This is an optimization exercise on Yosys and OpenROAD, whose aim is small area, a short achievable clock period and few clock cycles, not a production implementation. Function was checked by simulation only, so behaviour that the tests miss may differ from the original. Not every run is shown, and edits may drop behaviour that the tests do not exercise. No activity file was given, so power comes from the tool's default toggle rates.

==> flow/design.v <==
module ram(
input wire clock,
input wire reset,
input wire we,             
input wire [5:0] wa,       
input wire [31:0] wd,      
input wire ext_we,         
input wire [5:0] ra,       
output wire [31:0] rd,     
output wire rvalid,        
output wire wvalid         
);
reg [31:0] mem [0:63];
reg [63:0] valid;
always @(posedge clock) begin
    if (we) mem[wa] <= wd;
end
always @(posedge clock) begin
    if (reset) valid <= 64'b0;
    else if (ext_we) valid[wa] <= 1'b1;
end
assign rd = mem[ra];
assign rvalid = valid[ra];
assign wvalid = valid[wa];
endmodule
module alu(
input [31:0] aluA,
input [31:0] aluB,
input [15:0] valC,
input op_irm,
input op_add,
input op_sub,
input op_and,
output [31:0] valE
);
wire [31:0] sum = aluA + (op_sub ? ~aluB : aluB) + {31'b0, op_sub};
assign valE = op_irm ? {16'b0, valC} :
              (op_add | op_sub) ? sum :
              op_and ? (aluA & aluB) :
              (aluA ^ aluB);
endmodule
module regfile(
    input wire clock,
    input wire clr,
    input wire [5:0] we,        
    input wire [31:0] wd,
    input wire [5:0] selA,      
    input wire [5:0] selB,
    output wire [31:0] valA,
    output wire [31:0] valB,
    output reg [31:0] r0,
    output reg [31:0] r1,
    output reg [31:0] r2,
    output reg [31:0] r3,
    output reg [31:0] r4,
    output reg [31:0] r5
);
always @(posedge clock) begin
    if (clr) begin
        r0 <= 0; r1 <= 0; r2 <= 0; r3 <= 0; r4 <= 0; r5 <= 0;
    end
    else begin
        if (we[0]) r0 <= wd;
        if (we[1]) r1 <= wd;
        if (we[2]) r2 <= wd;
        if (we[3]) r3 <= wd;
        if (we[4]) r4 <= wd;
        if (we[5]) r5 <= wd;
    end
end
assign valA = ({32{selA[0]}} & r0) | ({32{selA[1]}} & r1) | ({32{selA[2]}} & r2) |
              ({32{selA[3]}} & r3) | ({32{selA[4]}} & r4) | ({32{selA[5]}} & r5);
assign valB = ({32{selB[0]}} & r0) | ({32{selB[1]}} & r1) | ({32{selB[2]}} & r2) |
              ({32{selB[3]}} & r3) | ({32{selB[4]}} & r4) | ({32{selB[5]}} & r5);
endmodule
module lsu #(parameter K = 4) (
input clock,
input clr,                  
input st_req,               
input [5:0] st_a,
input [31:0] st_d,
output st_stall,            
input drain_en,             
output drain_v,
output [5:0] drain_a,
output [31:0] drain_d,
input [5:0] ld_a,           
output ld_hit,
output [31:0] ld_d
);
reg [K-1:0] v;
reg [5:0] a [0:K-1];
reg [31:0] d [0:K-1];
wire [K-1:0] st_m, ld_m, free1, drn1;
genvar j;
generate for (j = 0; j < K; j = j + 1) begin : g
    assign st_m[j] = v[j] & (a[j] == st_a);
    assign ld_m[j] = v[j] & (a[j] == ld_a);
    if (j == 0) begin : f0
        assign free1[j] = ~v[j];
        assign drn1[j] = v[j];
    end else begin : fn
        assign free1[j] = ~v[j] & (&v[j-1:0]);
        assign drn1[j] = v[j] & ~(|v[j-1:0]);
    end
end endgenerate
wire any_m = |st_m;
wire [K-1:0] wr = {K{st_req}} & (any_m ? st_m : free1);
assign st_stall = st_req & ~any_m & (&v);
integer i;
always @(posedge clock) begin
    for (i = 0; i < K; i = i + 1) begin
        if (clr) v[i] <= 1'b0;
        else if (wr[i]) v[i] <= 1'b1;
        else if (drain_en & drn1[i]) v[i] <= 1'b0;
        if (wr[i]) begin
            a[i] <= st_a;
            d[i] <= st_d;
        end
    end
end
reg [5:0] da;
reg [31:0] dd, ldd;
always @(*) begin
    da = 6'b0; dd = 32'b0; ldd = 32'b0;
    for (i = 0; i < K; i = i + 1) begin
        da = da | ({6{drn1[i]}} & a[i]);
        dd = dd | ({32{drn1[i]}} & d[i]);
        ldd = ldd | ({32{ld_m[i]}} & d[i]);
    end
end
assign drain_v = |v;
assign drain_a = da;
assign drain_d = dd;
assign ld_hit = |ld_m;
assign ld_d = ldd;
endmodule
module processor(
    input wire clock,
    input wire reset,           
    input wire[8:0] addr,       
    input wire wEn,             
    input wire[31:0] wDat,      
    input wire working,
    output [31:0] r0,
    output [31:0] r1,
    output [31:0] r2,
    output [31:0] r3,
    output [31:0] r4,
    output [31:0] r5,
    output reg halted
);
    localparam SPEC = 1;        
    wire run_en = SPEC ? 1'b1 : working;
    reg [5:0] pc;
    reg restart;
    reg ir_v;
    reg op_irm, op_add, op_sub, op_and, op_xor, op_lw, op_sw, op_halt;
    reg [5:0] ra_oh, rb_oh;
    reg [15:0] valC;
    reg m_act;
    reg [5:0] lw_addr;
    reg [5:0] lw_dst;
    wire clr = reset | restart;
    wire ext_we = wEn & ~working;
    wire drain_v;
    wire [5:0] drain_a;
    wire [31:0] drain_d;
    wire mem_we = working ? (drain_v & ~restart) : wEn;
    wire [5:0] mem_wa = working ? drain_a : addr[5:0];
    wire [31:0] mem_wd = working ? drain_d : wDat;
    wire [5:0] mem_ra = m_act ? lw_addr : pc;
    wire [31:0] rd;
    wire rvalid, wvalid;
    ram inst_ram(
        .clock(clock), .reset(reset),
        .we(mem_we), .wa(mem_wa), .wd(mem_wd), .ext_we(ext_we),
        .ra(mem_ra), .rd(rd), .rvalid(rvalid), .wvalid(wvalid)
    );
    wire [31:0] valA, valB;
    wire [5:0] rf_we;
    wire [31:0] rf_wd;
    regfile inst_regfile(
        .clock(clock), .clr(clr), .we(rf_we), .wd(rf_wd),
        .selA(ra_oh), .selB(rb_oh), .valA(valA), .valB(valB),
        .r0(r0), .r1(r1), .r2(r2), .r3(r3), .r4(r4), .r5(r5)
    );
    wire [31:0] valE;
    alu inst_alu(
        .aluA(valA), .aluB(valB), .valC(valC),
        .op_irm(op_irm), .op_add(op_add), .op_sub(op_sub), .op_and(op_and),
        .valE(valE)
    );
    wire [5:0] ea = valB[5:0] + valC[5:0];      
    wire e_act = ir_v & ~m_act & run_en;
    wire st_stall;
    wire e_go = e_act & ~op_halt & ~st_stall;
    wire e_wb = op_irm | op_add | op_sub | op_and | op_xor;
    wire [5:0] e_dst = op_irm ? rb_oh : ra_oh;
    wire ld_hit;
    wire [31:0] ld_d;
    lsu #(.K(4)) inst_lsu(
        .clock(clock), .clr(clr),
        .st_req(e_act & op_sw), .st_a(ea), .st_d(valA), .st_stall(st_stall),
        .drain_en(working & ~restart), .drain_v(drain_v), .drain_a(drain_a), .drain_d(drain_d),
        .ld_a(lw_addr), .ld_hit(ld_hit), .ld_d(ld_d)
    );
    wire m_go = m_act & (ld_hit | rvalid | working);
    assign rf_we = m_act ? ({6{m_go}} & lw_dst) : ({6{e_go & e_wb}} & e_dst);
    assign rf_wd = m_act ? (ld_hit ? ld_d : rd) : valE;
    wire f_go = ~m_act & run_en & (~ir_v | e_go) & (rvalid | working);
    always @(posedge clock) begin
        if (clr) begin
            pc <= 6'd0;
            ir_v <= 1'b0;
            m_act <= 1'b0;
        end
        else begin
            if (f_go) begin
                pc <= pc + 6'd1;
                ir_v <= 1'b1;
            end
            else if (e_go)
                ir_v <= 1'b0;
            if (e_go & op_lw)
                m_act <= 1'b1;
            else if (m_go)
                m_act <= 1'b0;
        end
    end
    always @(posedge clock) begin
        if (f_go) begin
            op_irm  <= (rd[31:24] == 8'h10);
            op_add  <= (rd[31:24] == 8'h20);
            op_sub  <= (rd[31:24] == 8'h21);
            op_and  <= (rd[31:24] == 8'h32);
            op_xor  <= (rd[31:24] == 8'h33);
            op_lw   <= (rd[31:24] == 8'h40);
            op_sw   <= (rd[31:24] == 8'h41);
            op_halt <= (rd == 32'h0);
            ra_oh   <= 6'b1 << rd[23:20];
            rb_oh   <= 6'b1 << rd[19:16];
            valC    <= rd[15:0];
        end
        if (e_go & op_lw) begin
            lw_addr <= ea;
            lw_dst <= ra_oh;
        end
    end
    always @(posedge clock) begin
        if (reset) restart <= 1'b0;
        else restart <= ext_we & wvalid;
    end
    always @(posedge clock) begin
        if (reset) halted <= 1'b0;
        else if (working & ~restart & e_act & op_halt) halted <= 1'b1;
    end
endmodule
==> flow/run.sh <==
#!/bin/bash
# synth_recipe.tcl (not shown) runs the flow's synth.tcl, then flattens the netlist and writes it again
# the make line also repeats each setting of config.mk as NAME=value (left out here)
make -C /OpenROAD-flow-scripts/flow DESIGN_CONFIG=/design/flow/config.mk WORK_HOME=/design/flow/orfs CLKGATE_MAP_FILE= SYNTH_SCRIPT=/design/flow/synth_recipe.tcl finish
==> flow/config.mk <==
export PLATFORM = sky130hd
export DESIGN_NAME = processor
export DESIGN_NICKNAME = processor
export VERILOG_FILES = /design/flow/design.v
export SDC_FILE = /design/flow/constraint.sdc
export NUM_CORES = 4
export LEC_CHECK = 0
export CAP_MARGIN = 20
export CORE_MARGIN = 2
export CORE_UTILIZATION = 40
export SLEW_MARGIN = 20
==> flow/constraint.sdc <==
create_clock -name core_clock -period 10.0 [get_ports {clock}]
set_input_delay 2.0000 -clock core_clock [delete_from_list [all_inputs] [get_ports {clock}]]
set_output_delay 2.0000 -clock core_clock [all_outputs]
set_load 0.01 [all_outputs]
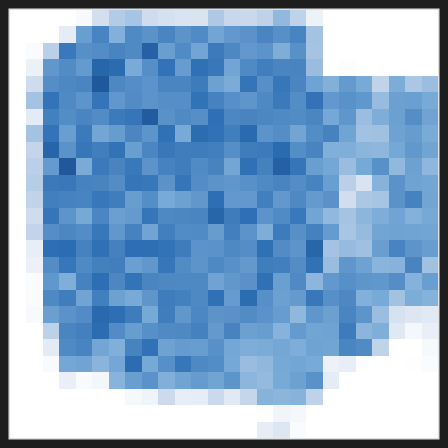
*Cell density map, run 1*
The die is cut into 26 by 26 equal tiles; white is low, dark blue is high, 0 to 100% covered.
- fullest tile: 84%
- tiles over 75% full: 3.0%
- mean over tiles: 44%

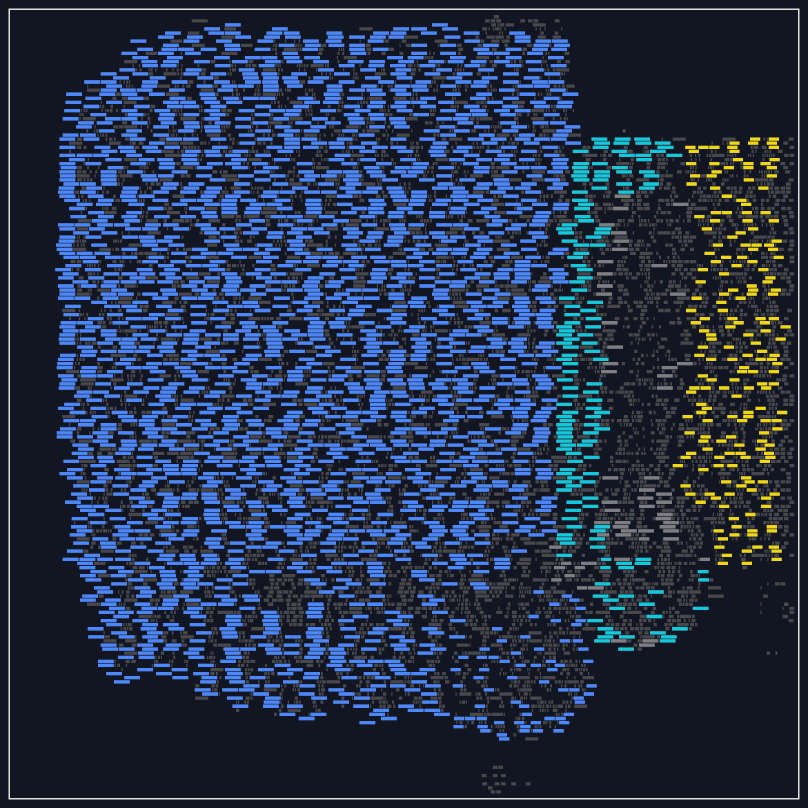
*Sequential cells coloured by instance or generate block, run 1*
Scale: 1.5 px per um. Other sequential cells in the stronger grey, the rest of the logic in the fainter grey.
- yellow: `inst_regfile` (sequential cells 192)
- blue: `inst_ram` (sequential cells 2112)
- cyan: `inst_lsu` (sequential cells 156)
- not coloured: 58
final cell count without fillers: 12500
Post-Route Utilization: 0.460
Die Area: 0.276 mm^2

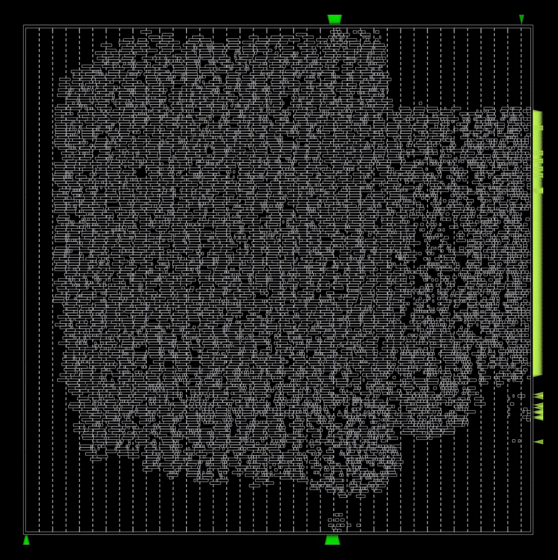
*Placed standard cells, run 1*
core area: 0.271 mm^2
Rows: 191
Seq/total area: 0.586
number of fill cells in the layout: 23800

==> results.yml, run 1 <==
setup_path:
  reg2reg_depth: 11
  critPathKind: "flip-flop to flip-flop"
  critPathLaunchType: "flip-flop"
  worstSetupStartpoint: "lw_addr[1]"
  ff2ff_setup_slack_ns: 3.56
  cp_max_fo: 139
  reg2reg_to: "op_halt"
  rr_startpoint: "lw_addr[1]"
  worstPathRequired_ns: 10.65
  cp-end-kind: "flip-flop"
sta:
  setup_viol: 0
  hold_viol_final: 0
  fin_crit_ns: 6.44
  final.setup.tns_ns: 0
  worst-slew-pin-transition_ns: 1.19
  report.final.slew_viol_count: 0
  fin_crit_sh: 0.644
  rsz0062_at_grt: "false"
  slew_headroom: 0.199
  fmax_mhz: 155
  skew_ns: 0.0910
floorplanning:
  ios: 238
  die-height_um: 525
  die_w_um: 525
  start_util: 0.402
global_route:
  grt_start_max_net_pins: 140
  grt_util_met1: 0.360
  grt_util_met2: 0.415
  antenna_found_initial: 12
  grt.total_usage: 0.262
  grt-ovfl-total: 0
  grt_use_met3: 0.0468
  grt_pass1_vias: 72800
  grt_pass1_wl_um: 530000
  top_usage_layer: "met2"
synthesis:
  syn_area_per_cell_um2: 12.7
  yosysWarnings: 6
  synth.largest_area_cell: "edfxtp_1"
  synth.top_cell.area_share: 0.621
  synth_area_leaders: "edfxtp_1, dfxtp_1, nand2_1"
  yosysSeqAreaShare: 0.671
  synth_cell_types: 103
  ys.flop_type: "edfxtp_1"
  ys_async_sr_fraction: 0
  synth-seq-cells: 2518
  synth_edf_count: 2248
  synth_fp_nets: 8687
routing:
  drt_pass1_iterations: 8
  wl_per_cell_um: 30.0
  antenna_left: 0
  vias: 77800
  drcViolationCount: 0
  wl_um: 376000
  drt_iter0_drc: 10900
  viasPerCell: 6.20
cts:
  post_cts_buffers: 0
  cts.sinks: 2518
  htree_levels: 5
  cts_tree: "built"
  path_clk_slew_ns: 0.06
  holdBufCountCts: 0
  clock_latency_ns: 0.96
  cts-resized-gates: 0
  clock_path_buffers: 4
  cts_buffers: 285
final_layout:
  syn_to_final_growth_pct: 14.5
  final_nets: 8877
placed_design:
  io_buffer_count: 234
  gp_congestion: 0.936
  place_hpwl_um: 218000
  dp.cells: 12000
run:
  cap_violations: 0
outcome:
  outcome: "finished clean"
hold_path:
  holdPathEnd: "ir_v"
  whs_path_depth: 2
  hold_class: "flip-flop to flip-flop"
  hold_start: "ir_v"
pwr:
  ir_worst_vdd_mv: 0.163
  power.density_mw_per_mm2: 233
  p_leak_nw: 40.9
Testbench counts for the RTL of run 1, summed over its fixed seeds: cycles 11,518.
==> run 1: synth_stat cells, drive strengths merged (10+ instances only) <==
master,n
or3,23
a311oi,18
and3,44
or2,16
ha,71
a21o,35
nand3,406
nor3,168
nor2b,50
o21a,14
dfxtp,270
mux4,78
o21ba,13
nor4b,10
a32oi,12
or4,11
mux2i,331
a2111oi,34
buf,357
and2,25
xor2,58
o22ai,108
nand4,32
o221ai,88
clkbuf,244
nand2b,42
inv,40
a22oi,291
edfxtp,2248
nor4,37
nor2,521
a41oi,17
a211o,15
a22o,22
a211oi,161
a21oi,701
a221oi,69
o211ai,36
nand2,1353
o21ai,217
o32ai,10
o31ai,23
xnor2,42
mux2,15
a31oi,72
==> run 1: kinds of logic after synthesis <==
family | after synthesis | share of synthesized area
fa+ha+maj | 73 | 0.00854
buf+inv | 644 | 0.0294
compound gates | 2039 | 0.123
simple gates | 2767 | 0.111
xor+xnor | 104 | 0.00888
flops | 2518 | 0.671
mux | 424 | 0.0485
==> run 1: how the worst max path moves through the flow <==
stage | to | slack (ns) | cells after the start
after floorplan | inst_ram.mem[29][0] | 4.35 | 8
after global placement | op_halt | 3.78 | 11
after detailed placement | op_halt | 3.78 | 11
after CTS | op_halt | 3.73 | 11
after global routing | op_halt | 3.50 | 11
final | op_halt | 3.56 | 11
==> run 1: critical path, stage by stage (launching register included) <==
cell and delay (ns):
edfxtp_1 0.52, buf_4 0.68, mux2_8 0.68, buf_12 0.58
mux4_2 0.41, a2111oi_0 0.67, o32ai_1 0.19, a21oi_1 0.53
a21oi_1 0.50, nand2b_1 0.33, nor3_1 0.47, nor4bb_1 0.37
==> run 1: state kept, by name, summed over array words and instances, names as in the netlist, 16 cells and up <==
signal / cells
valC: 16
inst_regfile.r3: 32
inst_regfile.r2: 32
inst_regfile.r5: 32
inst_lsu.d: 128
inst_ram.valid: 64
inst_regfile.r4: 32
inst_lsu.a: 24
inst_regfile.r0: 32
inst_regfile.r1: 32
inst_ram.mem: 2048
==> run 1: routing by layer <==
metal  vias to the layer above  share of wire
li1                      33100              -
met4                         0          0.039
met3                       763           0.10
met5                         -              0
met1                     39200           0.40
met2                      4702           0.46
==> run 1: placed cells by master, fill, tap and decap left out, types with 250 or more instances in the layout <==
cell / instances
a22oi_1: 290
clkbuf_16: 293
nand2_1: 1350
a21oi_1: 668
nand3_1: 406
dfxtp_1: 265
edfxtp_1: 2248
buf_4: 250
nor2_1: 454
mux2i_1: 325
==> run 1: power by group <==
part,internal [W],switching (W),total (W)
clock,0.00579,0.00411,0.00991
sequential,0.0118,0.000235,0.0121
combinational,0.00219,0.00486,0.00704
total,0.0198,0.00921,0.0290
==> run 1: through the flow <==
step | worst slack [ns] | cell area (um^2) | utilization | hold slack, ns | total power [W]
floorplan | 4.35 | 109000 | - | 0.424 | 0.0167
global placement | 3.78 | 116000 | 0.428 | 0.462 | 0.0191
global route | 3.50 | 124000 | 0.460 | 0.502 | 0.0299
detailed placement | 3.78 | 116000 | 0.428 | 0.471 | 0.0192
CTS | 3.73 | 124000 | 0.460 | 0.483 | 0.0290
finish | 3.56 | 125000 | 0.460 | 0.486 | 0.0290
==> run 1: layout make-up <==
cell class                      count  area [um^2]
Antenna cell                       15         37.5
Clock buffer                      363         7660
Timing Repair Buffer              504         4560
Inverter                           43          161
Fill cell                       23800       146000
Clock inverter                    121          968
Sequential cell                  2518        72900
Multi-Input combinational cell   5407        33700
Tap cell                         3570         4470
### Register map, names as in the netlist, run 1

Scale: 1 px per um. Other sequential cells in the stronger grey, the rest of the logic in the fainter grey.
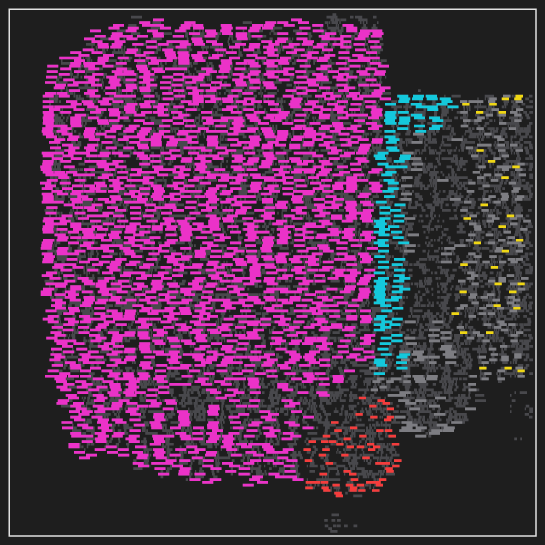

## Run 2: what changed since run 1
--- a/flow/design.v
+++ b/flow/design.v
@@ -11,17 +11,17 @@
 output wire wvalid         
 );
 reg [31:0] mem [0:63];
-reg [63:0] valid;
+reg [6:0] hw;
 always @(posedge clock) begin
     if (we) mem[wa] <= wd;
 end
 always @(posedge clock) begin
-    if (reset) valid <= 64'b0;
-    else if (ext_we) valid[wa] <= 1'b1;
+    if (reset) hw <= 7'd0;
+    else if (ext_we & ({1'b0, wa} == hw)) hw <= hw + 7'd1;
 end
 assign rd = mem[ra];
-assign rvalid = valid[ra];
-assign wvalid = valid[wa];
+assign rvalid = {1'b0, ra} < hw;
+assign wvalid = {1'b0, wa} < hw;
 endmodule
 module alu(
 input [31:0] aluA,
--- a/flow/config.mk
+++ b/flow/config.mk
@@ -5,7 +5,9 @@
 export SDC_FILE = /design/flow/constraint.sdc
 export NUM_CORES = 4
 export LEC_CHECK = 0
+export ABC_CLOCK_PERIOD_IN_PS = 3500
 export CAP_MARGIN = 20
 export CORE_MARGIN = 2
-export CORE_UTILIZATION = 40
+export CORE_UTILIZATION = 50
+export SETUP_SLACK_MARGIN = 5
 export SLEW_MARGIN = 20
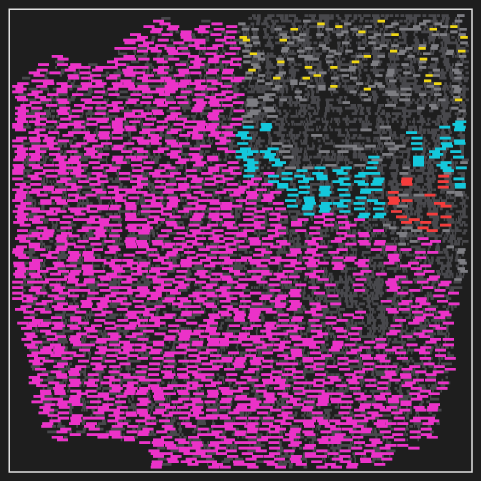
*Register map, names as in the netlist, run 2*
Scale: 1 px per um. Other sequential cells in the stronger grey, the rest of the logic in the fainter grey.
- cyan: `inst_lsu.d` (sequential cells 128)
- magenta: `inst_ram.mem` (sequential cells 2048; where spread over the die)
- yellow: `inst_regfile.r3` (sequential cells 32)
- red: `inst_lsu.a` (sequential cells 24; where right middle)
Post-Route Utilization: 0.584
P_seq: 0.0121 W

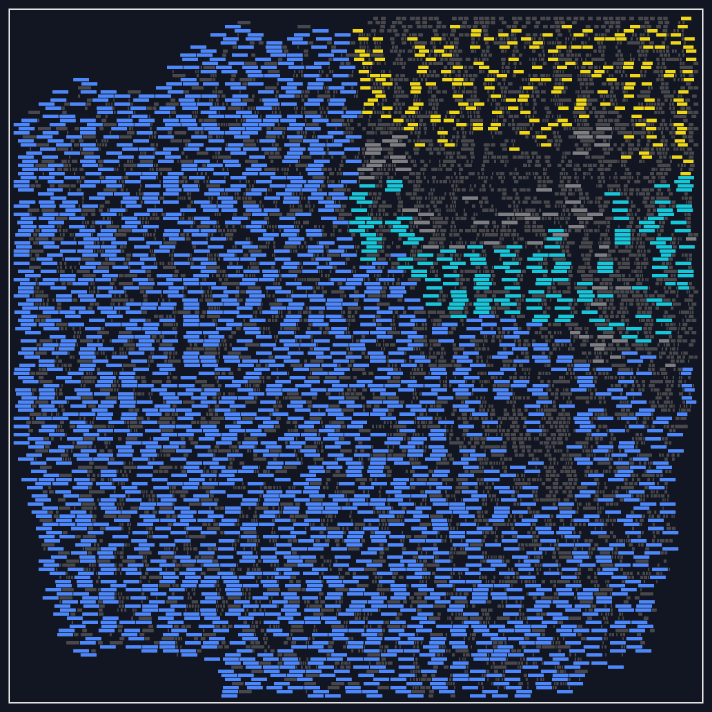
*Sequential cells coloured by instance or generate block, run 2*
Scale: 1.5 px per um. Other sequential cells in the stronger grey, the rest of the logic in the fainter grey.
- cyan: `inst_lsu` (sequential cells 156)
- blue: `inst_ram` (sequential cells 2055; where spread over the die)
- yellow: `inst_regfile` (sequential cells 192)
- not coloured: 58

==> run 2 against run 1 <==
Largest cell class unchanged; sequential share of layout area increased by 0.67 points; combinational power increased by 48%; clock power decreased by 5.9%; die area decreased by 23%; still clean.
==> results.yml, run 2 <==
setup_path:
  critPathMaxStageDelay_ns: 1.18
  crit_path_top_delay_cell: "a2111oi_0"
  cp_cell_sequence: "buf_6, nor3b_1, nor2_4, clkbuf_16, o22ai_1, o22ai_1, a2111oi_0, a32oi_2, buf_4, buf_4, a211oi_1, buf_4, nor2_1, nor3_1"
  crit_family: "compound AO/OA/AOI/OAI gates"
  worstPathRequired_ns: 10.81
  critPathCapture: "inst_regfile.r2[12]"
  cp.arrival_ns: 5.86
  reg2reg_to: "inst_regfile.r2[12]"
  crit_top_cell: "buf_4"
  reg2reg_depth: 14
  ff2ff_setup_slack_ns: 4.95
  worstSetupStartpoint: "pc[1]"
  critPathKind: "flip-flop to flip-flop"
  timing.critical_path.buf_inv: 5
  cp_max_fo: 38
  rr_startpoint: "pc[1]"
  cp-end-kind: "flip-flop"
  crit_cells: 14
  critPathLaunchType: "flip-flop"
cts:
  cts_buffers: 277
  path_clk_slew_ns: 0.06
  holdBufCountCts: 0
  clock_latency_ns: 0.94
  cts_tree: "built"
  cts.sinks: 2461
  clock_path_buffers: 4
  root_buffer: "clkbuf_16"
  htree_levels: 5
global_route:
  grt_pass1_vias: 68900
  grt_start_max_net_pins: 111
  antenna_found_initial: 12
  grt_pass1_wl_um: 511000
  grt-ovfl-total: 0
synthesis:
  ys.flop_type: "edfxtp_1"
  synth.largest_area_cell: "edfxtp_1"
  yosysSeqAreaShare: 0.686
  syn_inst: 7871
  synth_edf_count: 2248
  yosysWarnings: 6
  syn_area_mm2: 0.105
  synth-seq-cells: 2461
  synth_common_cells: "edfxtp_1, nand2_1, a21oi_1"
  synth_fp_nets: 7998
  synth_most_common_cell: "edfxtp_1"
  synth_area_leaders: "edfxtp_1, dfxtp_1, nand2_1"
  synth_cell_types: 90
  synth.top_cell.area_share: 0.646
  syn_area_per_cell_um2: 13.3
  ys_async_sr_fraction: 0
sta:
  slew_headroom: 0.0763
  final.setup.tns_ns: 0
  fin_crit_ns: 5.05
  worst-slew-pin-transition_ns: 1.35
  fin_crit_sh: 0.505
  hold_viol_final: 0
  report.final.slew_viol_count: 0
  setup_viol: 0
  skew_ns: 0.0578
  fmax_mhz: 198
  whs_ns: 0.489
  rsz0062_at_grt: "true"
floorplanning:
  ios: 238
  die_area_mm2: 0.213
  die_w_um: 461
  core-area_mm2: 0.207
  start_util: 0.504
  die-height_um: 461
pwr:
  ir_worst_vdd_mv: 0.205
  power.density_mw_per_mm2: 263
  p_leak_nw: 40.1
routing:
  drt_iter0_drc: 10700
  viasPerCell: 6.60
  drcViolationCount: 0
  drt_pass1_iterations: 7
  antenna_left: 0
placed_design:
  dp.cells: 10600
  place_hpwl_um: 206000
  io_buffer_count: 234
  gp_congestion: 0.918
  place_area_mm2: 0.111
hold_path:
  hold_class: "flip-flop to flip-flop"
  hold_start: "inst_regfile.r4[13]"
final_layout:
  final_cell_area_mm2: 0.121
  final_common_cell: "edfxtp_1"
  mostFrequentLayoutCells: "edfxtp_1, nand2_1, a21oi_1"
  drive_gt1_frac: 0.124
  finalNonFillerCells: 11200
  syn_to_final_growth_pct: 15.9
  top_register: "inst_ram.mem"
  reg_top3: "inst_ram.mem (2048), inst_lsu.d (128)"
  final_nets: 8316
  largest_register_ffs: 2048
run:
  cap_violations: 0
outcome:
  outcome: "finished clean"
Testbench counts for the RTL of run 2, summed over its fixed seeds: cycles 11,518.
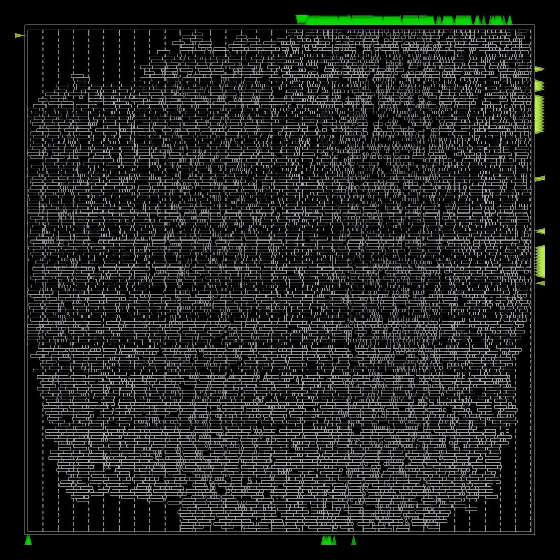
*Placed standard cells, run 2*
Tap Count: 2788
number of fill cells in the layout: 16300
Seq/total area: 0.592
Rows: 167

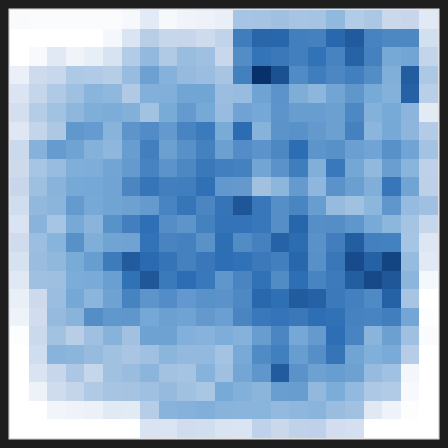
*Routed metal per tile, run 2*
The die is cut into 23 by 23 equal tiles; white is low, dark blue is high, scaled to the fullest tile. Values are wire area over tile area, all layers added.
- fullest tile: 0.65
- mean over tiles: 0.29
- nearly empty tiles: 5.7%
- tiles over half the peak: 47%
- densest ninth of the die: middle
routed wire length: 366000 um
aggregate global-route resource usage: 0.337
wire length per cell: 32.8 um
vias: 73700

[run 2: cell count changes after synthesis, moves of 57 or more]
cell	delta
a21oi_1	-90
buf_2	-93
clkbuf_1	+84
dfxtp_1	-57
nand2_1	-245
nor2_1	-95
[run 2: worst min path at each step]
stage / to / slack, ns / depth (start not counted)
after floorplan: lw_dst[0] / 0.42 / 0
after global placement: halted / 0.46 / 2
after detailed placement: halted / 0.47 / 2
after CTS: inst_regfile.r5[13] / 0.49 / 2
after global routing: inst_regfile.r5[13] / 0.52 / 2
final: inst_regfile.r4[13] / 0.49 / 2
[run 2: cells by family after synthesis]
group | synth area share
compound gates | 0.118
xor+xnor | 0.0101
fa+ha+maj | 0.00996
buf+inv | 0.0249
flops | 0.686
mux | 0.0547
simple gates | 0.0959
[run 2: worst register-to-register path, delay by kind of cell (launching register included)]
kind,cells,cell delay [ns]
buf+inv,5,1.22
compound gates,5,2.16
simple gates,4,1.12
flops,1,0.46
[run 2: per-layer routing]
| metal | part of all wire | global-route usage | up-vias |
|---|---|---|---|
| met1 | 0.39 | 0.469 | 37200 |
| li1 | - | - | 30900 |
| met4 | 0.054 | 0.156 | 2 |
| met2 | 0.45 | 0.517 | 4691 |
| met5 | 0.000035 | 0 | - |
| met3 | 0.11 | 0.0590 | 871 |
[run 2: through the flow]
stage           util  setup WS (ns)  total power (W)
2_1_floorplan      -           4.99           0.0182
3_3_place_gp   0.537           3.76           0.0217
3_5_place_dp   0.537           3.66           0.0218
4_1_cts        0.581           4.96           0.0315
5_1_grt        0.584           4.94           0.0329
6_report       0.584           4.95           0.0319
[run 2: area by class of cell]
type,instances,area (um^2)
diodes,7,17.5
well taps,2788,3490
flip-flops and latches,2461,71800
repair buffers,587,5840
fillers,16300,86300
clock inverters,109,641
inverters,56,243
clock buffers,353,7410
multi-input cells,4806,31800
[run 2: report_power, final]
group          leakage, nW  internal (W)  switching [W]
clock                 3.94       0.00533        0.00400
sequential            22.1        0.0118       0.000306
combinational         14.0       0.00347        0.00696
total                 40.1        0.0206         0.0113
[run 2: timing repair]
action | in CTS | in global routing
buffers inserted | 29 | 26
resized for setup | 117 | 63
pin swaps | 14 | 16
cloned | 10 | 7
setup endpoints to repair | 866 | 826
hold endpoints to repair | 0 | 0
### Cell density map, run 2

The die is cut into 23 by 23 equal tiles; white is low, dark blue is high, 0 to 100% covered.
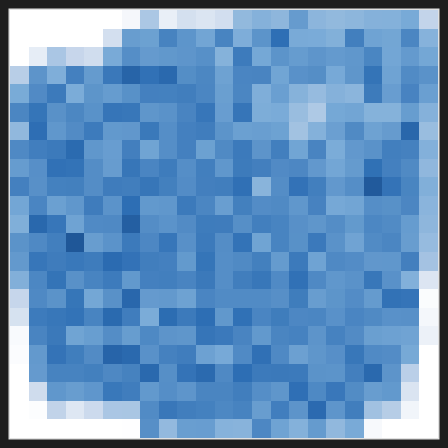

## Run 3: what changed since run 2
--- a/flow/design.v
+++ b/flow/design.v
@@ -8,7 +8,8 @@
 input wire [5:0] ra,       
 output wire [31:0] rd,     
 output wire rvalid,        
-output wire wvalid         
+output wire wvalid,        
+output wire wnext          
 );
 reg [31:0] mem [0:63];
 reg [6:0] hw;
@@ -17,11 +18,20 @@
 end
 always @(posedge clock) begin
     if (reset) hw <= 7'd0;
-    else if (ext_we & ({1'b0, wa} == hw)) hw <= hw + 7'd1;
-end
-assign rd = mem[ra];
+    else if (ext_we & wnext) hw <= hw + 7'd1;
+end
+wire [63:0] wl = 64'b1 << ra;
+reg [31:0] rdo;
+integer i;
+always @(*) begin
+    rdo = 32'b0;
+    for (i = 0; i < 64; i = i + 1)
+        rdo = rdo | ({32{wl[i]}} & mem[i]);
+end
+assign rd = rdo;
 assign rvalid = {1'b0, ra} < hw;
 assign wvalid = {1'b0, wa} < hw;
+assign wnext = {1'b0, wa} == hw;
 endmodule
 module alu(
 input [31:0] aluA,
@@ -153,7 +163,9 @@
     localparam SPEC = 1;        
     wire run_en = SPEC ? 1'b1 : working;
     reg [5:0] pc;
-    reg restart;
+    reg wr_v, wr_ext;
+    reg [5:0] wr_a;
+    reg [31:0] wr_d;
     reg ir_v;
     reg op_irm, op_add, op_sub, op_and, op_xor, op_lw, op_sw, op_halt;
     reg [5:0] ra_oh, rb_oh;
@@ -161,22 +173,29 @@
     reg m_act;
     reg [5:0] lw_addr;
     reg [5:0] lw_dst;
-    wire clr = reset | restart;
-    wire ext_we = wEn & ~working;
     wire drain_v;
     wire [5:0] drain_a;
     wire [31:0] drain_d;
-    wire mem_we = working ? (drain_v & ~restart) : wEn;
-    wire [5:0] mem_wa = working ? drain_a : addr[5:0];
-    wire [31:0] mem_wd = working ? drain_d : wDat;
     wire [5:0] mem_ra = m_act ? lw_addr : pc;
     wire [31:0] rd;
-    wire rvalid, wvalid;
+    wire rvalid, wvalid, wnext;
     ram inst_ram(
         .clock(clock), .reset(reset),
-        .we(mem_we), .wa(mem_wa), .wd(mem_wd), .ext_we(ext_we),
-        .ra(mem_ra), .rd(rd), .rvalid(rvalid), .wvalid(wvalid)
-    );
+        .we(wr_v), .wa(wr_a), .wd(wr_d), .ext_we(wr_v & wr_ext),
+        .ra(mem_ra), .rd(rd), .rvalid(rvalid), .wvalid(wvalid), .wnext(wnext)
+    );
+    wire restart = wr_v & wr_ext & wvalid;
+    wire clr = reset | restart;
+    wire wr_hit_ld = wr_v & (wr_a == lw_addr);
+    wire wr_hit_pc = wr_v & (wr_a == pc);
+    always @(posedge clock) begin
+        if (reset) wr_v <= 1'b0;
+        else if (~working) wr_v <= wEn;
+        else wr_v <= drain_v & ~restart;
+        wr_ext <= ~working;
+        wr_a <= working ? drain_a : addr[5:0];
+        wr_d <= working ? drain_d : wDat;
+    end
     wire [31:0] valA, valB;
     wire [5:0] rf_we;
     wire [31:0] rf_wd;
@@ -205,10 +224,11 @@
         .drain_en(working & ~restart), .drain_v(drain_v), .drain_a(drain_a), .drain_d(drain_d),
         .ld_a(lw_addr), .ld_hit(ld_hit), .ld_d(ld_d)
     );
-    wire m_go = m_act & (ld_hit | rvalid | working);
+    wire wr_ok = wr_hit_ld & (~wr_ext | wnext | working);
+    wire m_go = m_act & (ld_hit | wr_ok | (rvalid & ~wr_hit_ld) | working);
     assign rf_we = m_act ? ({6{m_go}} & lw_dst) : ({6{e_go & e_wb}} & e_dst);
-    assign rf_wd = m_act ? (ld_hit ? ld_d : rd) : valE;
-    wire f_go = ~m_act & run_en & (~ir_v | e_go) & (rvalid | working);
+    assign rf_wd = m_act ? (ld_hit ? ld_d : wr_hit_ld ? wr_d : rd) : valE;
+    wire f_go = ~m_act & run_en & (~ir_v | e_go) & (rvalid | working) & ~wr_hit_pc;
     always @(posedge clock) begin
         if (clr) begin
             pc <= 6'd0;
@@ -248,10 +268,6 @@
         end
     end
     always @(posedge clock) begin
-        if (reset) restart <= 1'b0;
-        else restart <= ext_we & wvalid;
-    end
-    always @(posedge clock) begin
         if (reset) halted <= 1'b0;
         else if (working & ~restart & e_act & op_halt) halted <= 1'b1;
     end
--- a/flow/config.mk
+++ b/flow/config.mk
@@ -9,5 +9,7 @@
 export CAP_MARGIN = 20
 export CORE_MARGIN = 2
 export CORE_UTILIZATION = 50
+export CTS_CLUSTER_DIAMETER = 80
+export CTS_CLUSTER_SIZE = 30
 export SETUP_SLACK_MARGIN = 5
 export SLEW_MARGIN = 20
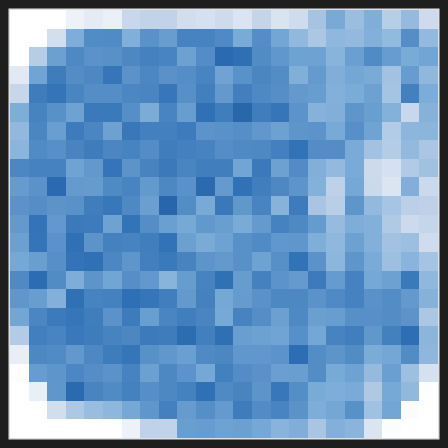
*Cell density map, run 3*
The die is cut into 23 by 23 equal tiles; white is low, dark blue is high, 0 to 100% covered.
- tiles over 75% full: 1.7%
- nearly empty tiles: 4.0%
- fullest tile: 78%
core area: 0.200 mm^2
Post-Route Utilization: 0.561
initial core utilization: 0.503

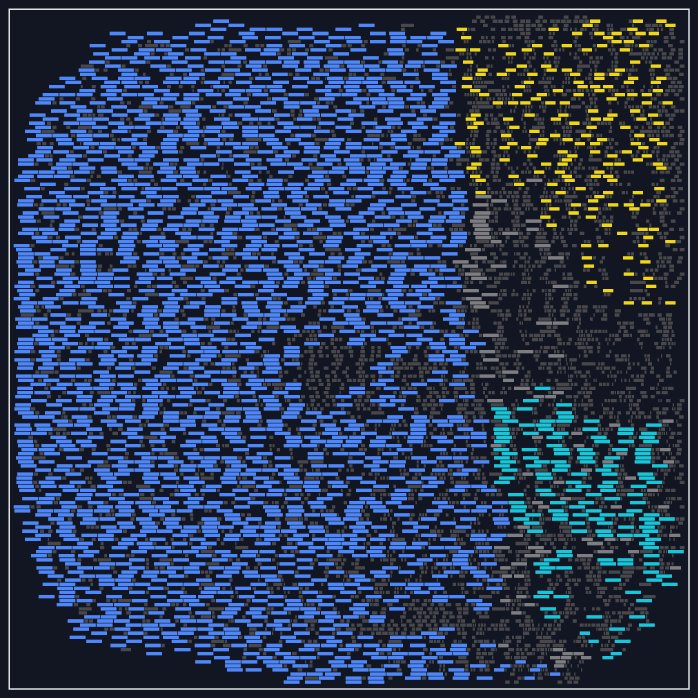
*Sequential cells coloured by instance or generate block, run 3*
Scale: 1.5 px per um. Other sequential cells in the stronger grey, the rest of the logic in the fainter grey.
- yellow: `inst_regfile` (sequential cells 192; where top right)
- blue: `inst_ram` (sequential cells 2055)
- cyan: `inst_lsu` (sequential cells 156)

==> run 3 against run 2 <==
First-iteration DRC count up 49%; register-to-register slack got worse by 0.20 ns; clock power fell by 33%; flip-flop and latch count is 39 higher; highest routed layer unchanged; cell count shrank 14%; area after synthesis is 3.9% lower; sequential power about the same; still clean; die area shrank 3.9%; setup slack lost 0.20 ns; combinational power decreased by 31%.
==> results.yml, run 3 <==
floorplanning:
  die_area_mm2: 0.205
  die_w_um: 452
  die-height_um: 452
  ios: 238
sta:
  worst-slew-pin-transition_ns: 1.29
  skew_ns: 0.0600
  final.setup.tns_ns: 0
  rsz0062_at_grt: "true"
  report.final.slew_viol_count: 0
  fin_crit_sh: 0.525
  hold_viol_final: 0
  whs_ns: 0.492
  setup_ws_ns: 4.75
  setup_viol: 0
  fin_crit_ns: 5.25
  fmax_mhz: 190
  slew_headroom: 0.138
routing:
  drt_pass1_iterations: 22
  viasPerCell: 7.76
  wl_per_cell_um: 48.0
  antenna_left: 0
  drcViolationCount: 0
  drt_iter0_drc: 16000
synthesis:
  ys_async_sr_fraction: 0
  synth-seq-cells: 2500
  synth_cell_types: 98
  synth.top_cell.area_share: 0.672
  syn_area_mm2: 0.100
  synth_fp_nets: 6754
  ys.flop_type: "edfxtp_1"
  synth_common_cells: "edfxtp_1, a22oi_1, a22o_1"
  syn_inst: 6627
  synth_area_leaders: "edfxtp_1, dfxtp_1, a22oi_1"
  synth_edf_count: 2248
  syn_area_per_cell_um2: 15.2
  yosysSeqAreaShare: 0.722
  yosysWarnings: 6
  synth_most_common_cell: "edfxtp_1"
  synth.largest_area_cell: "edfxtp_1"
pwr:
  p_comb_frac: 0.279
  power_w: 0.0257
  ir_worst_vdd_mv: 0.192
  p_leak_nw: 35.6
  p_switching_w: 0.00915
  p_sw_frac: 0.357
  clockPowerShare: 0.243
  p_seq_frac: 0.478
  internal_power_w: 0.0165
  power.density_mw_per_mm2: 229
cts:
  cts_tree: "built"
  clock_latency_ns: 0.89
  holdBufCountCts: 0
  root_buffer: "clkbuf_16"
  cts_buffers: 118
  htree_levels: 3
  clock_path_buffers: 3
  path_clk_slew_ns: 0.12
  cts.sinks: 2500
final_layout:
  largest_register_ffs: 2048
  reg_top3: "inst_ram.mem (2048), inst_lsu.d (128)"
  drive_gt1_frac: 0.116
  final_common_cell: "edfxtp_1"
  top_register: "inst_ram.mem"
  syn_to_final_growth_pct: 11.4
  mostFrequentLayoutCells: "edfxtp_1, a22oi_1, a22o_1"
  final_nets: 6964
setup_path:
  worstPathRequired_ns: 10.73
  critPathLaunchType: "flip-flop"
  crit_path_top_delay_cell: "and4b_1"
  critPathKind: "flip-flop to flip-flop"
  reg2reg_to: "op_halt"
  cp_cell_sequence: "buf_4, and3_1, o22ai_2, a21oi_1, a2111oi_0, nand4_1, and4b_1, nand2_1, or4_1, nor4_1, buf_4"
  reg2reg_depth: 11
  crit_top_cell: "buf_4"
  cp.arrival_ns: 5.99
  ff2ff_setup_slack_ns: 4.75
  cp-end-kind: "flip-flop"
  rr_startpoint: "lw_addr[0]"
  critPathMaxStageDelay_ns: 0.69
  cp_max_fo: 13
placed_design:
  preCtsSetupSlack_ns: 3.80
  gp_congestion: 0.954
  place_hpwl_um: 259000
  io_buffer_count: 234
outcome:
  outcome: "finished clean"
global_route:
  grt-ovfl-total: 0
  antenna_found_initial: 22
  grt_start_max_net_pins: 86
  grt_pass1_vias: 66500
  grt_pass1_wl_um: 606000
hold_path:
  hold_start: "inst_ram.hw[5]"
  hold_class: "flip-flop to flip-flop"
  whs_path_depth: 2
  holdPathEnd: "inst_ram.hw[5]"
run:
  cap_violations: 0
Testbench counts for the RTL of run 3, summed over its fixed seeds: cycles 11,518.
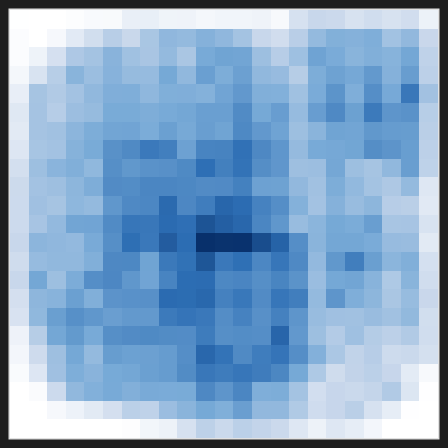
*Routed metal per tile, run 3*
The die is cut into 23 by 23 equal tiles; white is low, dark blue is high, scaled to the fullest tile. Values are wire area over tile area, all layers added.
- densest ninth of the die: middle
- fullest tile: 0.96
- mean over tiles: 0.42
- tiles over half the peak: 41%
routed wire length: 460000 um
aggregate global-route resource usage: 0.440
vias: 74400

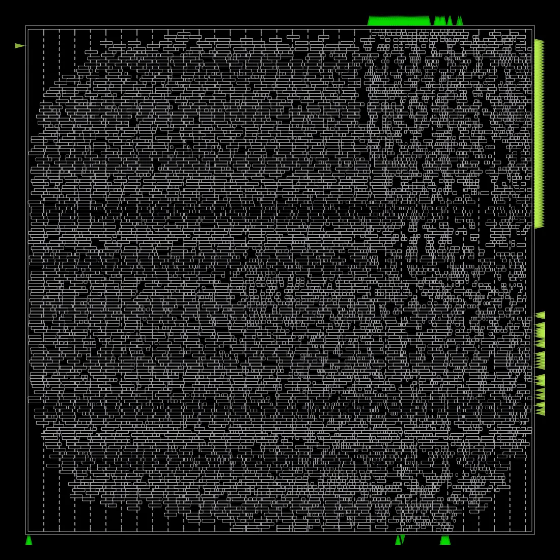
*Placed standard cells, run 3*
final cell count without fillers: 9594
Rows: 164
Seq/total area: 0.649

## run 3: changes by cell type in the layout (fill, tap and decap cells not counted), sizes merged, moves of 230 or more
cell    delta
mux2i    -296
nand3    -255
clkbuf   -230
a221oi   +289
nand2    -957
a22o     +346
a21oi    -350
## run 3: power by group through the flow
stage          registers, W  clock network (W)  logic [W]
2_1_floorplan        0.0125                  0    0.00336
3_5_place_dp         0.0125                  0    0.00654
6_report             0.0123            0.00624    0.00715
5_1_grt              0.0123            0.00654    0.00728
4_1_cts              0.0122            0.00619    0.00677
3_3_place_gp         0.0125                  0    0.00648
## run 3: worst max path at each step
| stage | from | end | depth (start not counted) | slack, ns |
|---|---|---|---|---|
| after global placement | rb_oh[4] | inst_lsu.d[1][2] | 13 | 3.77 |
| after detailed placement | rb_oh[2] | inst_regfile.r4[28] | 14 | 3.80 |
| final | lw_addr[0] | op_halt | 11 | 4.75 |
| after global routing | lw_addr[0] | op_halt | 11 | 4.90 |
| after CTS | m_act | inst_regfile.r4[13] | 11 | 4.92 |
| after floorplan | rb_oh[4] | lw_addr[0] | 14 | 5.02 |
## run 3: area by class of cell
| class | count | area (um^2) |
|---|---|---|
| Multi-Input combinational cell | 3575 | 26400 |
| Tap cell | 2656 | 3320 |
| Clock inverter | 80 | 1100 |
| Timing Repair Buffer | 605 | 5350 |
| Antenna cell | 13 | 32.5 |
| Sequential cell | 2500 | 72600 |
| Clock buffer | 128 | 3030 |
| Fill cell | 15800 | 87700 |
| Inverter | 37 | 140 |
## run 3: critical path: cells and delay by family (launching register included)
family                 cells  cell delay, ns
and+or+nand+nor            6            2.51
AOI/OAI and AO/OA          3            1.39
DFF                        1            0.67
buffers and inverters      2            0.53
## run 3: metrics by stage
step / cells / cell area, um^2
floorplan: 6627 / 100000
finish: 9594 / 112000
CTS: 9579 / 112000
global route: 9582 / 112000
detailed placement: 9345 / 107000
global placement: 9342 / 107000
## run 3: per-layer routing
| layer | global-route usage | up-vias | wire length [um] |
|---|---|---|---|
| li1 | - | 27900 | - |
| met1 | 0.556 | 37500 | 152000 |
| met2 | 0.647 | 7230 | 196000 |
| met3 | 0.135 | 1763 | 69600 |
| met4 | 0.311 | 24 | 42100 |
| met5 | 0.00606 | - | 270 |
## run 3: cell families after synthesis
| group | Yosys count | synth area share |
|---|---|---|
| simple gates | 1135 | 0.0601 |
| compound gates | 2193 | 0.166 |
| buf+inv | 554 | 0.0251 |
| fa+ha+maj | 82 | 0.0104 |
| xor+xnor | 113 | 0.0110 |
| mux | 50 | 0.00509 |
| flops | 2500 | 0.722 |
## run 3: what timing repair did
action | CTS | global route
gates resized for setup | 67 | 35
endpoints found under the setup margin | 418 | 363
setup buffers | 24 | 1
pin swaps | 5 | 1
gates cloned | 2 | 0
### Register map, names as in the netlist, run 3

Scale: 1 px per um. Other sequential cells in the stronger grey, the rest of the logic in the fainter grey.
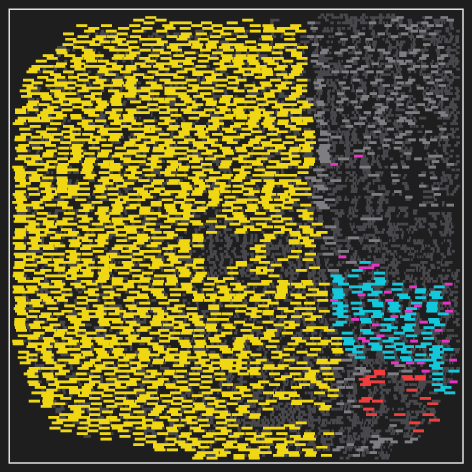

## Run 4: what changed since run 3
--- a/flow/design.v
+++ b/flow/design.v
@@ -6,6 +6,7 @@
 input wire [31:0] wd,      
 input wire ext_we,         
 input wire [5:0] ra,       
+input wire [63:0] rsel,    
 output wire [31:0] rd,     
 output wire rvalid,        
 output wire wvalid,        
@@ -20,7 +21,7 @@
     if (reset) hw <= 7'd0;
     else if (ext_we & wnext) hw <= hw + 7'd1;
 end
-wire [63:0] wl = 64'b1 << ra;
+wire [63:0] wl = rsel;
 reg [31:0] rdo;
 integer i;
 always @(*) begin
@@ -177,12 +178,13 @@
     wire [5:0] drain_a;
     wire [31:0] drain_d;
     wire [5:0] mem_ra = m_act ? lw_addr : pc;
+    reg [63:0] rsel;            
     wire [31:0] rd;
     wire rvalid, wvalid, wnext;
     ram inst_ram(
         .clock(clock), .reset(reset),
         .we(wr_v), .wa(wr_a), .wd(wr_d), .ext_we(wr_v & wr_ext),
-        .ra(mem_ra), .rd(rd), .rvalid(rvalid), .wvalid(wvalid), .wnext(wnext)
+        .ra(mem_ra), .rsel(rsel), .rd(rd), .rvalid(rvalid), .wvalid(wvalid), .wnext(wnext)
     );
     wire restart = wr_v & wr_ext & wvalid;
     wire clr = reset | restart;
@@ -248,6 +250,8 @@
                 m_act <= 1'b0;
         end
     end
+    wire [63:0] dec_pc = 64'b1 << pc;
+    wire [63:0] dec_ea = 64'b1 << ea;
     always @(posedge clock) begin
         if (f_go) begin
             op_irm  <= (rd[31:24] == 8'h10);
@@ -262,6 +266,11 @@
             rb_oh   <= 6'b1 << rd[19:16];
             valC    <= rd[15:0];
         end
+        if (clr) rsel <= 64'b1;
+        else if (e_go & op_lw) rsel <= dec_ea;
+        else if (m_act & ~m_go) rsel <= rsel;
+        else if (f_go) rsel <= {dec_pc[62:0], dec_pc[63]};
+        else rsel <= dec_pc;
         if (e_go & op_lw) begin
             lw_addr <= ea;
             lw_dst <= ra_oh;
==> flow/flow/run.sh (new file) <==
#!/bin/bash
# Own flow: the standard layout (standard.sh, ORFS unchanged, standard synthesis),
# with a larger setup-slack target for ORFS's timing repair and clock tree
# synthesis without dummy loads. Each run's full output goes to a log file here.
set -euo pipefail
bash standard.sh \
  SETUP_SLACK_MARGIN=6.3 \
  "CTS_ARGS=-sink_clustering_enable -repair_clock_nets -sink_clustering_size 30 -sink_clustering_max_diameter 80 -dont_use_dummy_load" \
  finish > flow_finish.log 2>&1
==> flow/standard.sh (new file) <==
#!/bin/bash
# synth_recipe.tcl (not shown) runs the flow's synth.tcl, then flattens the netlist and writes it again
# the make line also repeats each setting of config.mk as NAME=value (left out here)
make -C /OpenROAD-flow-scripts/flow DESIGN_CONFIG=/design/flow/config.mk WORK_HOME=/design/flow/orfs CLKGATE_MAP_FILE= SYNTH_SCRIPT=/design/flow/synth_recipe.tcl "${@:-finish}"
--- a/flow/config.mk
+++ b/flow/config.mk
@@ -8,8 +8,7 @@
 export ABC_CLOCK_PERIOD_IN_PS = 3500
 export CAP_MARGIN = 20
 export CORE_MARGIN = 2
-export CORE_UTILIZATION = 50
+export CORE_UTILIZATION = 40
 export CTS_CLUSTER_DIAMETER = 80
 export CTS_CLUSTER_SIZE = 30
-export SETUP_SLACK_MARGIN = 5
 export SLEW_MARGIN = 20
removed: flow/run.sh
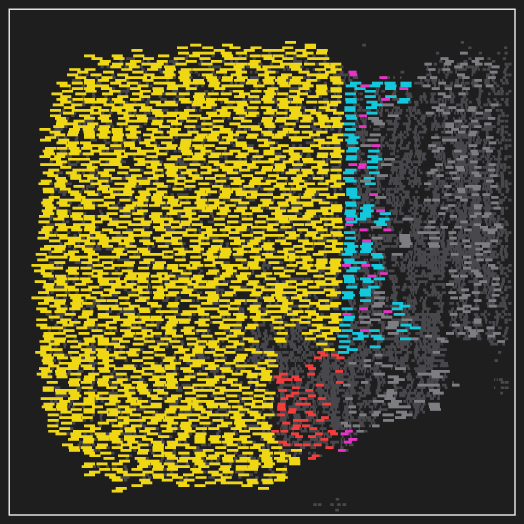
*Register map, names as in the netlist, run 4*
Scale: 1 px per um. Other sequential cells in the stronger grey, the rest of the logic in the fainter grey.
- yellow: `inst_ram.mem` (sequential cells 2048)
- magenta: `wr_d` (sequential cells 32)
- red: `rsel` (sequential cells 64; where bottom middle)
- cyan: `inst_lsu.d` (sequential cells 128)

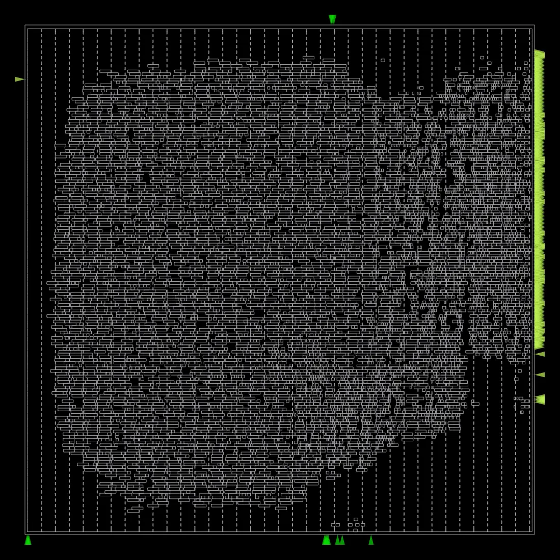
*Placed standard cells, run 4*
number of fill cells in the layout: 21200
Seq/total area: 0.641
core area: 0.249 mm^2
Rows: 183

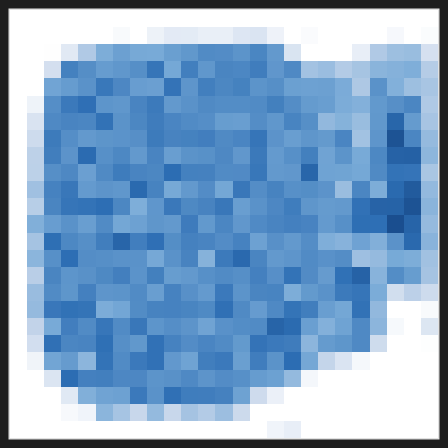
*Cell density map, run 4*
The die is cut into 25 by 25 equal tiles; white is low, dark blue is high, 0 to 100% covered.
- nearly empty tiles: 21%
- fullest tile: 88%
- tiles over 75% full: 4.0%
- emptiest ninth of the die: bottom right
- mean over tiles: 44%
Post-Route Utilization: 0.465
initial core utilization: 0.403

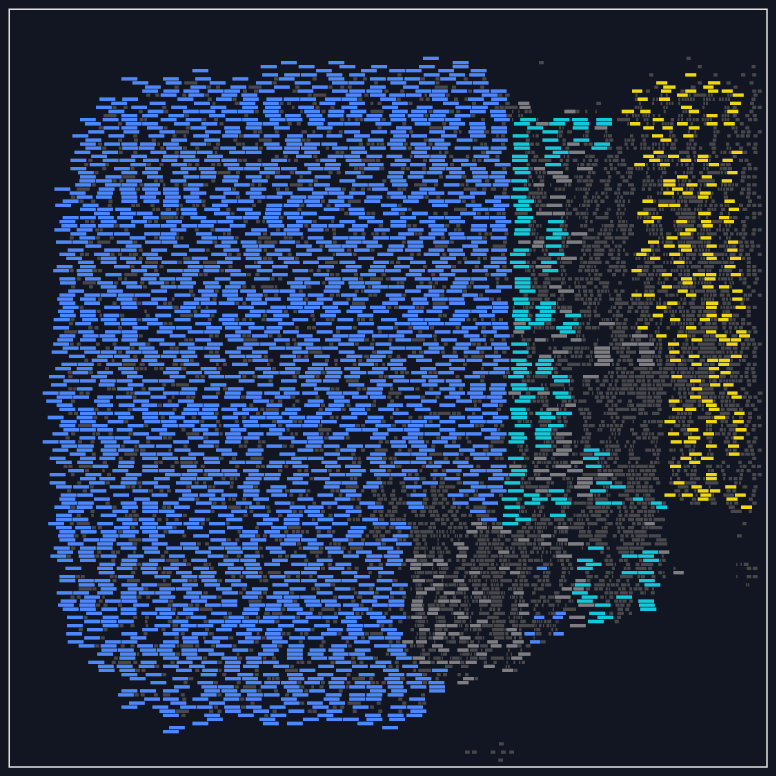
*Sequential cells coloured by instance or generate block, run 4*
Scale: 1.5 px per um. Other sequential cells in the stronger grey, the rest of the logic in the fainter grey.
- blue: `inst_ram` (sequential cells 2055)
- cyan: `inst_lsu` (sequential cells 156)
- yellow: `inst_regfile` (sequential cells 192)
- not coloured: 161

==> run 4 against run 3 <==
Count of clock-buffer cells in the layout decreased by 14; register-to-register slack better by 0.68 ns; fmax is 15% higher; non-clock buffer count up 59; critical path depth up 7; flip-flop and latch count increased by 64; largest power group unchanged.
==> results.yml, run 4 <==
final_layout:
  final_cell_area_mm2: 0.116
  top_register: "inst_ram.mem"
  largest_register_ffs: 2048
  mostFrequentLayoutCells: "edfxtp_1, a221oi_1, a22o_1"
  final_nets: 6890
  finalNonFillerCells: 10100
  reg_top3: "inst_ram.mem (2048), inst_lsu.d (128), rsel (64)"
  syn_to_final_growth_pct: 15.6
  final_common_cell: "edfxtp_1"
  drive_gt1_frac: 0.179
floorplanning:
  die_area_mm2: 0.254
  die_w_um: 504
  ios: 238
  die-height_um: 504
synthesis:
  synth_fp_nets: 6549
  synth-seq-cells: 2564
  syn_area_per_cell_um2: 15.6
  synth_cell_types: 85
  syn_inst: 6417
  ys.flop_type: "edfxtp_1"
  synth.largest_area_cell: "edfxtp_1"
  synth.top_cell.area_share: 0.674
  ys_async_sr_fraction: 0
  synth_common_cells: "edfxtp_1, a221oi_1, a22o_1"
  synth_edf_count: 2248
  syn_area_mm2: 0.100
  yosysWarnings: 6
  synth_area_leaders: "edfxtp_1, dfxtp_1, a221oi_1"
  yosysSeqAreaShare: 0.738
  synth_most_common_cell: "edfxtp_1"
run:
  cap_violations: 0
global_route:
  grt.total_usage: 0.341
  grt_pass1_wl_um: 595000
  top_usage_layer: "met2"
  grt-ovfl-total: 0
  grt_use_met3: 0.105
  grt_pass1_vias: 66400
  antenna_found_initial: 17
  grt_start_max_net_pins: 92
  grt_util_met2: 0.508
  grt_util_met1: 0.439
outcome:
  outcome: "finished clean"
sta:
  skew_ns: 0.149
  final.setup.tns_ns: 0
  fin_crit_sh: 0.457
  hold_viol_final: 0
  worst-slew-pin-transition_ns: 1.29
  rsz0062_at_grt: "true"
  setup_viol: 0
  report.final.slew_viol_count: 0
  fin_crit_ns: 4.57
  slew_headroom: 0.133
  fmax_mhz: 219
setup_path:
  cp.arrival_ns: 5.18
  critPathKind: "flip-flop to flip-flop"
  cp-end-kind: "flip-flop"
  cp_max_fo: 15
  critPathCapture: "inst_regfile.r5[20]"
  reg2reg_to: "inst_regfile.r5[20]"
  ff2ff_setup_slack_ns: 5.43
  worstPathRequired_ns: 10.60
  critPathLaunchType: "flip-flop"
  rr_startpoint: "rb_oh[1]"
  worstSetupStartpoint: "rb_oh[1]"
  reg2reg_depth: 18
cts:
  cts.sinks: 2564
  htree_levels: 3
  clock_path_buffers: 3
  cts_tree: "built"
  clock_latency_ns: 0.89
  cts_buffers: 114
  holdBufCountCts: 0
  path_clk_slew_ns: 0.09
  root_buffer: "clkbuf_16"
routing:
  vias: 73900
  drt_pass1_iterations: 7
  wl_per_cell_um: 44.6
  wl_um: 451000
  viasPerCell: 7.31
  drcViolationCount: 0
  antenna_left: 0
  drt_iter0_drc: 14700
pwr:
  p_leak_nw: 37.6
  power.density_mw_per_mm2: 254
  ir_worst_vdd_mv: 0.216
hold_path:
  hold_class: "flip-flop to flip-flop"
placed_design:
  gp_congestion: 0.924
  place_hpwl_um: 240000
  place_area_mm2: 0.107
  io_buffer_count: 234
  dp.cells: 9740
Testbench counts for the RTL of run 4, summed over its fixed seeds: cycles 11,518.
-- run 4: changes by cell type after synthesis, moves of 32 or more --
cell      delta
a22o_1     +166
nor2_1      -32
o221ai_1    +44
clkbuf_1    +41
buf_2       -76
a22oi_1    -249
a211oi_1    -52
dfxtp_1     +64
o21ai_0     -95
a222oi_1    -85
buf_4       -37
a221oi_1   +225
nor3_1      -35
buf_1       +37
-- run 4: final cells by class --
class	instances	area, um^2
Antenna cell	14	35.0
Clock buffer	114	2850
Fill cell	21200	133000
Inverter	43	220
Multi-Input combinational cell	3364	27200
Sequential cell	2564	74200
Tap cell	3330	4170
Timing Repair Buffer	664	6970
Timing Repair inverter	7	109
-- run 4: kinds of logic (layout without fill, tap and decap cells) --
kind of cell	after synthesis	after routing	share of synthesized area
AOI/OAI and AO/OA	2035	2047	0.159
other	0	14	0
xor gates and xnor gates	118	118	0.0115
DFF	2564	2564	0.738
muxes	76	76	0.00804
adders and majority gates	87	87	0.0110
and+or+nand+nor	1032	1036	0.0532
buffers and inverters	505	828	0.0196
-- run 4: per-layer routing --
layer	routed length, um	vias up
met5	27	-
met4	34900	4
li1	-	27300
met3	71000	1747
met1	152000	37500
met2	193000	7363
-- run 4: worst min-delay path by stage --
| stage | to | cells past startpoint | from |
|---|---|---|---|
| after global placement | inst_ram.hw[5] | 2 | inst_ram.hw[5] |
| after floorplan | lw_dst[0] | 0 | ra_oh[0] |
| after global routing | ir_v | 2 | ir_v |
| after detailed placement | inst_ram.hw[5] | 2 | inst_ram.hw[5] |
| after CTS | inst_ram.hw[5] | 2 | inst_ram.hw[5] |
| final | inst_ram.hw[5] | 2 | inst_ram.hw[5] |
-- run 4: repair_timing --
item	4_1_cts	5_1_grt
endpoints found under the setup margin	707	502
pin swaps	109	17
setup buffers	167	17
cloned	45	1
gates resized for setup	798	75
-- run 4: power breakdown --
part	switching, W	internal, W	total (W)
registers	0.000820	0.0125	0.0133
clock network	0.00325	0.00203	0.00528
logic	0.00693	0.00388	0.0108
-- run 4: through the flow --
stage,total power (W),hold WS [ns],setup slack [ns]
final,0.0294,0.500,5.43
after global routing,0.0300,0.516,5.32
after CTS,0.0287,0.498,5.68
after detailed placement,0.0217,0.481,3.93
after global placement,0.0216,0.484,4.03
after floorplan,0.0181,0.424,5.95
-- run 4: worst max-delay path, cell delays in order (launching register included) --
cell	delay, ns
edfxtp_1	0.45
buf_12	0.18
buf_4	0.16
a22oi_1	0.29
nand3_4	0.18
buf_12	0.19
ha_4	0.33
o2bb2ai_4	0.09
xnor3_2	0.48
nor3_4	0.06
a2111oi_4	0.47
a22oi_4	0.16
buf_4	0.17
buf_12	0.15
buf_4	0.15
buf_4	0.13
o21a_4	0.29
nor3_1	0.29
a211oi_1	0.11
### Routed metal per tile, run 4

The die is cut into 25 by 25 equal tiles; white is low, dark blue is high, scaled to the fullest tile. Values are wire area over tile area, all layers added.
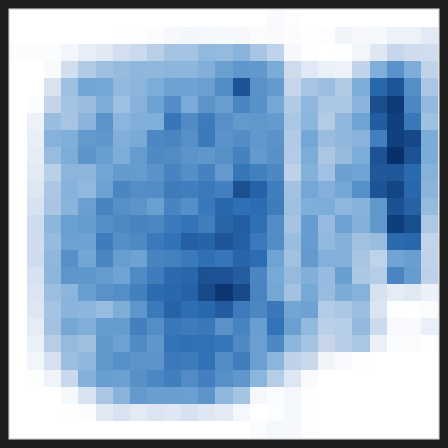

## Run 5: what changed since run 4
--- a/flow/design.v
+++ b/flow/design.v
@@ -102,42 +102,46 @@
 reg [K-1:0] v;
 reg [5:0] a [0:K-1];
 reg [31:0] d [0:K-1];
-wire [K-1:0] st_m, ld_m, free1, drn1;
+assign st_stall = st_req & v[K-1];
+wire st_go = st_req & ~v[K-1];
+wire [K-1:0] drn1 = v & ~{1'b0, v[K-1:1]};
+wire [K-1:0] drained = {K{drain_en}} & drn1;
+wire [K-1:0] v_dr = v & ~drained;
+integer i;
+always @(posedge clock) begin
+    if (clr) v <= {K{1'b0}};
+    else if (st_go) v <= {v_dr[K-2:0], 1'b1};
+    else v <= v_dr;
+    if (st_go) begin
+        a[0] <= st_a;
+        d[0] <= st_d;
+        for (i = 1; i < K; i = i + 1) begin
+            a[i] <= a[i-1];
+            d[i] <= d[i-1];
+        end
+    end
+end
+wire [K-1:0] ld_m;
 genvar j;
 generate for (j = 0; j < K; j = j + 1) begin : g
-    assign st_m[j] = v[j] & (a[j] == st_a);
     assign ld_m[j] = v[j] & (a[j] == ld_a);
-    if (j == 0) begin : f0
-        assign free1[j] = ~v[j];
-        assign drn1[j] = v[j];
-    end else begin : fn
-        assign free1[j] = ~v[j] & (&v[j-1:0]);
-        assign drn1[j] = v[j] & ~(|v[j-1:0]);
-    end
 end endgenerate
-wire any_m = |st_m;
-wire [K-1:0] wr = {K{st_req}} & (any_m ? st_m : free1);
-assign st_stall = st_req & ~any_m & (&v);
-integer i;
-always @(posedge clock) begin
-    for (i = 0; i < K; i = i + 1) begin
-        if (clr) v[i] <= 1'b0;
-        else if (wr[i]) v[i] <= 1'b1;
-        else if (drain_en & drn1[i]) v[i] <= 1'b0;
-        if (wr[i]) begin
-            a[i] <= st_a;
-            d[i] <= st_d;
-        end
-    end
-end
 reg [5:0] da;
 reg [31:0] dd, ldd;
+reg found;
+integer k;
 always @(*) begin
-    da = 6'b0; dd = 32'b0; ldd = 32'b0;
-    for (i = 0; i < K; i = i + 1) begin
-        da = da | ({6{drn1[i]}} & a[i]);
-        dd = dd | ({32{drn1[i]}} & d[i]);
-        ldd = ldd | ({32{ld_m[i]}} & d[i]);
+    da = 6'b0; dd = 32'b0;
+    for (k = 0; k < K; k = k + 1) begin
+        da = da | ({6{drn1[k]}} & a[k]);
+        dd = dd | ({32{drn1[k]}} & d[k]);
+    end
+    ldd = 32'b0; found = 1'b0;
+    for (k = 0; k < K; k = k + 1) begin
+        if (ld_m[k] & ~found) begin
+            ldd = d[k];
+            found = 1'b1;
+        end
     end
 end
 assign drain_v = |v;
@@ -187,7 +191,12 @@
         .ra(mem_ra), .rsel(rsel), .rd(rd), .rvalid(rvalid), .wvalid(wvalid), .wnext(wnext)
     );
     wire restart = wr_v & wr_ext & wvalid;
-    wire clr = reset | restart;
+    reg reset_r, working_r;
+    always @(posedge clock) begin
+        reset_r <= reset;
+        working_r <= working & ~reset;
+    end
+    wire clr = reset_r | restart;
     wire wr_hit_ld = wr_v & (wr_a == lw_addr);
     wire wr_hit_pc = wr_v & (wr_a == pc);
     always @(posedge clock) begin
@@ -226,11 +235,12 @@
         .drain_en(working & ~restart), .drain_v(drain_v), .drain_a(drain_a), .drain_d(drain_d),
         .ld_a(lw_addr), .ld_hit(ld_hit), .ld_d(ld_d)
     );
-    wire wr_ok = wr_hit_ld & (~wr_ext | wnext | working);
-    wire m_go = m_act & (ld_hit | wr_ok | (rvalid & ~wr_hit_ld) | working);
+    wire wr_ok = wr_hit_ld & (~wr_ext | wnext | working_r);
+    wire m_go = m_act & (ld_hit | wr_ok | (rvalid & ~wr_hit_ld) | working_r);
     assign rf_we = m_act ? ({6{m_go}} & lw_dst) : ({6{e_go & e_wb}} & e_dst);
     assign rf_wd = m_act ? (ld_hit ? ld_d : wr_hit_ld ? wr_d : rd) : valE;
-    wire f_go = ~m_act & run_en & (~ir_v | e_go) & (rvalid | working) & ~wr_hit_pc;
+    wire f_halt;
+    wire f_go = ~m_act & run_en & (~ir_v | e_go) & (rvalid | working_r) & ~wr_hit_pc;
     always @(posedge clock) begin
         if (clr) begin
             pc <= 6'd0;
@@ -250,6 +260,7 @@
                 m_act <= 1'b0;
         end
     end
+    assign f_halt = f_go & (rd == 32'h0) & (~ir_v | ~op_lw);
     wire [63:0] dec_pc = 64'b1 << pc;
     wire [63:0] dec_ea = 64'b1 << ea;
     always @(posedge clock) begin
@@ -278,6 +289,6 @@
     end
     always @(posedge clock) begin
         if (reset) halted <= 1'b0;
-        else if (working & ~restart & e_act & op_halt) halted <= 1'b1;
-    end
-endmodule
+        else if (working & ~restart & ~reset_r & ((e_act & op_halt) | f_halt)) halted <= 1'b1;
+    end
+endmodule
--- a/flow/flow/run.sh
+++ b/flow/flow/run.sh
@@ -4,6 +4,6 @@
 # synthesis without dummy loads. Each run's full output goes to a log file here.
 set -euo pipefail
 bash standard.sh \
-  SETUP_SLACK_MARGIN=6.3 \
+  SETUP_SLACK_MARGIN=6.5 \
   "CTS_ARGS=-sink_clustering_enable -repair_clock_nets -sink_clustering_size 30 -sink_clustering_max_diameter 80 -dont_use_dummy_load" \
   finish > flow_finish.log 2>&1
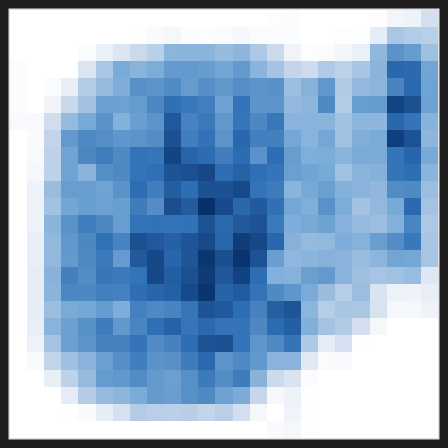
*Routed metal per tile, run 5*
The die is cut into 25 by 25 equal tiles; white is low, dark blue is high, scaled to the fullest tile. Values are wire area over tile area, all layers added.
- nearly empty tiles: 21%
- tiles over half the peak: 44%
- emptiest ninth of the die: bottom right
- fullest tile: 0.78

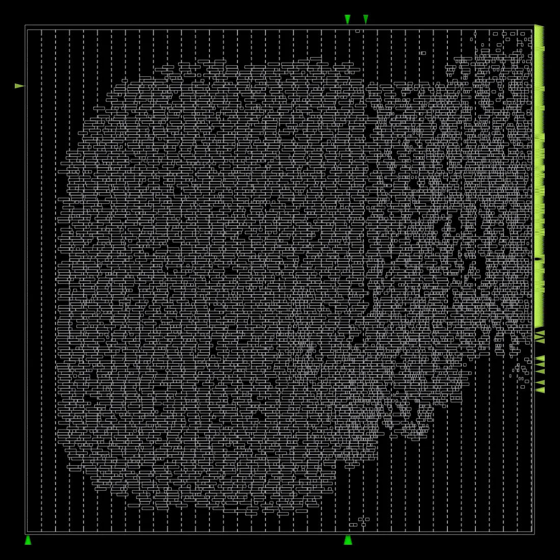
*Placed standard cells, run 5*
Post-Route Utilization: 0.471
Rows: 182
Tap Count: 3312
Seq/total area: 0.640

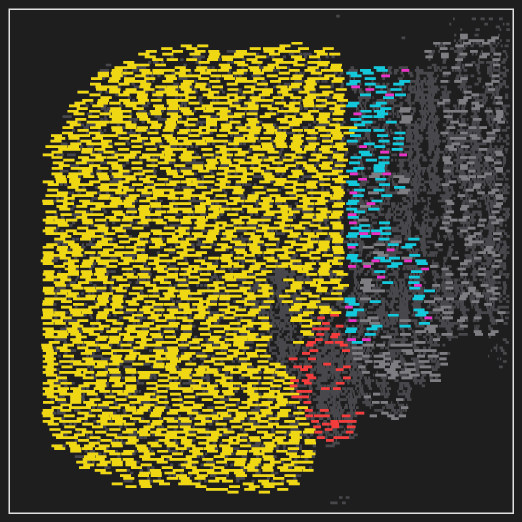
*Register map, names as in the netlist, run 5*
Scale: 1 px per um. Other sequential cells in the stronger grey, the rest of the logic in the fainter grey.
- magenta: `wr_d` (sequential cells 32)
- cyan: `inst_lsu.d` (sequential cells 128)
- red: `rsel` (sequential cells 64)
- yellow: `inst_ram.mem` (sequential cells 2048)
- not coloured: 294

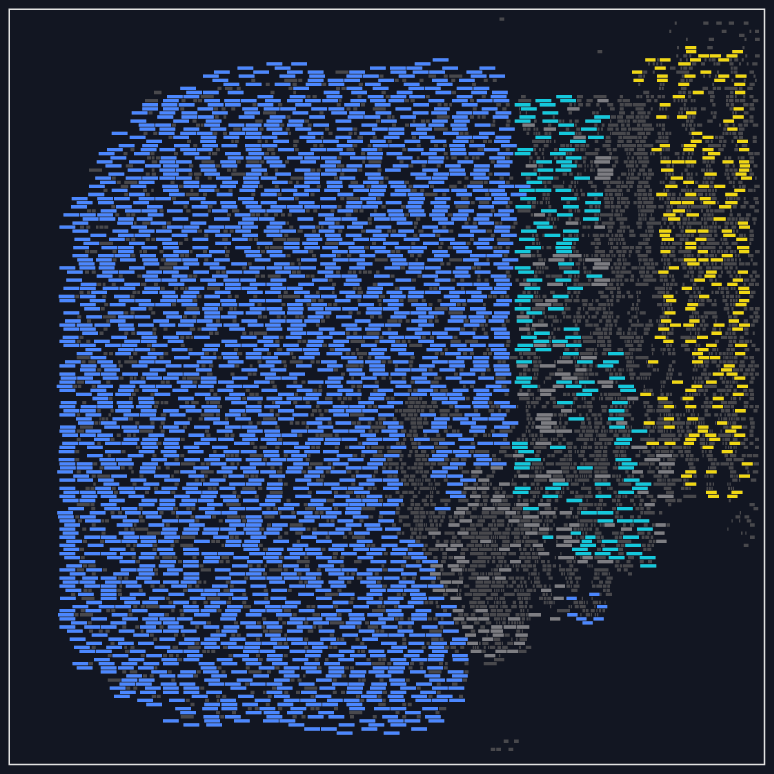
*Sequential cells coloured by instance or generate block, run 5*
Scale: 1.5 px per um. Other sequential cells in the stronger grey, the rest of the logic in the fainter grey.
- blue: `inst_ram` (sequential cells 2055)
- yellow: `inst_regfile` (sequential cells 192)
- cyan: `inst_lsu` (sequential cells 156)
- not coloured: 163
final cell count without fillers: 10000
Die Area: 0.252 mm^2

==> run 5 against run 4 <==
Utilization grew 0.60 points; combinational power increased by 5%; total power up 1.9%; still clean; area after synthesis down 0.71%; global-route usage is 1.1 points lower; setup slack improved by 0.55 ns; critical endpoint is now inst_regfile.r1[25]; clock power increased by 3%; critical path depth is 2 higher; clock skew fell by 0.034 ns; count of clock-buffer cells in the layout grew 6.
==> results.yml, run 5 <==
outcome:
  outcome: "finished clean"
synthesis:
  synth_edf_count: 2248
  synth_compound_area_frac: 0.164
  syn_area_per_cell_um2: 15.8
  synth_cell_types: 91
  synth.top_cell.area_share: 0.679
  yosysSeqAreaShare: 0.743
  synthXorXnorAreaFrac: 0.00925
  synth_fp_nets: 6425
  synth_common_cells: "edfxtp_1, a221oi_1, a22o_1"
  yosysWarnings: 6
  syn_inst: 6293
  synth_top_family_by_area: "compound AO/OA/AOI/OAI gates"
  ys.flop_type: "edfxtp_1"
  ys_async_sr_fraction: 0
  synth-seq-cells: 2566
  synth_most_common_cell: "edfxtp_1"
  synth_simple_gate_area_frac: 0.0433
  synthAdderAreaFrac: 0.0111
  synth_mux_area_frac: 0.00806
  synth.largest_area_cell: "edfxtp_1"
  synth_area_leaders: "edfxtp_1, dfxtp_1, a221oi_1"
  syn_area_mm2: 0.0994
global_route:
  grt_use_met3: 0.105
  grt_util_met1: 0.430
  grt_pass1_vias: 63300
  grt_util_met2: 0.493
  top_usage_layer: "met2"
  grt-ovfl-total: 0
  antenna_found_initial: 23
  grt_start_max_net_pins: 135
  grt_pass1_wl_um: 568000
  grt.total_usage: 0.331
sta:
  whs_ns: 0.407
  hold_viol_final: 0
  final.setup.tns_ns: 0
  report.final.slew_viol_count: 0
  slew_headroom: 0.171
  fmax_mhz: 248
  fin_crit_sh: 0.402
  rsz0062_at_grt: "true"
  skew_ns: 0.114
  setup_viol: 0
  fin_crit_ns: 4.02
  worst-slew-pin-transition_ns: 1.24
setup_path:
  crit_path_top_delay_cell: "edfxtp_1"
  cp_cell_sequence: "buf_12, buf_8, a22oi_2, nand3_2, xor2_1, ha_1, nand2_2, buf_6, o21ai_4, or3_4, o21ai_4, a31oi_4, buf_6, buf_6, buf_6, a21boi_4, xnor2_2, a211oi_4, buf_6, a21oi_2"
  critPathLaunchType: "flip-flop"
  cp.arrival_ns: 4.71
  worstPathRequired_ns: 10.69
  critPathKind: "flip-flop to flip-flop"
  crit_top_cell: "buf_6"
  cp-end-kind: "flip-flop"
  critPathMaxStageDelay_ns: 0.50
  cp_max_fo: 6
final_layout:
  final_cell_area_mm2: 0.116
  mostFrequentLayoutCells: "edfxtp_1, a22o_1, a221oi_1"
  largest_register_ffs: 2048
  final_nets: 6833
  syn_to_final_growth_pct: 16.9
  drive_gt1_frac: 0.227
  reg_top3: "inst_ram.mem (2048), inst_lsu.d (128), rsel (64)"
  final_common_cell: "edfxtp_1"
  top_register: "inst_ram.mem"
routing:
  viasPerCell: 7.16
  drt_iter0_drc: 14100
  drt_pass1_iterations: 8
  wl_per_cell_um: 43.8
  vias: 71700
  drcViolationCount: 0
  antenna_left: 0
  wl_um: 439000
pwr:
  ir_worst_vdd_mv: 0.229
  power.density_mw_per_mm2: 258
  p_leak_nw: 37.2
floorplanning:
  die_w_um: 502
  core-area_mm2: 0.246
  ios: 238
  die-height_um: 502
  start_util: 0.403
cts:
  cts.sinks: 2566
  clock_latency_ns: 0.88
  path_clk_slew_ns: 0.10
  cts_tree: "built"
  clock_path_buffers: 3
  htree_levels: 3
  cts_buffers: 120
  root_buffer: "clkbuf_16"
placed_design:
  gp_congestion: 0.895
  place_hpwl_um: 238000
  io_buffer_count: 234
  place_area_mm2: 0.106
hold_path:
  hold_class: "flip-flop to flip-flop"
run:
  cap_violations: 0
Testbench counts for the RTL of run 5, summed over its fixed seeds: cycles 11,458.
run 5: cell count changes after synthesis, moves of 59 or more:
cell	delta
a221oi_1	-59
buf_2	+109
clkbuf_1	-117
nor2_1	+63
nor3_1	-189
o21ai_0	+147
run 5: where the power goes:
group	total, W	switching [W]	internal [W]
registers	0.0133	0.000762	0.0125
clock network	0.00543	0.00330	0.00213
logic	0.0113	0.00715	0.00412
total	0.0300	0.0112	0.0188
run 5: critical path, delay by kind of cell (launching register included):
kind / cells / cell delay (ns)
AOI/OAI and AO/OA: 7 / 1.07
buffers and inverters: 7 / 1.00
and+or+nand+nor: 3 / 0.68
DFF: 1 / 0.50
adders and majority gates: 1 / 0.35
xor gates and xnor gates: 2 / 0.28
run 5: layer usage:
layer,wire (um),share of wire
met2,186000,0.42
met4,33400,0.076
met5,135,0.00031
met1,149000,0.34
met3,70800,0.16
run 5: kinds of logic after synthesis:
| family | count (synthesis) |
|---|---|
| AO/OA/AOI/OAI | 2116 |
| XOR/XNOR | 105 |
| adder cells (fa/ha/maj) | 87 |
| buffers and inverters | 475 |
| flip-flops | 2566 |
| multiplexers | 79 |
| AND/OR/NAND/NOR | 865 |
run 5: area by class of cell:
class                      count  area [um^2]
tap                         3312         4140
clock buffer                 120         3000
inverter                      35          139
antenna                       13         32.5
timing repair buffer         723         7590
sequential                  2566        74300
multi-input combinational   3255        26900
fill                       20900       130000
run 5: path summary, 6_finish.rpt:
path	end	slack (ns)	cells past startpoint	startpoint
max	inst_regfile.r1[25]	5.98	20	rb_oh[4]
min	inst_lsu.d[1][14]	0.41	0	inst_lsu.d[0][14]
max reg2reg	inst_regfile.r1[25]	5.98	20	rb_oh[4]
min reg2reg	inst_lsu.d[1][14]	0.41	0	inst_lsu.d[0][14]
run 5: stage by stage:
step	power (W)	util	setup WS [ns]	cells
2_1_floorplan	0.0177	-	6.36	6293
3_3_place_gp	0.0213	0.432	4.86	9628
3_5_place_dp	0.0214	0.432	5.00	9632
4_1_cts	0.0284	0.459	6.07	9891
5_1_grt	0.0306	0.471	5.89	10000
6_report	0.0300	0.471	5.98	10000
run 5: what timing repair did:
item / 4_1_cts / 5_1_grt
resized for setup: 1135 / 474
hold buffers: 0 / 0
pin swaps: 171 / 190
cloned: 5 / 12
setup buffers: 134 / 105
endpoints found under the setup margin: 737 / 428
### Cell density map, run 5

The die is cut into 25 by 25 equal tiles; white is low, dark blue is high, 0 to 100% covered.
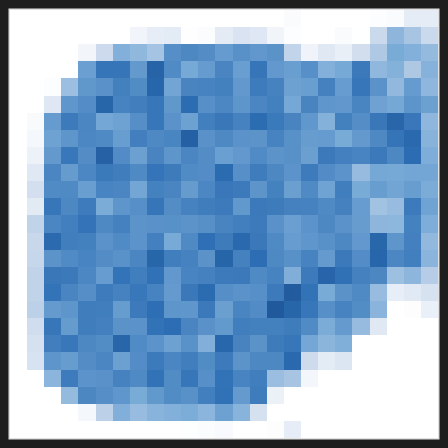

## Run 6: what changed since run 5
--- a/flow/design.v
+++ b/flow/design.v
@@ -42,13 +42,15 @@
 input op_add,
 input op_sub,
 input op_and,
+input op_xor,
+input en,                    
 output [31:0] valE
 );
-wire [31:0] sum = aluA + (op_sub ? ~aluB : aluB) + {31'b0, op_sub};
-assign valE = op_irm ? {16'b0, valC} :
-              (op_add | op_sub) ? sum :
-              op_and ? (aluA & aluB) :
-              (aluA ^ aluB);
+wire [31:0] sum = aluA + (aluB ^ {32{op_sub}}) + {31'b0, op_sub};
+assign valE = ({32{en & op_irm}} & {16'b0, valC}) |
+              ({32{en & (op_add | op_sub)}} & sum) |
+              ({32{en & op_and}} & (aluA & aluB)) |
+              ({32{en & op_xor}} & (aluA ^ aluB));
 endmodule
 module regfile(
     input wire clock,
@@ -219,7 +221,7 @@
     alu inst_alu(
         .aluA(valA), .aluB(valB), .valC(valC),
         .op_irm(op_irm), .op_add(op_add), .op_sub(op_sub), .op_and(op_and),
-        .valE(valE)
+        .op_xor(op_xor), .en(~m_act), .valE(valE)
     );
     wire [5:0] ea = valB[5:0] + valC[5:0];      
     wire e_act = ir_v & ~m_act & run_en;
@@ -238,7 +240,7 @@
     wire wr_ok = wr_hit_ld & (~wr_ext | wnext | working_r);
     wire m_go = m_act & (ld_hit | wr_ok | (rvalid & ~wr_hit_ld) | working_r);
     assign rf_we = m_act ? ({6{m_go}} & lw_dst) : ({6{e_go & e_wb}} & e_dst);
-    assign rf_wd = m_act ? (ld_hit ? ld_d : wr_hit_ld ? wr_d : rd) : valE;
+    assign rf_wd = ({32{m_act}} & (ld_hit ? ld_d : wr_hit_ld ? wr_d : rd)) | valE;
     wire f_halt;
     wire f_go = ~m_act & run_en & (~ir_v | e_go) & (rvalid | working_r) & ~wr_hit_pc;
     always @(posedge clock) begin
--- a/flow/config.mk
+++ b/flow/config.mk
@@ -5,7 +5,7 @@
 export SDC_FILE = /design/flow/constraint.sdc
 export NUM_CORES = 4
 export LEC_CHECK = 0
-export ABC_CLOCK_PERIOD_IN_PS = 3500
+export ABC_CLOCK_PERIOD_IN_PS = 3000
 export CAP_MARGIN = 20
 export CORE_MARGIN = 2
 export CORE_UTILIZATION = 40
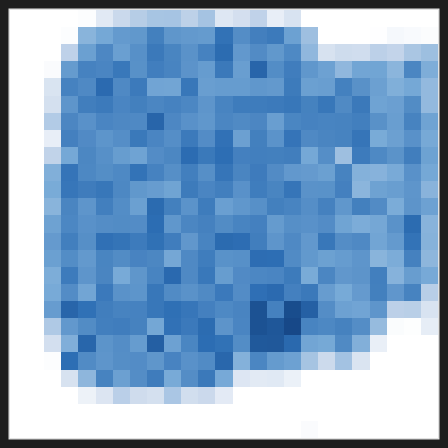
*Cell density map, run 6*
The die is cut into 25 by 25 equal tiles; white is low, dark blue is high, 0 to 100% covered.
- fullest tile: 90%
- densest ninth of the die: middle
- nearly empty tiles: 23%
- emptiest ninth of the die: bottom right
- mean over tiles: 44%

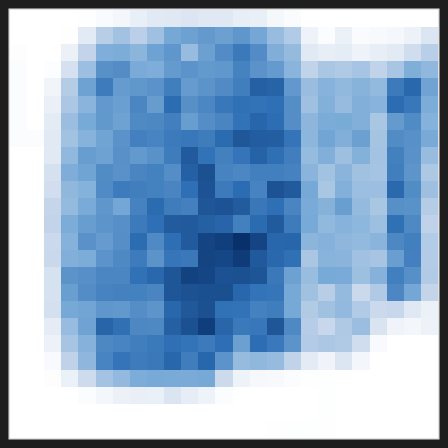
*Routed metal per tile, run 6*
The die is cut into 25 by 25 equal tiles; white is low, dark blue is high, scaled to the fullest tile. Values are wire area over tile area, all layers added.
- emptiest ninth of the die: bottom right
- tiles over half the peak: 43%
- nearly empty tiles: 23%
- mean over tiles: 0.31

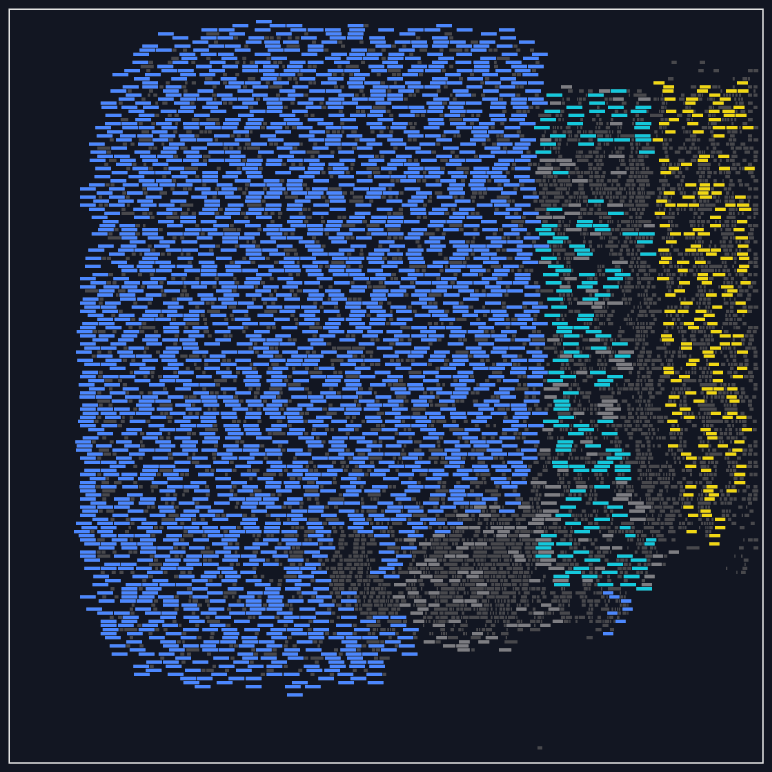
*Sequential cells coloured by instance or generate block, run 6*
Scale: 1.5 px per um. Other sequential cells in the stronger grey, the rest of the logic in the fainter grey.
- blue: `inst_ram` (sequential cells 2055)
- cyan: `inst_lsu` (sequential cells 156)
- yellow: `inst_regfile` (sequential cells 192)
Post-Route Utilization: 0.467
Die Area: 0.251 mm^2

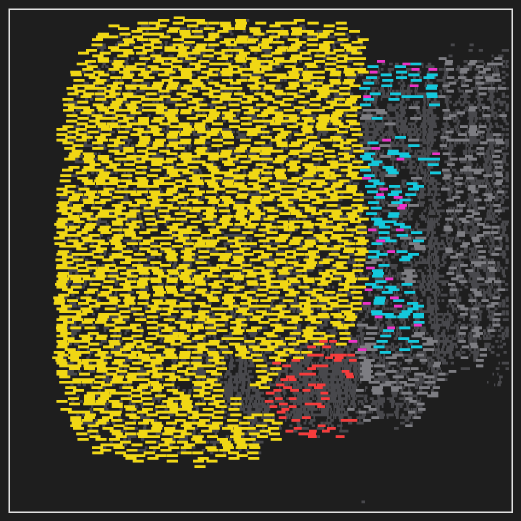
*Register map, names as in the netlist, run 6*
Scale: 1 px per um. Other sequential cells in the stronger grey, the rest of the logic in the fainter grey.
- red: `rsel` (sequential cells 64; where bottom middle)
- cyan: `inst_lsu.d` (sequential cells 128)
- magenta: `wr_d` (sequential cells 32)
- yellow: `inst_ram.mem` (sequential cells 2048)
Seq/total area: 0.647
storage element area: 0.0743 mm^2
P_seq: 0.0133 W

==> run 6 against run 5 <==
The layout now fails its checks (max-capacitance violations, max-slew violations); fmax decreased by 3.6%; combinational power about the same; largest power group unchanged; utilization decreased by 0.45 points; largest cell class unchanged; flip-flop and latch count unchanged; setup slack got worse by 0.15 ns; total power decreased by 0.14%; critical path type unchanged; sequential power about the same.
==> results.yml, run 6 <==
outcome:
  outcome: "failed layout checks"
  so.violations: "max-capacitance violations, max-slew violations"
synthesis:
  yosysWarnings: 6
  syn_area_mm2: 0.0990
  synth_area_leaders: "edfxtp_1, dfxtp_1, a221oi_1"
  syn_inst: 6326
  synth.largest_area_cell: "edfxtp_1"
  synth-seq-cells: 2566
  synth_cell_types: 82
  synth_most_common_cell: "edfxtp_1"
  yosysSeqAreaShare: 0.746
  ys.flop_type: "edfxtp_1"
placed_design:
  gp_congestion: 0.899
  dp.cells: 9577
final_layout:
  syn_to_final_growth_pct: 16.0
  final_common_cell: "edfxtp_1"
  drive_gt1_frac: 0.194
  final_cell_area_mm2: 0.115
  final_nets: 6838
  largest_register_ffs: 2048
  multi_input_area_mm2: 0.0260
  top_register: "inst_ram.mem"
  mostFrequentLayoutCells: "edfxtp_1, a22o_1, a221oi_1"
  fillCellCount: 20900
routing:
  drcViolationCount: 0
  wl_um: 426000
  drt_pass1_iterations: 7
  viasPerCell: 7.20
  wl_per_cell_um: 42.9
cts:
  clock_latency_ns: 0.85
  htree_levels: 3
  root_buffer: "clkbuf_16"
  cts_tree: "built"
pwr:
  p_comb_frac: 0.380
  clockPowerShare: 0.178
  ir_worst_vdd_mv: 0.206
  p_seq_frac: 0.442
global_route:
  antenna_found_initial: 15
  grt.total_usage: 0.325
  grt_start_max_net_pins: 118
  grt_pass1_vias: 63700
  grt-ovfl-total: 0
setup_path:
  ff2ff_setup_slack_ns: 5.83
  critPathMaxStageDelay_ns: 0.47
  critPathCapture: "inst_regfile.r5[31]"
  worstPathRequired_ns: 10.60
  critPathLaunchType: "flip-flop"
  crit_path_top_delay_cell: "or4_4"
  critPathKind: "flip-flop to flip-flop"
  cp_cell_sequence: "buf_6, buf_12, a22oi_1, nand3_2, xor2_2, ha_1, and2_4, o41a_1, o2111ai_2, o211a_4, or4_4, a2111oi_4, buf_4, nor2_4, a211oi_4, buf_6, o211ai_1"
  reg2reg_to: "inst_regfile.r5[31]"
  reg2reg_depth: 17
run:
  cap_violations: 1
floorplanning:
  start_util: 0.402
  die-height_um: 501
  die_w_um: 501
  ios: 238
  std_cell_rows: 182
  core-area_mm2: 0.246
sta:
  fin_crit_sh: 0.417
  report.final.slew_viol_count: 8
  rsz0062_at_grt: "true"
  worst-slew-pin-transition_ns: 1.50
  hold_viol_final: 0
  fmax_mhz: 240
hold_path:
  hold_class: "flip-flop to flip-flop"
Testbench counts for the RTL of run 6, summed over its fixed seeds: cycles 11,458.
==> run 6: cell count changes in the layout (fill, tap and decap cells not counted), moves of 46 or more <==
cell      delta
nand2_1     -47
a21oi_2     -61
nor3_1      +55
a211oi_1    +46
nor2_1     +109
a22oi_1     +60
==> run 6: layout make-up <==
| cell class | count | area share |
|---|---|---|
| multi-input combinational | 3289 | 0.226 |
| tap | 3220 | 0.0351 |
| antenna | 12 | 0.000261 |
| sequential | 2566 | 0.647 |
| timing repair buffer | 689 | 0.0645 |
| clock buffer | 116 | 0.0253 |
| inverter | 44 | 0.00157 |
==> run 6: repair_timing <==
item                       in CTS  in global routing
setup buffers                 117                 96
gates resized for setup       893                365
pin swaps                     123                116
setup endpoints to repair     618                444
gates cloned                   11                  7
==> run 6: cells by family after synthesis <==
family / count (synthesis) / synth area share
buffers and inverters: 474 / 0.0193
multiplexers: 33 / 0.00345
XOR/XNOR: 102 / 0.00903
flip-flops: 2566 / 0.746
AO/OA/AOI/OAI: 2063 / 0.162
AND/OR/NAND/NOR: 1001 / 0.0490
adder cells (fa/ha/maj): 87 / 0.0111
==> run 6: critical path: cells and delay by family, from the launching register on <==
kind,cells,cell delay (ns)
and+or+nand+nor,4,0.87
AOI/OAI and AO/OA,7,1.49
adders and majority gates,1,0.33
buffers and inverters,4,0.66
xor gates and xnor gates,1,0.20
DFF,1,0.40
==> run 6: through the flow <==
step / power (W) / setup slack [ns] / hold WS (ns)
after floorplan: 0.0181 / 6.35 / 0.424
after global placement: 0.0218 / 5.23 / 0.451
after detailed placement: 0.0219 / 5.24 / 0.459
after CTS: 0.0287 / 5.85 / 0.449
after global routing: 0.0307 / 5.77 / 0.467
final: 0.0300 / 5.83 / 0.447
==> run 6: worst min path at each step <==
stage / cells past startpoint / endpoint / start / slack (ns)
floorplan: 0 / lw_dst[0] / ra_oh[0] / 0.42
CTS: 0 / inst_lsu.d[2][5] / inst_lsu.d[1][5] / 0.45
finish: 0 / inst_lsu.d[2][5] / inst_lsu.d[1][5] / 0.45
detailed placement: 0 / inst_lsu.d[3][18] / inst_lsu.d[2][18] / 0.46
global route: 0 / inst_lsu.d[2][5] / inst_lsu.d[1][5] / 0.47
global placement: 0 / inst_lsu.d[3][26] / inst_lsu.d[2][26] / 0.45
==> run 6: power by group through the flow <==
stage	clock (W)	combinational (W)	sequential (W)
3_5_place_dp	0	0.00847	0.0135
5_1_grt	0.00563	0.0118	0.0133
4_1_cts	0.00530	0.0101	0.0132
2_1_floorplan	0	0.00481	0.0133
3_3_place_gp	0	0.00841	0.0134
6_report	0.00532	0.0114	0.0133
==> run 6: metal layers <==
layer	GRT usage	routed length, um	vias to the layer above
met5	0	75	-
met4	0.172	30800	14
met3	0.0919	67300	1485
met2	0.488	183000	6785
met1	0.429	145000	36400
li1	-	-	26800
### Placed standard cells, run 6

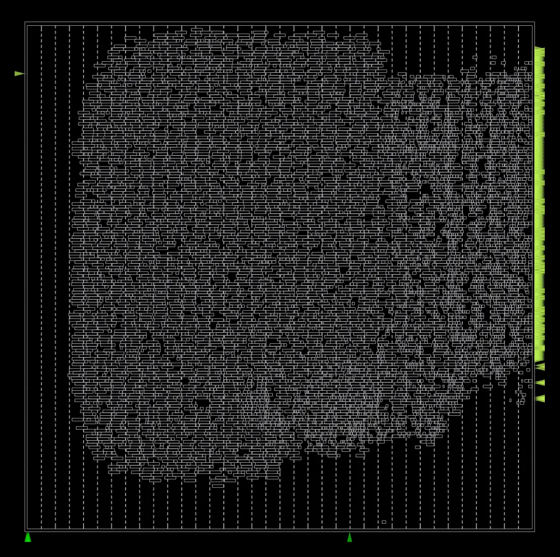

## Run 7: what changed since run 6
--- a/flow/design.v
+++ b/flow/design.v
@@ -54,7 +54,6 @@
 endmodule
 module regfile(
     input wire clock,
-    input wire clr,
     input wire [5:0] we,        
     input wire [31:0] wd,
     input wire [5:0] selA,      
@@ -69,17 +68,12 @@
     output reg [31:0] r5
 );
 always @(posedge clock) begin
-    if (clr) begin
-        r0 <= 0; r1 <= 0; r2 <= 0; r3 <= 0; r4 <= 0; r5 <= 0;
-    end
-    else begin
-        if (we[0]) r0 <= wd;
-        if (we[1]) r1 <= wd;
-        if (we[2]) r2 <= wd;
-        if (we[3]) r3 <= wd;
-        if (we[4]) r4 <= wd;
-        if (we[5]) r5 <= wd;
-    end
+    if (we[0]) r0 <= wd;
+    if (we[1]) r1 <= wd;
+    if (we[2]) r2 <= wd;
+    if (we[3]) r3 <= wd;
+    if (we[4]) r4 <= wd;
+    if (we[5]) r5 <= wd;
 end
 assign valA = ({32{selA[0]}} & r0) | ({32{selA[1]}} & r1) | ({32{selA[2]}} & r2) |
               ({32{selA[3]}} & r3) | ({32{selA[4]}} & r4) | ({32{selA[5]}} & r5);
@@ -213,7 +207,7 @@
     wire [5:0] rf_we;
     wire [31:0] rf_wd;
     regfile inst_regfile(
-        .clock(clock), .clr(clr), .we(rf_we), .wd(rf_wd),
+        .clock(clock), .we(rf_we), .wd(rf_wd),
         .selA(ra_oh), .selB(rb_oh), .valA(valA), .valB(valB),
         .r0(r0), .r1(r1), .r2(r2), .r3(r3), .r4(r4), .r5(r5)
     );
@@ -221,7 +215,7 @@
     alu inst_alu(
         .aluA(valA), .aluB(valB), .valC(valC),
         .op_irm(op_irm), .op_add(op_add), .op_sub(op_sub), .op_and(op_and),
-        .op_xor(op_xor), .en(~m_act), .valE(valE)
+        .op_xor(op_xor), .en(~m_act & ~clr), .valE(valE)
     );
     wire [5:0] ea = valB[5:0] + valC[5:0];      
     wire e_act = ir_v & ~m_act & run_en;
@@ -239,8 +233,8 @@
     );
     wire wr_ok = wr_hit_ld & (~wr_ext | wnext | working_r);
     wire m_go = m_act & (ld_hit | wr_ok | (rvalid & ~wr_hit_ld) | working_r);
-    assign rf_we = m_act ? ({6{m_go}} & lw_dst) : ({6{e_go & e_wb}} & e_dst);
-    assign rf_wd = ({32{m_act}} & (ld_hit ? ld_d : wr_hit_ld ? wr_d : rd)) | valE;
+    assign rf_we = {6{clr}} | (m_act ? ({6{m_go}} & lw_dst) : ({6{e_go & e_wb}} & e_dst));
+    assign rf_wd = ({32{m_act & ~clr}} & (ld_hit ? ld_d : wr_hit_ld ? wr_d : rd)) | valE;
     wire f_halt;
     wire f_go = ~m_act & run_en & (~ir_v | e_go) & (rvalid | working_r) & ~wr_hit_pc;
     always @(posedge clock) begin
--- a/flow/config.mk
+++ b/flow/config.mk
@@ -5,7 +5,7 @@
 export SDC_FILE = /design/flow/constraint.sdc
 export NUM_CORES = 4
 export LEC_CHECK = 0
-export ABC_CLOCK_PERIOD_IN_PS = 3000
+export ABC_CLOCK_PERIOD_IN_PS = 3500
 export CAP_MARGIN = 20
 export CORE_MARGIN = 2
 export CORE_UTILIZATION = 40
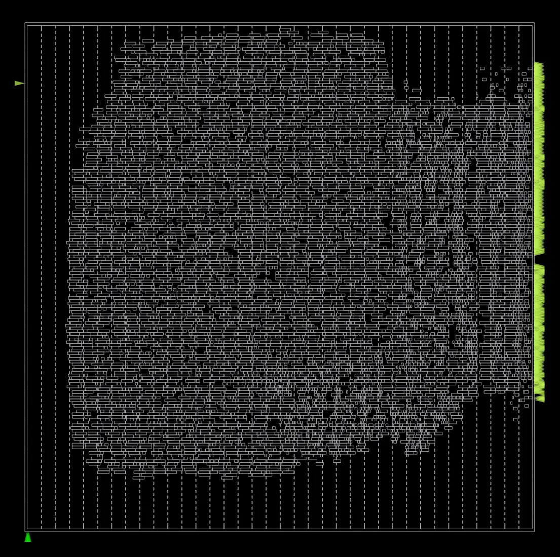
*Placed standard cells, run 7*
final cell count without fillers: 9714
number of fill cells in the layout: 20500
layout sequential cell count: 2566
core area: 0.246 mm^2
Tap Count: 3220

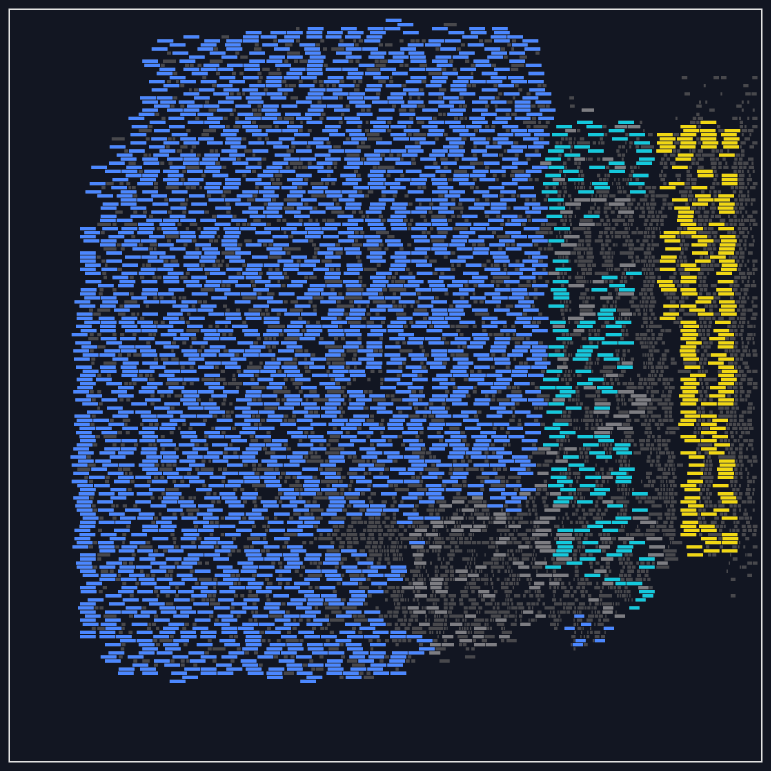
*Sequential cells coloured by instance or generate block, run 7*
Scale: 1.5 px per um. Other sequential cells in the stronger grey, the rest of the logic in the fainter grey.
- yellow: `inst_regfile` (sequential cells 192)
- cyan: `inst_lsu` (sequential cells 156)
- blue: `inst_ram` (sequential cells 2055)
- not coloured: 163
Die Area: 0.251 mm^2
Post-Route Utilization: 0.473

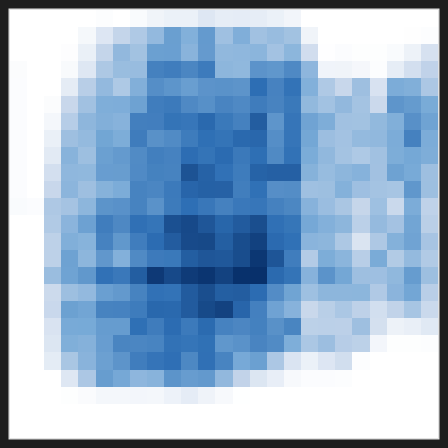
*Routed metal per tile, run 7*
The die is cut into 25 by 25 equal tiles; white is low, dark blue is high, scaled to the fullest tile. Values are wire area over tile area, all layers added.
- tiles over half the peak: 37%
- nearly empty tiles: 25%
- fullest tile: 0.85
- emptiest ninth of the die: bottom right

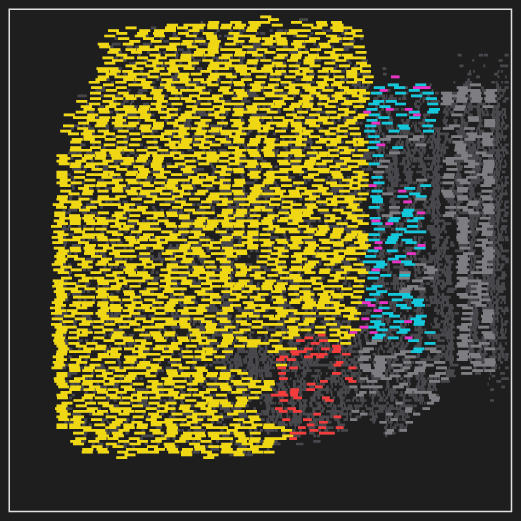
*Register map, names as in the netlist, run 7*
Scale: 1 px per um. Other sequential cells in the stronger grey, the rest of the logic in the fainter grey.
- red: `rsel` (sequential cells 64; where bottom middle)
- cyan: `inst_lsu.d` (sequential cells 128)
- yellow: `inst_ram.mem` (sequential cells 2048)
- magenta: `wr_d` (sequential cells 32)

==> run 7 against run 6 <==
Now clean on timing, DRC and antenna; final area is 1.3% higher; setup slack better by 0.22 ns; fmax is 5.6% higher; non-clock buffer count is 266 higher; hold slack worse by 0.012 ns; clock power hardly changed; area after synthesis is 0.31% lower.
==> results.yml, run 7 <==
synthesis:
  syn_area_mm2: 0.0987
  syn_inst: 5783
  synth.largest_area_cell: "edfxtp_1"
  synth_edf_count: 2440
  synth_fp_nets: 5915
  yosysWarnings: 6
  synth_area_leaders: "edfxtp_1, a221oi_1, a22o_1"
  yosysSeqAreaShare: 0.768
  synth_cell_types: 75
  ys_async_sr_fraction: 0
  synth-seq-cells: 2566
  ys.flop_type: "edfxtp_1"
  synth.top_cell.area_share: 0.743
  synth_most_common_cell: "edfxtp_1"
  synth_common_cells: "edfxtp_1, a221oi_1, a22o_1"
  syn_area_per_cell_um2: 17.1
placed_design:
  io_buffer_count: 234
  gp_congestion: 0.913
  dp.cells: 9086
  place_hpwl_um: 221000
setup_path:
  critPathLaunchType: "flip-flop"
  cp.arrival_ns: 4.49
  critPathKind: "flip-flop to flip-flop"
  cp-end-kind: "flip-flop"
  cp_max_fo: 34
  worstPathRequired_ns: 10.54
routing:
  wl_per_cell_um: 44.1
  antenna_left: 0
  viasPerCell: 7.15
  drt_iter0_drc: 14500
  vias: 69400
  drt_pass1_iterations: 6
  wl_um: 429000
  drcViolationCount: 0
sta:
  final.setup.tns_ns: 0
  fin_crit_ns: 3.95
  whs_ns: 0.435
  setup_viol: 0
  report.final.slew_viol_count: 0
  rsz0062_at_grt: "true"
  fmax_mhz: 253
  slew_headroom: 0.143
  fin_crit_sh: 0.395
  worst-slew-pin-transition_ns: 1.29
  skew_ns: 0.150
  hold_viol_final: 0
cts:
  path_clk_slew_ns: 0.11
  clock_latency_ns: 0.87
  holdBufCountCts: 0
  root_buffer: "clkbuf_16"
  clock_path_buffers: 3
  htree_levels: 3
  cts_buffers: 117
  cts.sinks: 2566
  cts_tree: "built"
global_route:
  grt-ovfl-total: 0
  grt_pass1_wl_um: 560000
  grt_pass1_vias: 62100
  grt.total_usage: 0.330
  antenna_found_initial: 35
  grt_start_max_net_pins: 77
floorplanning:
  die-height_um: 501
  ios: 238
  start_util: 0.402
  std_cell_rows: 182
  die_w_um: 501
final_layout:
  final_nets: 6611
  top_register: "inst_ram.mem"
  largest_register_ffs: 2048
  reg_top3: "inst_ram.mem (2048), inst_lsu.d (128), rsel (64)"
  drive_gt1_frac: 0.229
  mostFrequentLayoutCells: "edfxtp_1, a22o_1, buf_4"
  final_common_cell: "edfxtp_1"
  syn_to_final_growth_pct: 17.9
pwr:
  ir_worst_vdd_mv: 0.259
  power.density_mw_per_mm2: 291
  p_leak_nw: 37.6
outcome:
  outcome: "finished clean"
run:
  cap_violations: 0
hold_path:
  hold_class: "flip-flop to flip-flop"
Testbench counts for the RTL of run 7, summed over its fixed seeds: cycles 11,458.
==> run 7: path summary, 6_finish.rpt <==
kind	from	cells after the start	slack [ns]	end
worst min-delay path	inst_lsu.d[2][14]	0	0.44	inst_lsu.d[3][14]
worst max register to register	ra_oh[2]	13	6.05	inst_regfile.r2[24]
worst max-delay path	ra_oh[2]	13	6.05	inst_regfile.r2[24]
worst min register to register	inst_lsu.d[2][14]	0	0.44	inst_lsu.d[3][14]
==> run 7: stage by stage <==
step	total power, W	area (um^2)	worst slack, ns
floorplan	0.0204	98800	6.38
global placement	0.0250	106000	5.37
detailed placement	0.0251	106000	5.36
CTS	0.0323	115000	6.15
global route	0.0347	116000	5.99
finish	0.0338	116000	6.05
==> run 7: area by class of cell <==
type,instances,area [um^2],area share
flip-flops and latches,2566,76100,0.654
well taps,3220,4030,0.0346
multi-input cells,2800,23000,0.198
repair buffers,955,10100,0.0866
clock buffers,117,2930,0.0252
diodes,17,42.5,0.000366
inverters,39,153,0.00131
==> run 7: what timing repair did <==
item	CTS	global route
gates cloned	23	3
resized for setup	1215	229
setup endpoints to repair	886	586
pin swaps	85	74
buffers inserted	387	80
==> run 7: cell families after synthesis <==
group,synth area share
adder cells (fa/ha/maj),0.0112
flip-flops,0.768
XOR/XNOR,0.00932
AND/OR/NAND/NOR,0.0395
multiplexers,0.00307
AO/OA/AOI/OAI,0.148
buffers and inverters,0.0207
==> run 7: where the power goes <==
group          total [W]  internal [W]  switching (W)
Sequential        0.0143        0.0135       0.000794
Clock            0.00532       0.00208        0.00324
Combinational     0.0142       0.00564        0.00860
==> run 7: critical path: stages, from the launching register on <==
cell and delay (ns):
edfxtp_1 0.40, buf_6 0.24, a22oi_1 0.29, nand3_2 0.28, fa_2 0.44, a21o_1 0.21, a221oi_4 0.29, o2111ai_2 0.22
and4b_2 0.33, or3_1 0.38, a21oi_2 0.17, xor2_1 0.16, o211ai_1 0.09, buf_4 0.17
==> run 7: per-layer routing <==
metal | share of wire | global-route usage | up-vias
met5 | 0.0010 | 0 | -
met4 | 0.083 | 0.207 | 28
met3 | 0.16 | 0.108 | 1665
met2 | 0.42 | 0.483 | 6895
met1 | 0.33 | 0.424 | 35200
li1 | - | - | 25600
### Cell density map, run 7

The die is cut into 25 by 25 equal tiles; white is low, dark blue is high, 0 to 100% covered.
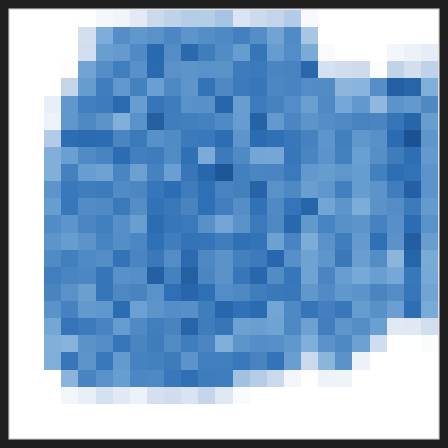

## Run 8: what changed since run 7
==> flow/flow/run.sh (replaced) <==
#!/bin/bash
# Own flow: the standard layout (standard.sh, ORFS unchanged, standard synthesis),
# with a larger setup-slack target for ORFS's timing repair and clock tree
# synthesis without dummy loads, and buf_2 as the port buffers. Each run's full output goes to a log file here.
set -euo pipefail
bash standard.sh \
  SETUP_SLACK_MARGIN=6.5 \
  "BUFFER_PORTS_ARGS=-buffer_cell sky130_fd_sc_hd__buf_2" \
  "CTS_ARGS=-sink_clustering_enable -repair_clock_nets -sink_clustering_size 30 -sink_clustering_max_diameter 80 -dont_use_dummy_load" \
  finish > flow_finish.log 2>&1
--- a/flow/config.mk
+++ b/flow/config.mk
@@ -6,9 +6,9 @@
 export NUM_CORES = 4
 export LEC_CHECK = 0
 export ABC_CLOCK_PERIOD_IN_PS = 3500
-export CAP_MARGIN = 20
+export CAP_MARGIN = 30
 export CORE_MARGIN = 2
 export CORE_UTILIZATION = 40
 export CTS_CLUSTER_DIAMETER = 80
 export CTS_CLUSTER_SIZE = 30
-export SLEW_MARGIN = 20
+export SLEW_MARGIN = 30
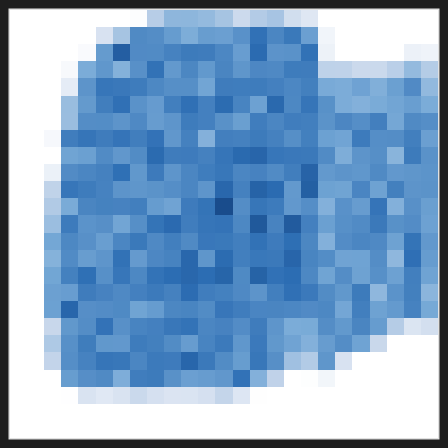
*Cell density map, run 8*
The die is cut into 25 by 25 equal tiles; white is low, dark blue is high, 0 to 100% covered.
- emptiest ninth of the die: bottom right
- fullest tile: 89%
- tiles over 75% full: 4.5%

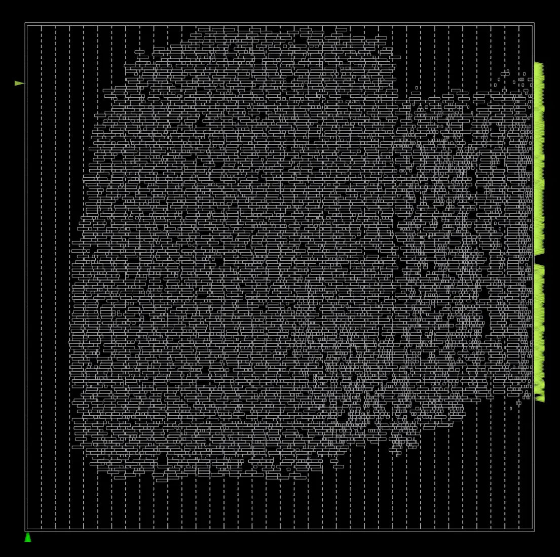
*Placed standard cells, run 8*
number of fill cells in the layout: 20600
Post-Route Utilization: 0.463
Seq/total area: 0.669
final cell count without fillers: 9521

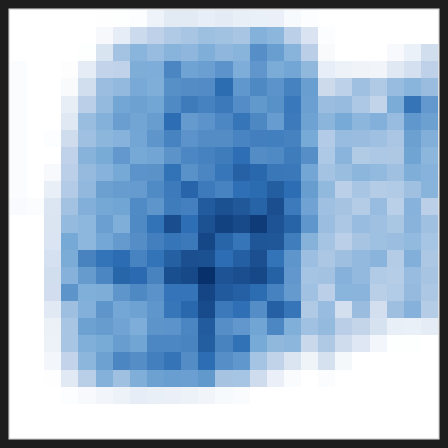
*Routed metal per tile, run 8*
The die is cut into 25 by 25 equal tiles; white is low, dark blue is high, scaled to the fullest tile. Values are wire area over tile area, all layers added.
- tiles over half the peak: 34%
- fullest tile: 0.89
- nearly empty tiles: 26%
- mean over tiles: 0.32
- emptiest ninth of the die: bottom right
- densest ninth of the die: middle
aggregate global-route resource usage: 0.327
wire length per cell: 44.8 um
routed wire length: 427000 um
vias: 68700

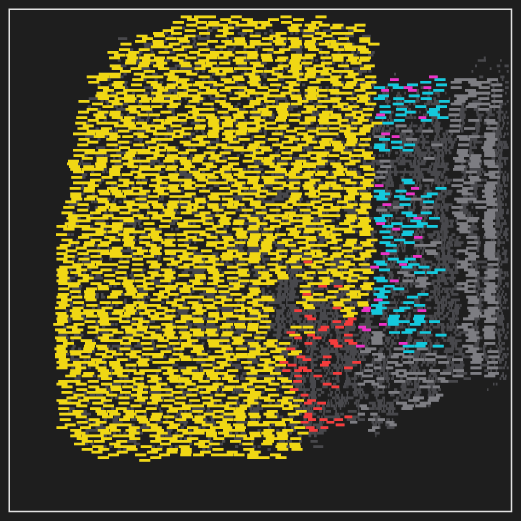
*Register map, names as in the netlist, run 8*
Scale: 1 px per um. Other sequential cells in the stronger grey, the rest of the logic in the fainter grey.
- cyan: `inst_lsu.d` (sequential cells 128)
- yellow: `inst_ram.mem` (sequential cells 2048)
- red: `rsel` (sequential cells 64)
- magenta: `wr_d` (sequential cells 32)
- not coloured: 294

==> run 8 against run 7 <==
Critical path depth grew 1; sequential power barely moved; largest cell class unchanged; global-route usage down 0.34 points; via count shrank 1.1%.
==> results.yml, run 8 <==
final_layout:
  drive_gt1_frac: 0.212
  reg_top3: "inst_ram.mem (2048), inst_lsu.d (128), rsel (64)"
  area.sequential_mm2: 0.0761
  mostFrequentLayoutCells: "edfxtp_1, a22o_1, a221oi_1"
  multi_input_area_mm2: 0.0229
  final_common_cell: "edfxtp_1"
  top_register: "inst_ram.mem"
  final_nets: 6399
  largest_register_ffs: 2048
  syn_to_final_growth_pct: 15.3
sta:
  worst-slew-pin-transition_ns: 1.19
  fmax_mhz: 250
  report.final.slew_viol_count: 0
  fin_crit_sh: 0.400
  fin_crit_ns: 4.00
  skew_ns: 0.151
  hold_viol_final: 0
  final.setup.tns_ns: 0
  setup_viol: 0
  slew_headroom: 0.208
  rsz0062_at_grt: "true"
hold_path:
  hold_class: "flip-flop to flip-flop"
routing:
  antenna_left: 0
  drt_pass1_iterations: 8
  drcViolationCount: 0
  drt_iter0_drc: 14300
  viasPerCell: 7.21
setup_path:
  cp-end-kind: "flip-flop"
  worstPathRequired_ns: 10.51
  critPathKind: "flip-flop to flip-flop"
  critPathLaunchType: "flip-flop"
  cp.arrival_ns: 4.51
  cp_max_fo: 33
global_route:
  grt-ovfl-total: 0
  antenna_found_initial: 41
  grt_pass1_wl_um: 554000
  grt_pass1_vias: 60800
  grt_start_max_net_pins: 81
floorplanning:
  ios: 238
  die_area_mm2: 0.251
  die_w_um: 501
  std_cell_rows: 182
  core-area_mm2: 0.246
  die-height_um: 501
  start_util: 0.402
cts:
  htree_levels: 3
  root_buffer: "clkbuf_16"
  holdBufCountCts: 0
  cts_tree: "built"
  cts.sinks: 2566
  cts_buffers: 116
  clock_latency_ns: 0.87
  path_clk_slew_ns: 0.09
  clock_path_buffers: 3
synthesis:
  synth_area_leaders: "edfxtp_1, a221oi_1, a22o_1"
  yosysSeqAreaShare: 0.768
  synth_cell_types: 75
  ys.flop_type: "edfxtp_1"
  syn_area_per_cell_um2: 17.1
  syn_inst: 5783
  synth.largest_area_cell: "edfxtp_1"
  synth_edf_count: 2440
  synth_common_cells: "edfxtp_1, a221oi_1, a22o_1"
  ys_async_sr_fraction: 0
  synth_fp_nets: 5915
  synth.top_cell.area_share: 0.743
  yosysWarnings: 6
  synth-seq-cells: 2566
  synth_most_common_cell: "edfxtp_1"
  syn_area_mm2: 0.0987
pwr:
  p_leak_nw: 36.3
  p_seq_frac: 0.436
  p_sw_frac: 0.377
  power_w: 0.0330
  p_switching_w: 0.0124
  ir_worst_vdd_mv: 0.273
  p_comb_frac: 0.404
  power.density_mw_per_mm2: 290
  internal_power_w: 0.0205
  clockPowerShare: 0.160
placed_design:
  dp.cells: 9091
  place_hpwl_um: 226000
  io_buffer_count: 234
  gp_congestion: 0.879
run:
  cap_violations: 0
outcome:
  outcome: "finished clean"
## run 8: cell counts after synthesis
No cell type changed its count.
## run 8: cell families (layout without fill, tap and decap cells)
| family | Yosys count | in the layout | synth area share |
|---|---|---|---|
| AO/OA/AOI/OAI | 1819 | 1819 | 0.148 |
| flip-flops | 2566 | 2566 | 0.768 |
| other | 0 | 36 | 0 |
| XOR/XNOR | 105 | 105 | 0.00932 |
| AND/OR/NAND/NOR | 759 | 760 | 0.0395 |
| multiplexers | 30 | 30 | 0.00307 |
| buffers and inverters | 417 | 898 | 0.0207 |
| adder cells (fa/ha/maj) | 87 | 87 | 0.0112 |
## run 8: worst max-delay path: stages, from the launching register on
cell and delay, ns:
edfxtp_1 0.45, buf_12 0.22, a22oi_1 0.22, nand3_2 0.19, xor2_1 0.19, ha_1 0.38, a21o_1 0.24, a221oi_4 0.34
o2111ai_2 0.18, and4b_2 0.31, or3_1 0.38, a21oi_2 0.19, xor2_1 0.17, o211ai_1 0.09, buf_4 0.18
## run 8: routing by layer
metal,global-route usage,up-vias,wire (um),share of wire
li1,-,25200,-,-
met1,0.418,34700,142000,0.33
met2,0.476,7047,180000,0.42
met3,0.114,1652,70300,0.16
met4,0.201,22,34500,0.081
met5,0.00521,-,131,0.00031
## run 8: area by class of cell
type / count / area share
diodes: 36 / 0.000792
repair buffers: 743 / 0.0674
well taps: 3220 / 0.0354
inverters: 39 / 0.00132
multi-input cells: 2801 / 0.201
flip-flops and latches: 2566 / 0.669
clock buffers: 116 / 0.0255
## run 8: final timing paths
kind                    start                   to  slack, ns  cells past startpoint
max                  rb_oh[5]  inst_regfile.r0[24]       6.00                     14
min          inst_lsu.d[1][7]     inst_lsu.d[2][7]       0.45                      0
max reg2reg          rb_oh[5]  inst_regfile.r0[24]       6.00                     14
min reg2reg  inst_lsu.d[1][7]     inst_lsu.d[2][7]       0.45                      0
## run 8: power groups by stage
stage          Sequential [W]  Clock (W)  Combinational [W]
2_1_floorplan          0.0144          0            0.00600
3_3_place_gp           0.0146          0            0.00995
3_5_place_dp           0.0146          0             0.0101
4_1_cts                0.0143    0.00525             0.0117
5_1_grt                0.0144    0.00560             0.0139
6_report               0.0144    0.00529             0.0133
## run 8: what timing repair did
item / CTS / global route
gates cloned: 20 / 5
setup endpoints to repair: 852 / 520
setup buffers: 182 / 71
gates resized for setup: 453 / 192
pin swaps: 78 / 73
## run 8: through the flow
| stage | util | hold WS [ns] | instance area [um^2] | setup WS [ns] |
|---|---|---|---|---|
| finish | 0.463 | 0.455 | 114000 | 6.00 |
| global placement | 0.425 | 0.457 | 104000 | 5.51 |
| detailed placement | 0.427 | 0.466 | 105000 | 5.51 |
| CTS | 0.456 | 0.459 | 112000 | 6.11 |
| floorplan | - | 0.424 | 98800 | 6.38 |
| global route | 0.463 | 0.471 | 114000 | 5.97 |
### Sequential cells coloured by instance or generate block, run 8

Scale: 1.5 px per um. Other sequential cells in the stronger grey, the rest of the logic in the fainter grey.
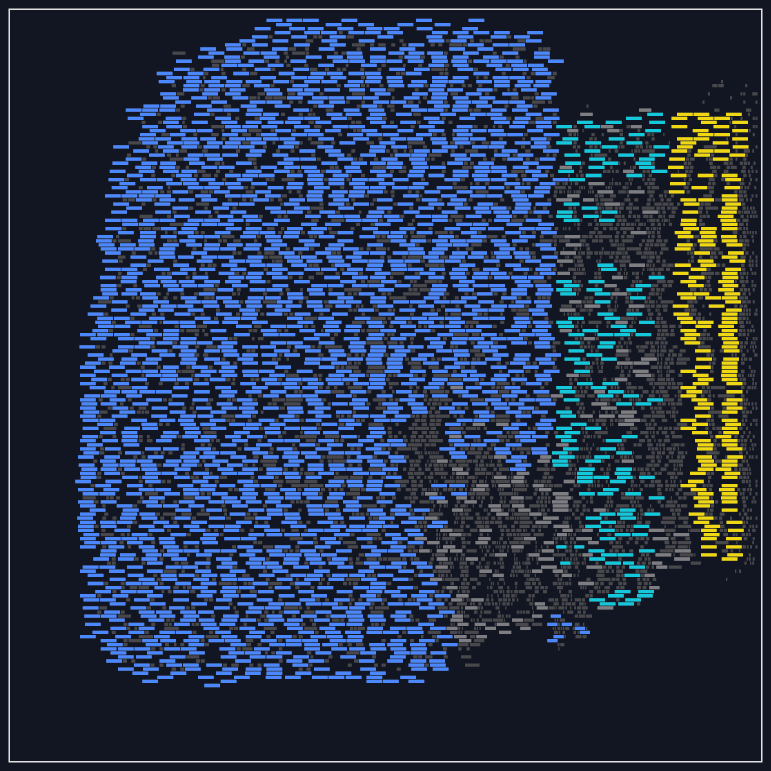

## Run 9: what changed since run 8
--- a/flow/design.v
+++ b/flow/design.v
@@ -167,7 +167,10 @@
     reg wr_v, wr_ext;
     reg [5:0] wr_a;
     reg [31:0] wr_d;
+    reg fb_v;
+    reg [31:0] fb;
     reg ir_v;
+    reg [31:0] opA, opB;
     reg op_irm, op_add, op_sub, op_and, op_xor, op_lw, op_sw, op_halt;
     reg [5:0] ra_oh, rb_oh;
     reg [15:0] valC;
@@ -206,18 +209,20 @@
     wire [31:0] valA, valB;
     wire [5:0] rf_we;
     wire [31:0] rf_wd;
+    wire [5:0] fa_oh = 6'b1 << fb[23:20];
+    wire [5:0] fb_oh = 6'b1 << fb[19:16];
     regfile inst_regfile(
         .clock(clock), .we(rf_we), .wd(rf_wd),
-        .selA(ra_oh), .selB(rb_oh), .valA(valA), .valB(valB),
+        .selA(fa_oh), .selB(fb_oh), .valA(valA), .valB(valB),
         .r0(r0), .r1(r1), .r2(r2), .r3(r3), .r4(r4), .r5(r5)
     );
     wire [31:0] valE;
     alu inst_alu(
-        .aluA(valA), .aluB(valB), .valC(valC),
+        .aluA(opA), .aluB(opB), .valC(valC),
         .op_irm(op_irm), .op_add(op_add), .op_sub(op_sub), .op_and(op_and),
         .op_xor(op_xor), .en(~m_act & ~clr), .valE(valE)
     );
-    wire [5:0] ea = valB[5:0] + valC[5:0];      
+    wire [5:0] ea = opB[5:0] + valC[5:0];      
     wire e_act = ir_v & ~m_act & run_en;
     wire st_stall;
     wire e_go = e_act & ~op_halt & ~st_stall;
@@ -227,27 +232,34 @@
     wire [31:0] ld_d;
     lsu #(.K(4)) inst_lsu(
         .clock(clock), .clr(clr),
-        .st_req(e_act & op_sw), .st_a(ea), .st_d(valA), .st_stall(st_stall),
+        .st_req(e_act & op_sw), .st_a(ea), .st_d(opA), .st_stall(st_stall),
         .drain_en(working & ~restart), .drain_v(drain_v), .drain_a(drain_a), .drain_d(drain_d),
         .ld_a(lw_addr), .ld_hit(ld_hit), .ld_d(ld_d)
     );
     wire wr_ok = wr_hit_ld & (~wr_ext | wnext | working_r);
     wire m_go = m_act & (ld_hit | wr_ok | (rvalid & ~wr_hit_ld) | working_r);
     assign rf_we = {6{clr}} | (m_act ? ({6{m_go}} & lw_dst) : ({6{e_go & e_wb}} & e_dst));
-    assign rf_wd = ({32{m_act & ~clr}} & (ld_hit ? ld_d : wr_hit_ld ? wr_d : rd)) | valE;
-    wire f_halt;
-    wire f_go = ~m_act & run_en & (~ir_v | e_go) & (rvalid | working_r) & ~wr_hit_pc;
+    wire [31:0] ld_val = ld_hit ? ld_d : wr_hit_ld ? wr_d : rd;
+    assign rf_wd = ({32{m_act & ~clr}} & ld_val) | valE;
+    wire ir_load = fb_v & ~m_act & run_en & (~ir_v | e_go);
+    wire f_halt = ir_load & (fb == 32'h0) & (~ir_v | ~op_lw);
+    wire f_go = ~m_act & run_en & (~fb_v | ir_load) & (rvalid | working_r) & ~wr_hit_pc;
     always @(posedge clock) begin
         if (clr) begin
             pc <= 6'd0;
+            fb_v <= 1'b0;
             ir_v <= 1'b0;
             m_act <= 1'b0;
         end
         else begin
             if (f_go) begin
                 pc <= pc + 6'd1;
+                fb_v <= 1'b1;
+            end
+            else if (ir_load)
+                fb_v <= 1'b0;
+            if (ir_load)
                 ir_v <= 1'b1;
-            end
             else if (e_go)
                 ir_v <= 1'b0;
             if (e_go & op_lw)
@@ -256,22 +268,28 @@
                 m_act <= 1'b0;
         end
     end
-    assign f_halt = f_go & (rd == 32'h0) & (~ir_v | ~op_lw);
     wire [63:0] dec_pc = 64'b1 << pc;
     wire [63:0] dec_ea = 64'b1 << ea;
     always @(posedge clock) begin
-        if (f_go) begin
-            op_irm  <= (rd[31:24] == 8'h10);
-            op_add  <= (rd[31:24] == 8'h20);
-            op_sub  <= (rd[31:24] == 8'h21);
-            op_and  <= (rd[31:24] == 8'h32);
-            op_xor  <= (rd[31:24] == 8'h33);
-            op_lw   <= (rd[31:24] == 8'h40);
-            op_sw   <= (rd[31:24] == 8'h41);
-            op_halt <= (rd == 32'h0);
-            ra_oh   <= 6'b1 << rd[23:20];
-            rb_oh   <= 6'b1 << rd[19:16];
-            valC    <= rd[15:0];
+        if (f_go) fb <= rd;
+        if (ir_load) begin
+            op_irm  <= (fb[31:24] == 8'h10);
+            op_add  <= (fb[31:24] == 8'h20);
+            op_sub  <= (fb[31:24] == 8'h21);
+            op_and  <= (fb[31:24] == 8'h32);
+            op_xor  <= (fb[31:24] == 8'h33);
+            op_lw   <= (fb[31:24] == 8'h40);
+            op_sw   <= (fb[31:24] == 8'h41);
+            op_halt <= (fb == 32'h0);
+            ra_oh   <= fa_oh;
+            rb_oh   <= fb_oh;
+            valC    <= fb[15:0];
+            opA <= (e_go & e_wb & |(e_dst & fa_oh)) ? valE : valA;
+            opB <= (e_go & e_wb & |(e_dst & fb_oh)) ? valE : valB;
+        end
+        else if (m_go) begin
+            if (|(lw_dst & ra_oh)) opA <= ld_val;
+            if (|(lw_dst & rb_oh)) opB <= ld_val;
         end
         if (clr) rsel <= 64'b1;
         else if (e_go & op_lw) rsel <= dec_ea;
--- a/flow/flow/run.sh
+++ b/flow/flow/run.sh
@@ -4,7 +4,7 @@
 # synthesis without dummy loads, and buf_2 as the port buffers. Each run's full output goes to a log file here.
 set -euo pipefail
 bash standard.sh \
-  SETUP_SLACK_MARGIN=6.5 \
+  SETUP_SLACK_MARGIN=6.6 \
   "BUFFER_PORTS_ARGS=-buffer_cell sky130_fd_sc_hd__buf_2" \
   "CTS_ARGS=-sink_clustering_enable -repair_clock_nets -sink_clustering_size 30 -sink_clustering_max_diameter 80 -dont_use_dummy_load" \
   finish > flow_finish.log 2>&1
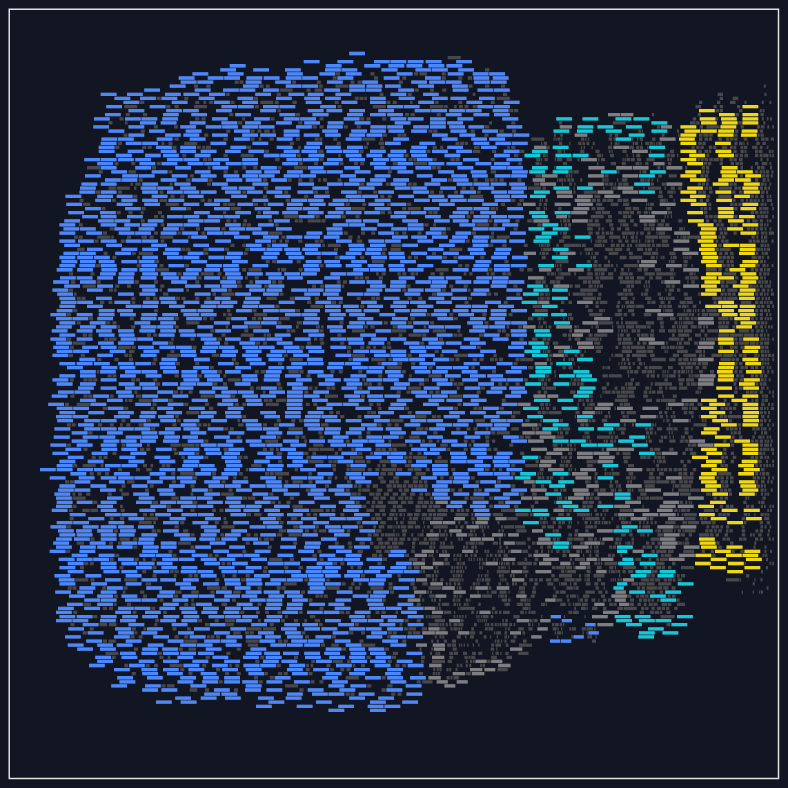
*Sequential cells coloured by instance or generate block, run 9*
Scale: 1.5 px per um. Other sequential cells in the stronger grey, the rest of the logic in the fainter grey.
- blue: `inst_ram` (sequential cells 2055)
- cyan: `inst_lsu` (sequential cells 156)
- yellow: `inst_regfile` (sequential cells 192)
Post-Route Utilization: 0.466
final cell count without fillers: 10200
Die Area: 0.262 mm^2

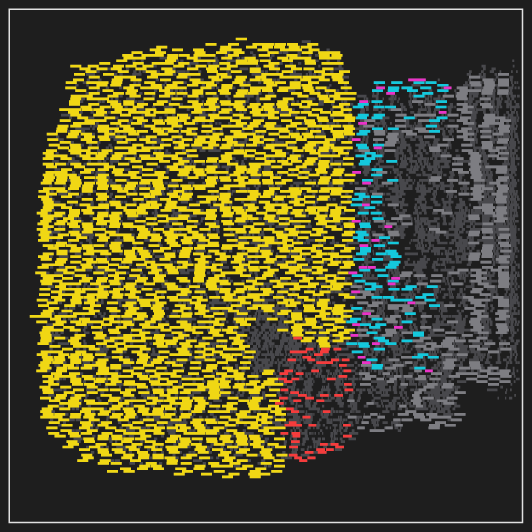
*Register map, names as in the netlist, run 9*
Scale: 1 px per um. Other sequential cells in the stronger grey, the rest of the logic in the fainter grey.
- cyan: `inst_lsu.d` (sequential cells 128)
- red: `rsel` (sequential cells 64; where bottom middle)
- yellow: `inst_ram.mem` (sequential cells 2048)
- magenta: `wr_d` (sequential cells 32)
- not coloured: 391
storage element area: 0.0790 mm^2
P_seq: 0.0150 W
Seq/total area: 0.660

==> run 9 against run 8 <==
Sequential power increased by 4%; utilization increased by 0.31 points; critical path type unchanged; combinational power decreased by 19%; hold slack got worse by 0.0066 ns; setup slack improved by 0.35 ns; register-to-register slack improved by 0.35 ns; still clean on timing, DRC and antenna; sequential share of layout area decreased by 0.88 points; area after synthesis increased by 4.5%; total power decreased by 5.4%; global-route usage decreased by 0.48 points; highest routed layer unchanged.
==> results.yml, run 9 <==
final_layout:
  antenna_cells: 18
  final_nets: 6968
outcome:
  outcome: "finished clean"
placed_design:
  preCtsSetupSlack_ns: 5.17
  io_buffer_count: 234
synthesis:
  ys_async_sr_fraction: 0
routing:
  antenna_left: 0
sta:
  skew_ns: 0.108
  slew_headroom: 0.183
  fmax_mhz: 274
floorplanning:
  std_cell_rows: 186
Testbench counts for the RTL of run 9, summed over its fixed seeds: cycles 11,458.
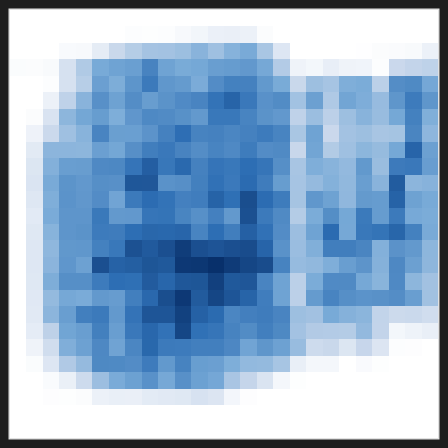
*Routed metal per tile, run 9*
The die is cut into 26 by 26 equal tiles; white is low, dark blue is high, scaled to the fullest tile. Values are wire area over tile area, all layers added.
- tiles over half the peak: 46%
- emptiest ninth of the die: bottom right
- densest ninth of the die: middle
vias: 72700
aggregate global-route resource usage: 0.322
routed wire length: 445000 um

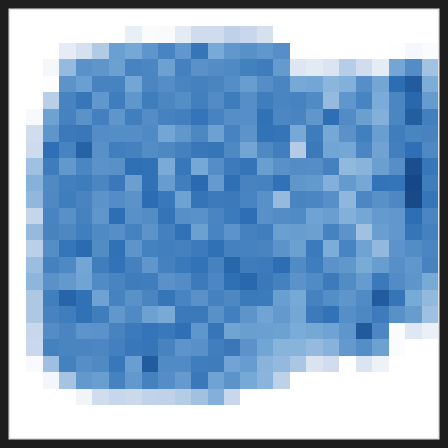
*Cell density map, run 9*
The die is cut into 26 by 26 equal tiles; white is low, dark blue is high, 0 to 100% covered.
- emptiest ninth of the die: bottom right
- mean over tiles: 44%
- densest ninth of the die: middle
- tiles over 75% full: 3.3%
- fullest tile: 90%
initial core utilization: 0.402
core area: 0.257 mm^2

[run 9: final timing paths]
check | from | endpoint | slack (ns) | depth (start not counted)
hold reg to reg | inst_lsu.d[1][2] | inst_lsu.d[2][2] | 0.45 | 0
hold / removal | inst_lsu.d[1][2] | inst_lsu.d[2][2] | 0.45 | 0
setup reg to reg | op_sub | opB[31] | 6.35 | 14
setup / recovery | op_sub | opB[31] | 6.35 | 14
[run 9: report_power, final]
part           internal (W)  switching (W)
Sequential           0.0139        0.00111
Clock               0.00208        0.00333
Combinational       0.00422        0.00657
Total                0.0202         0.0110

Setup slack of run 9, layout unchanged: 6.353 ns with ideal ports, 6.353 ns with driving cells assumed (clock clkbuf_16, inputs buf_2), 6.004 ns with port delays also shifted by the 0.909 ns mid clock arrival.
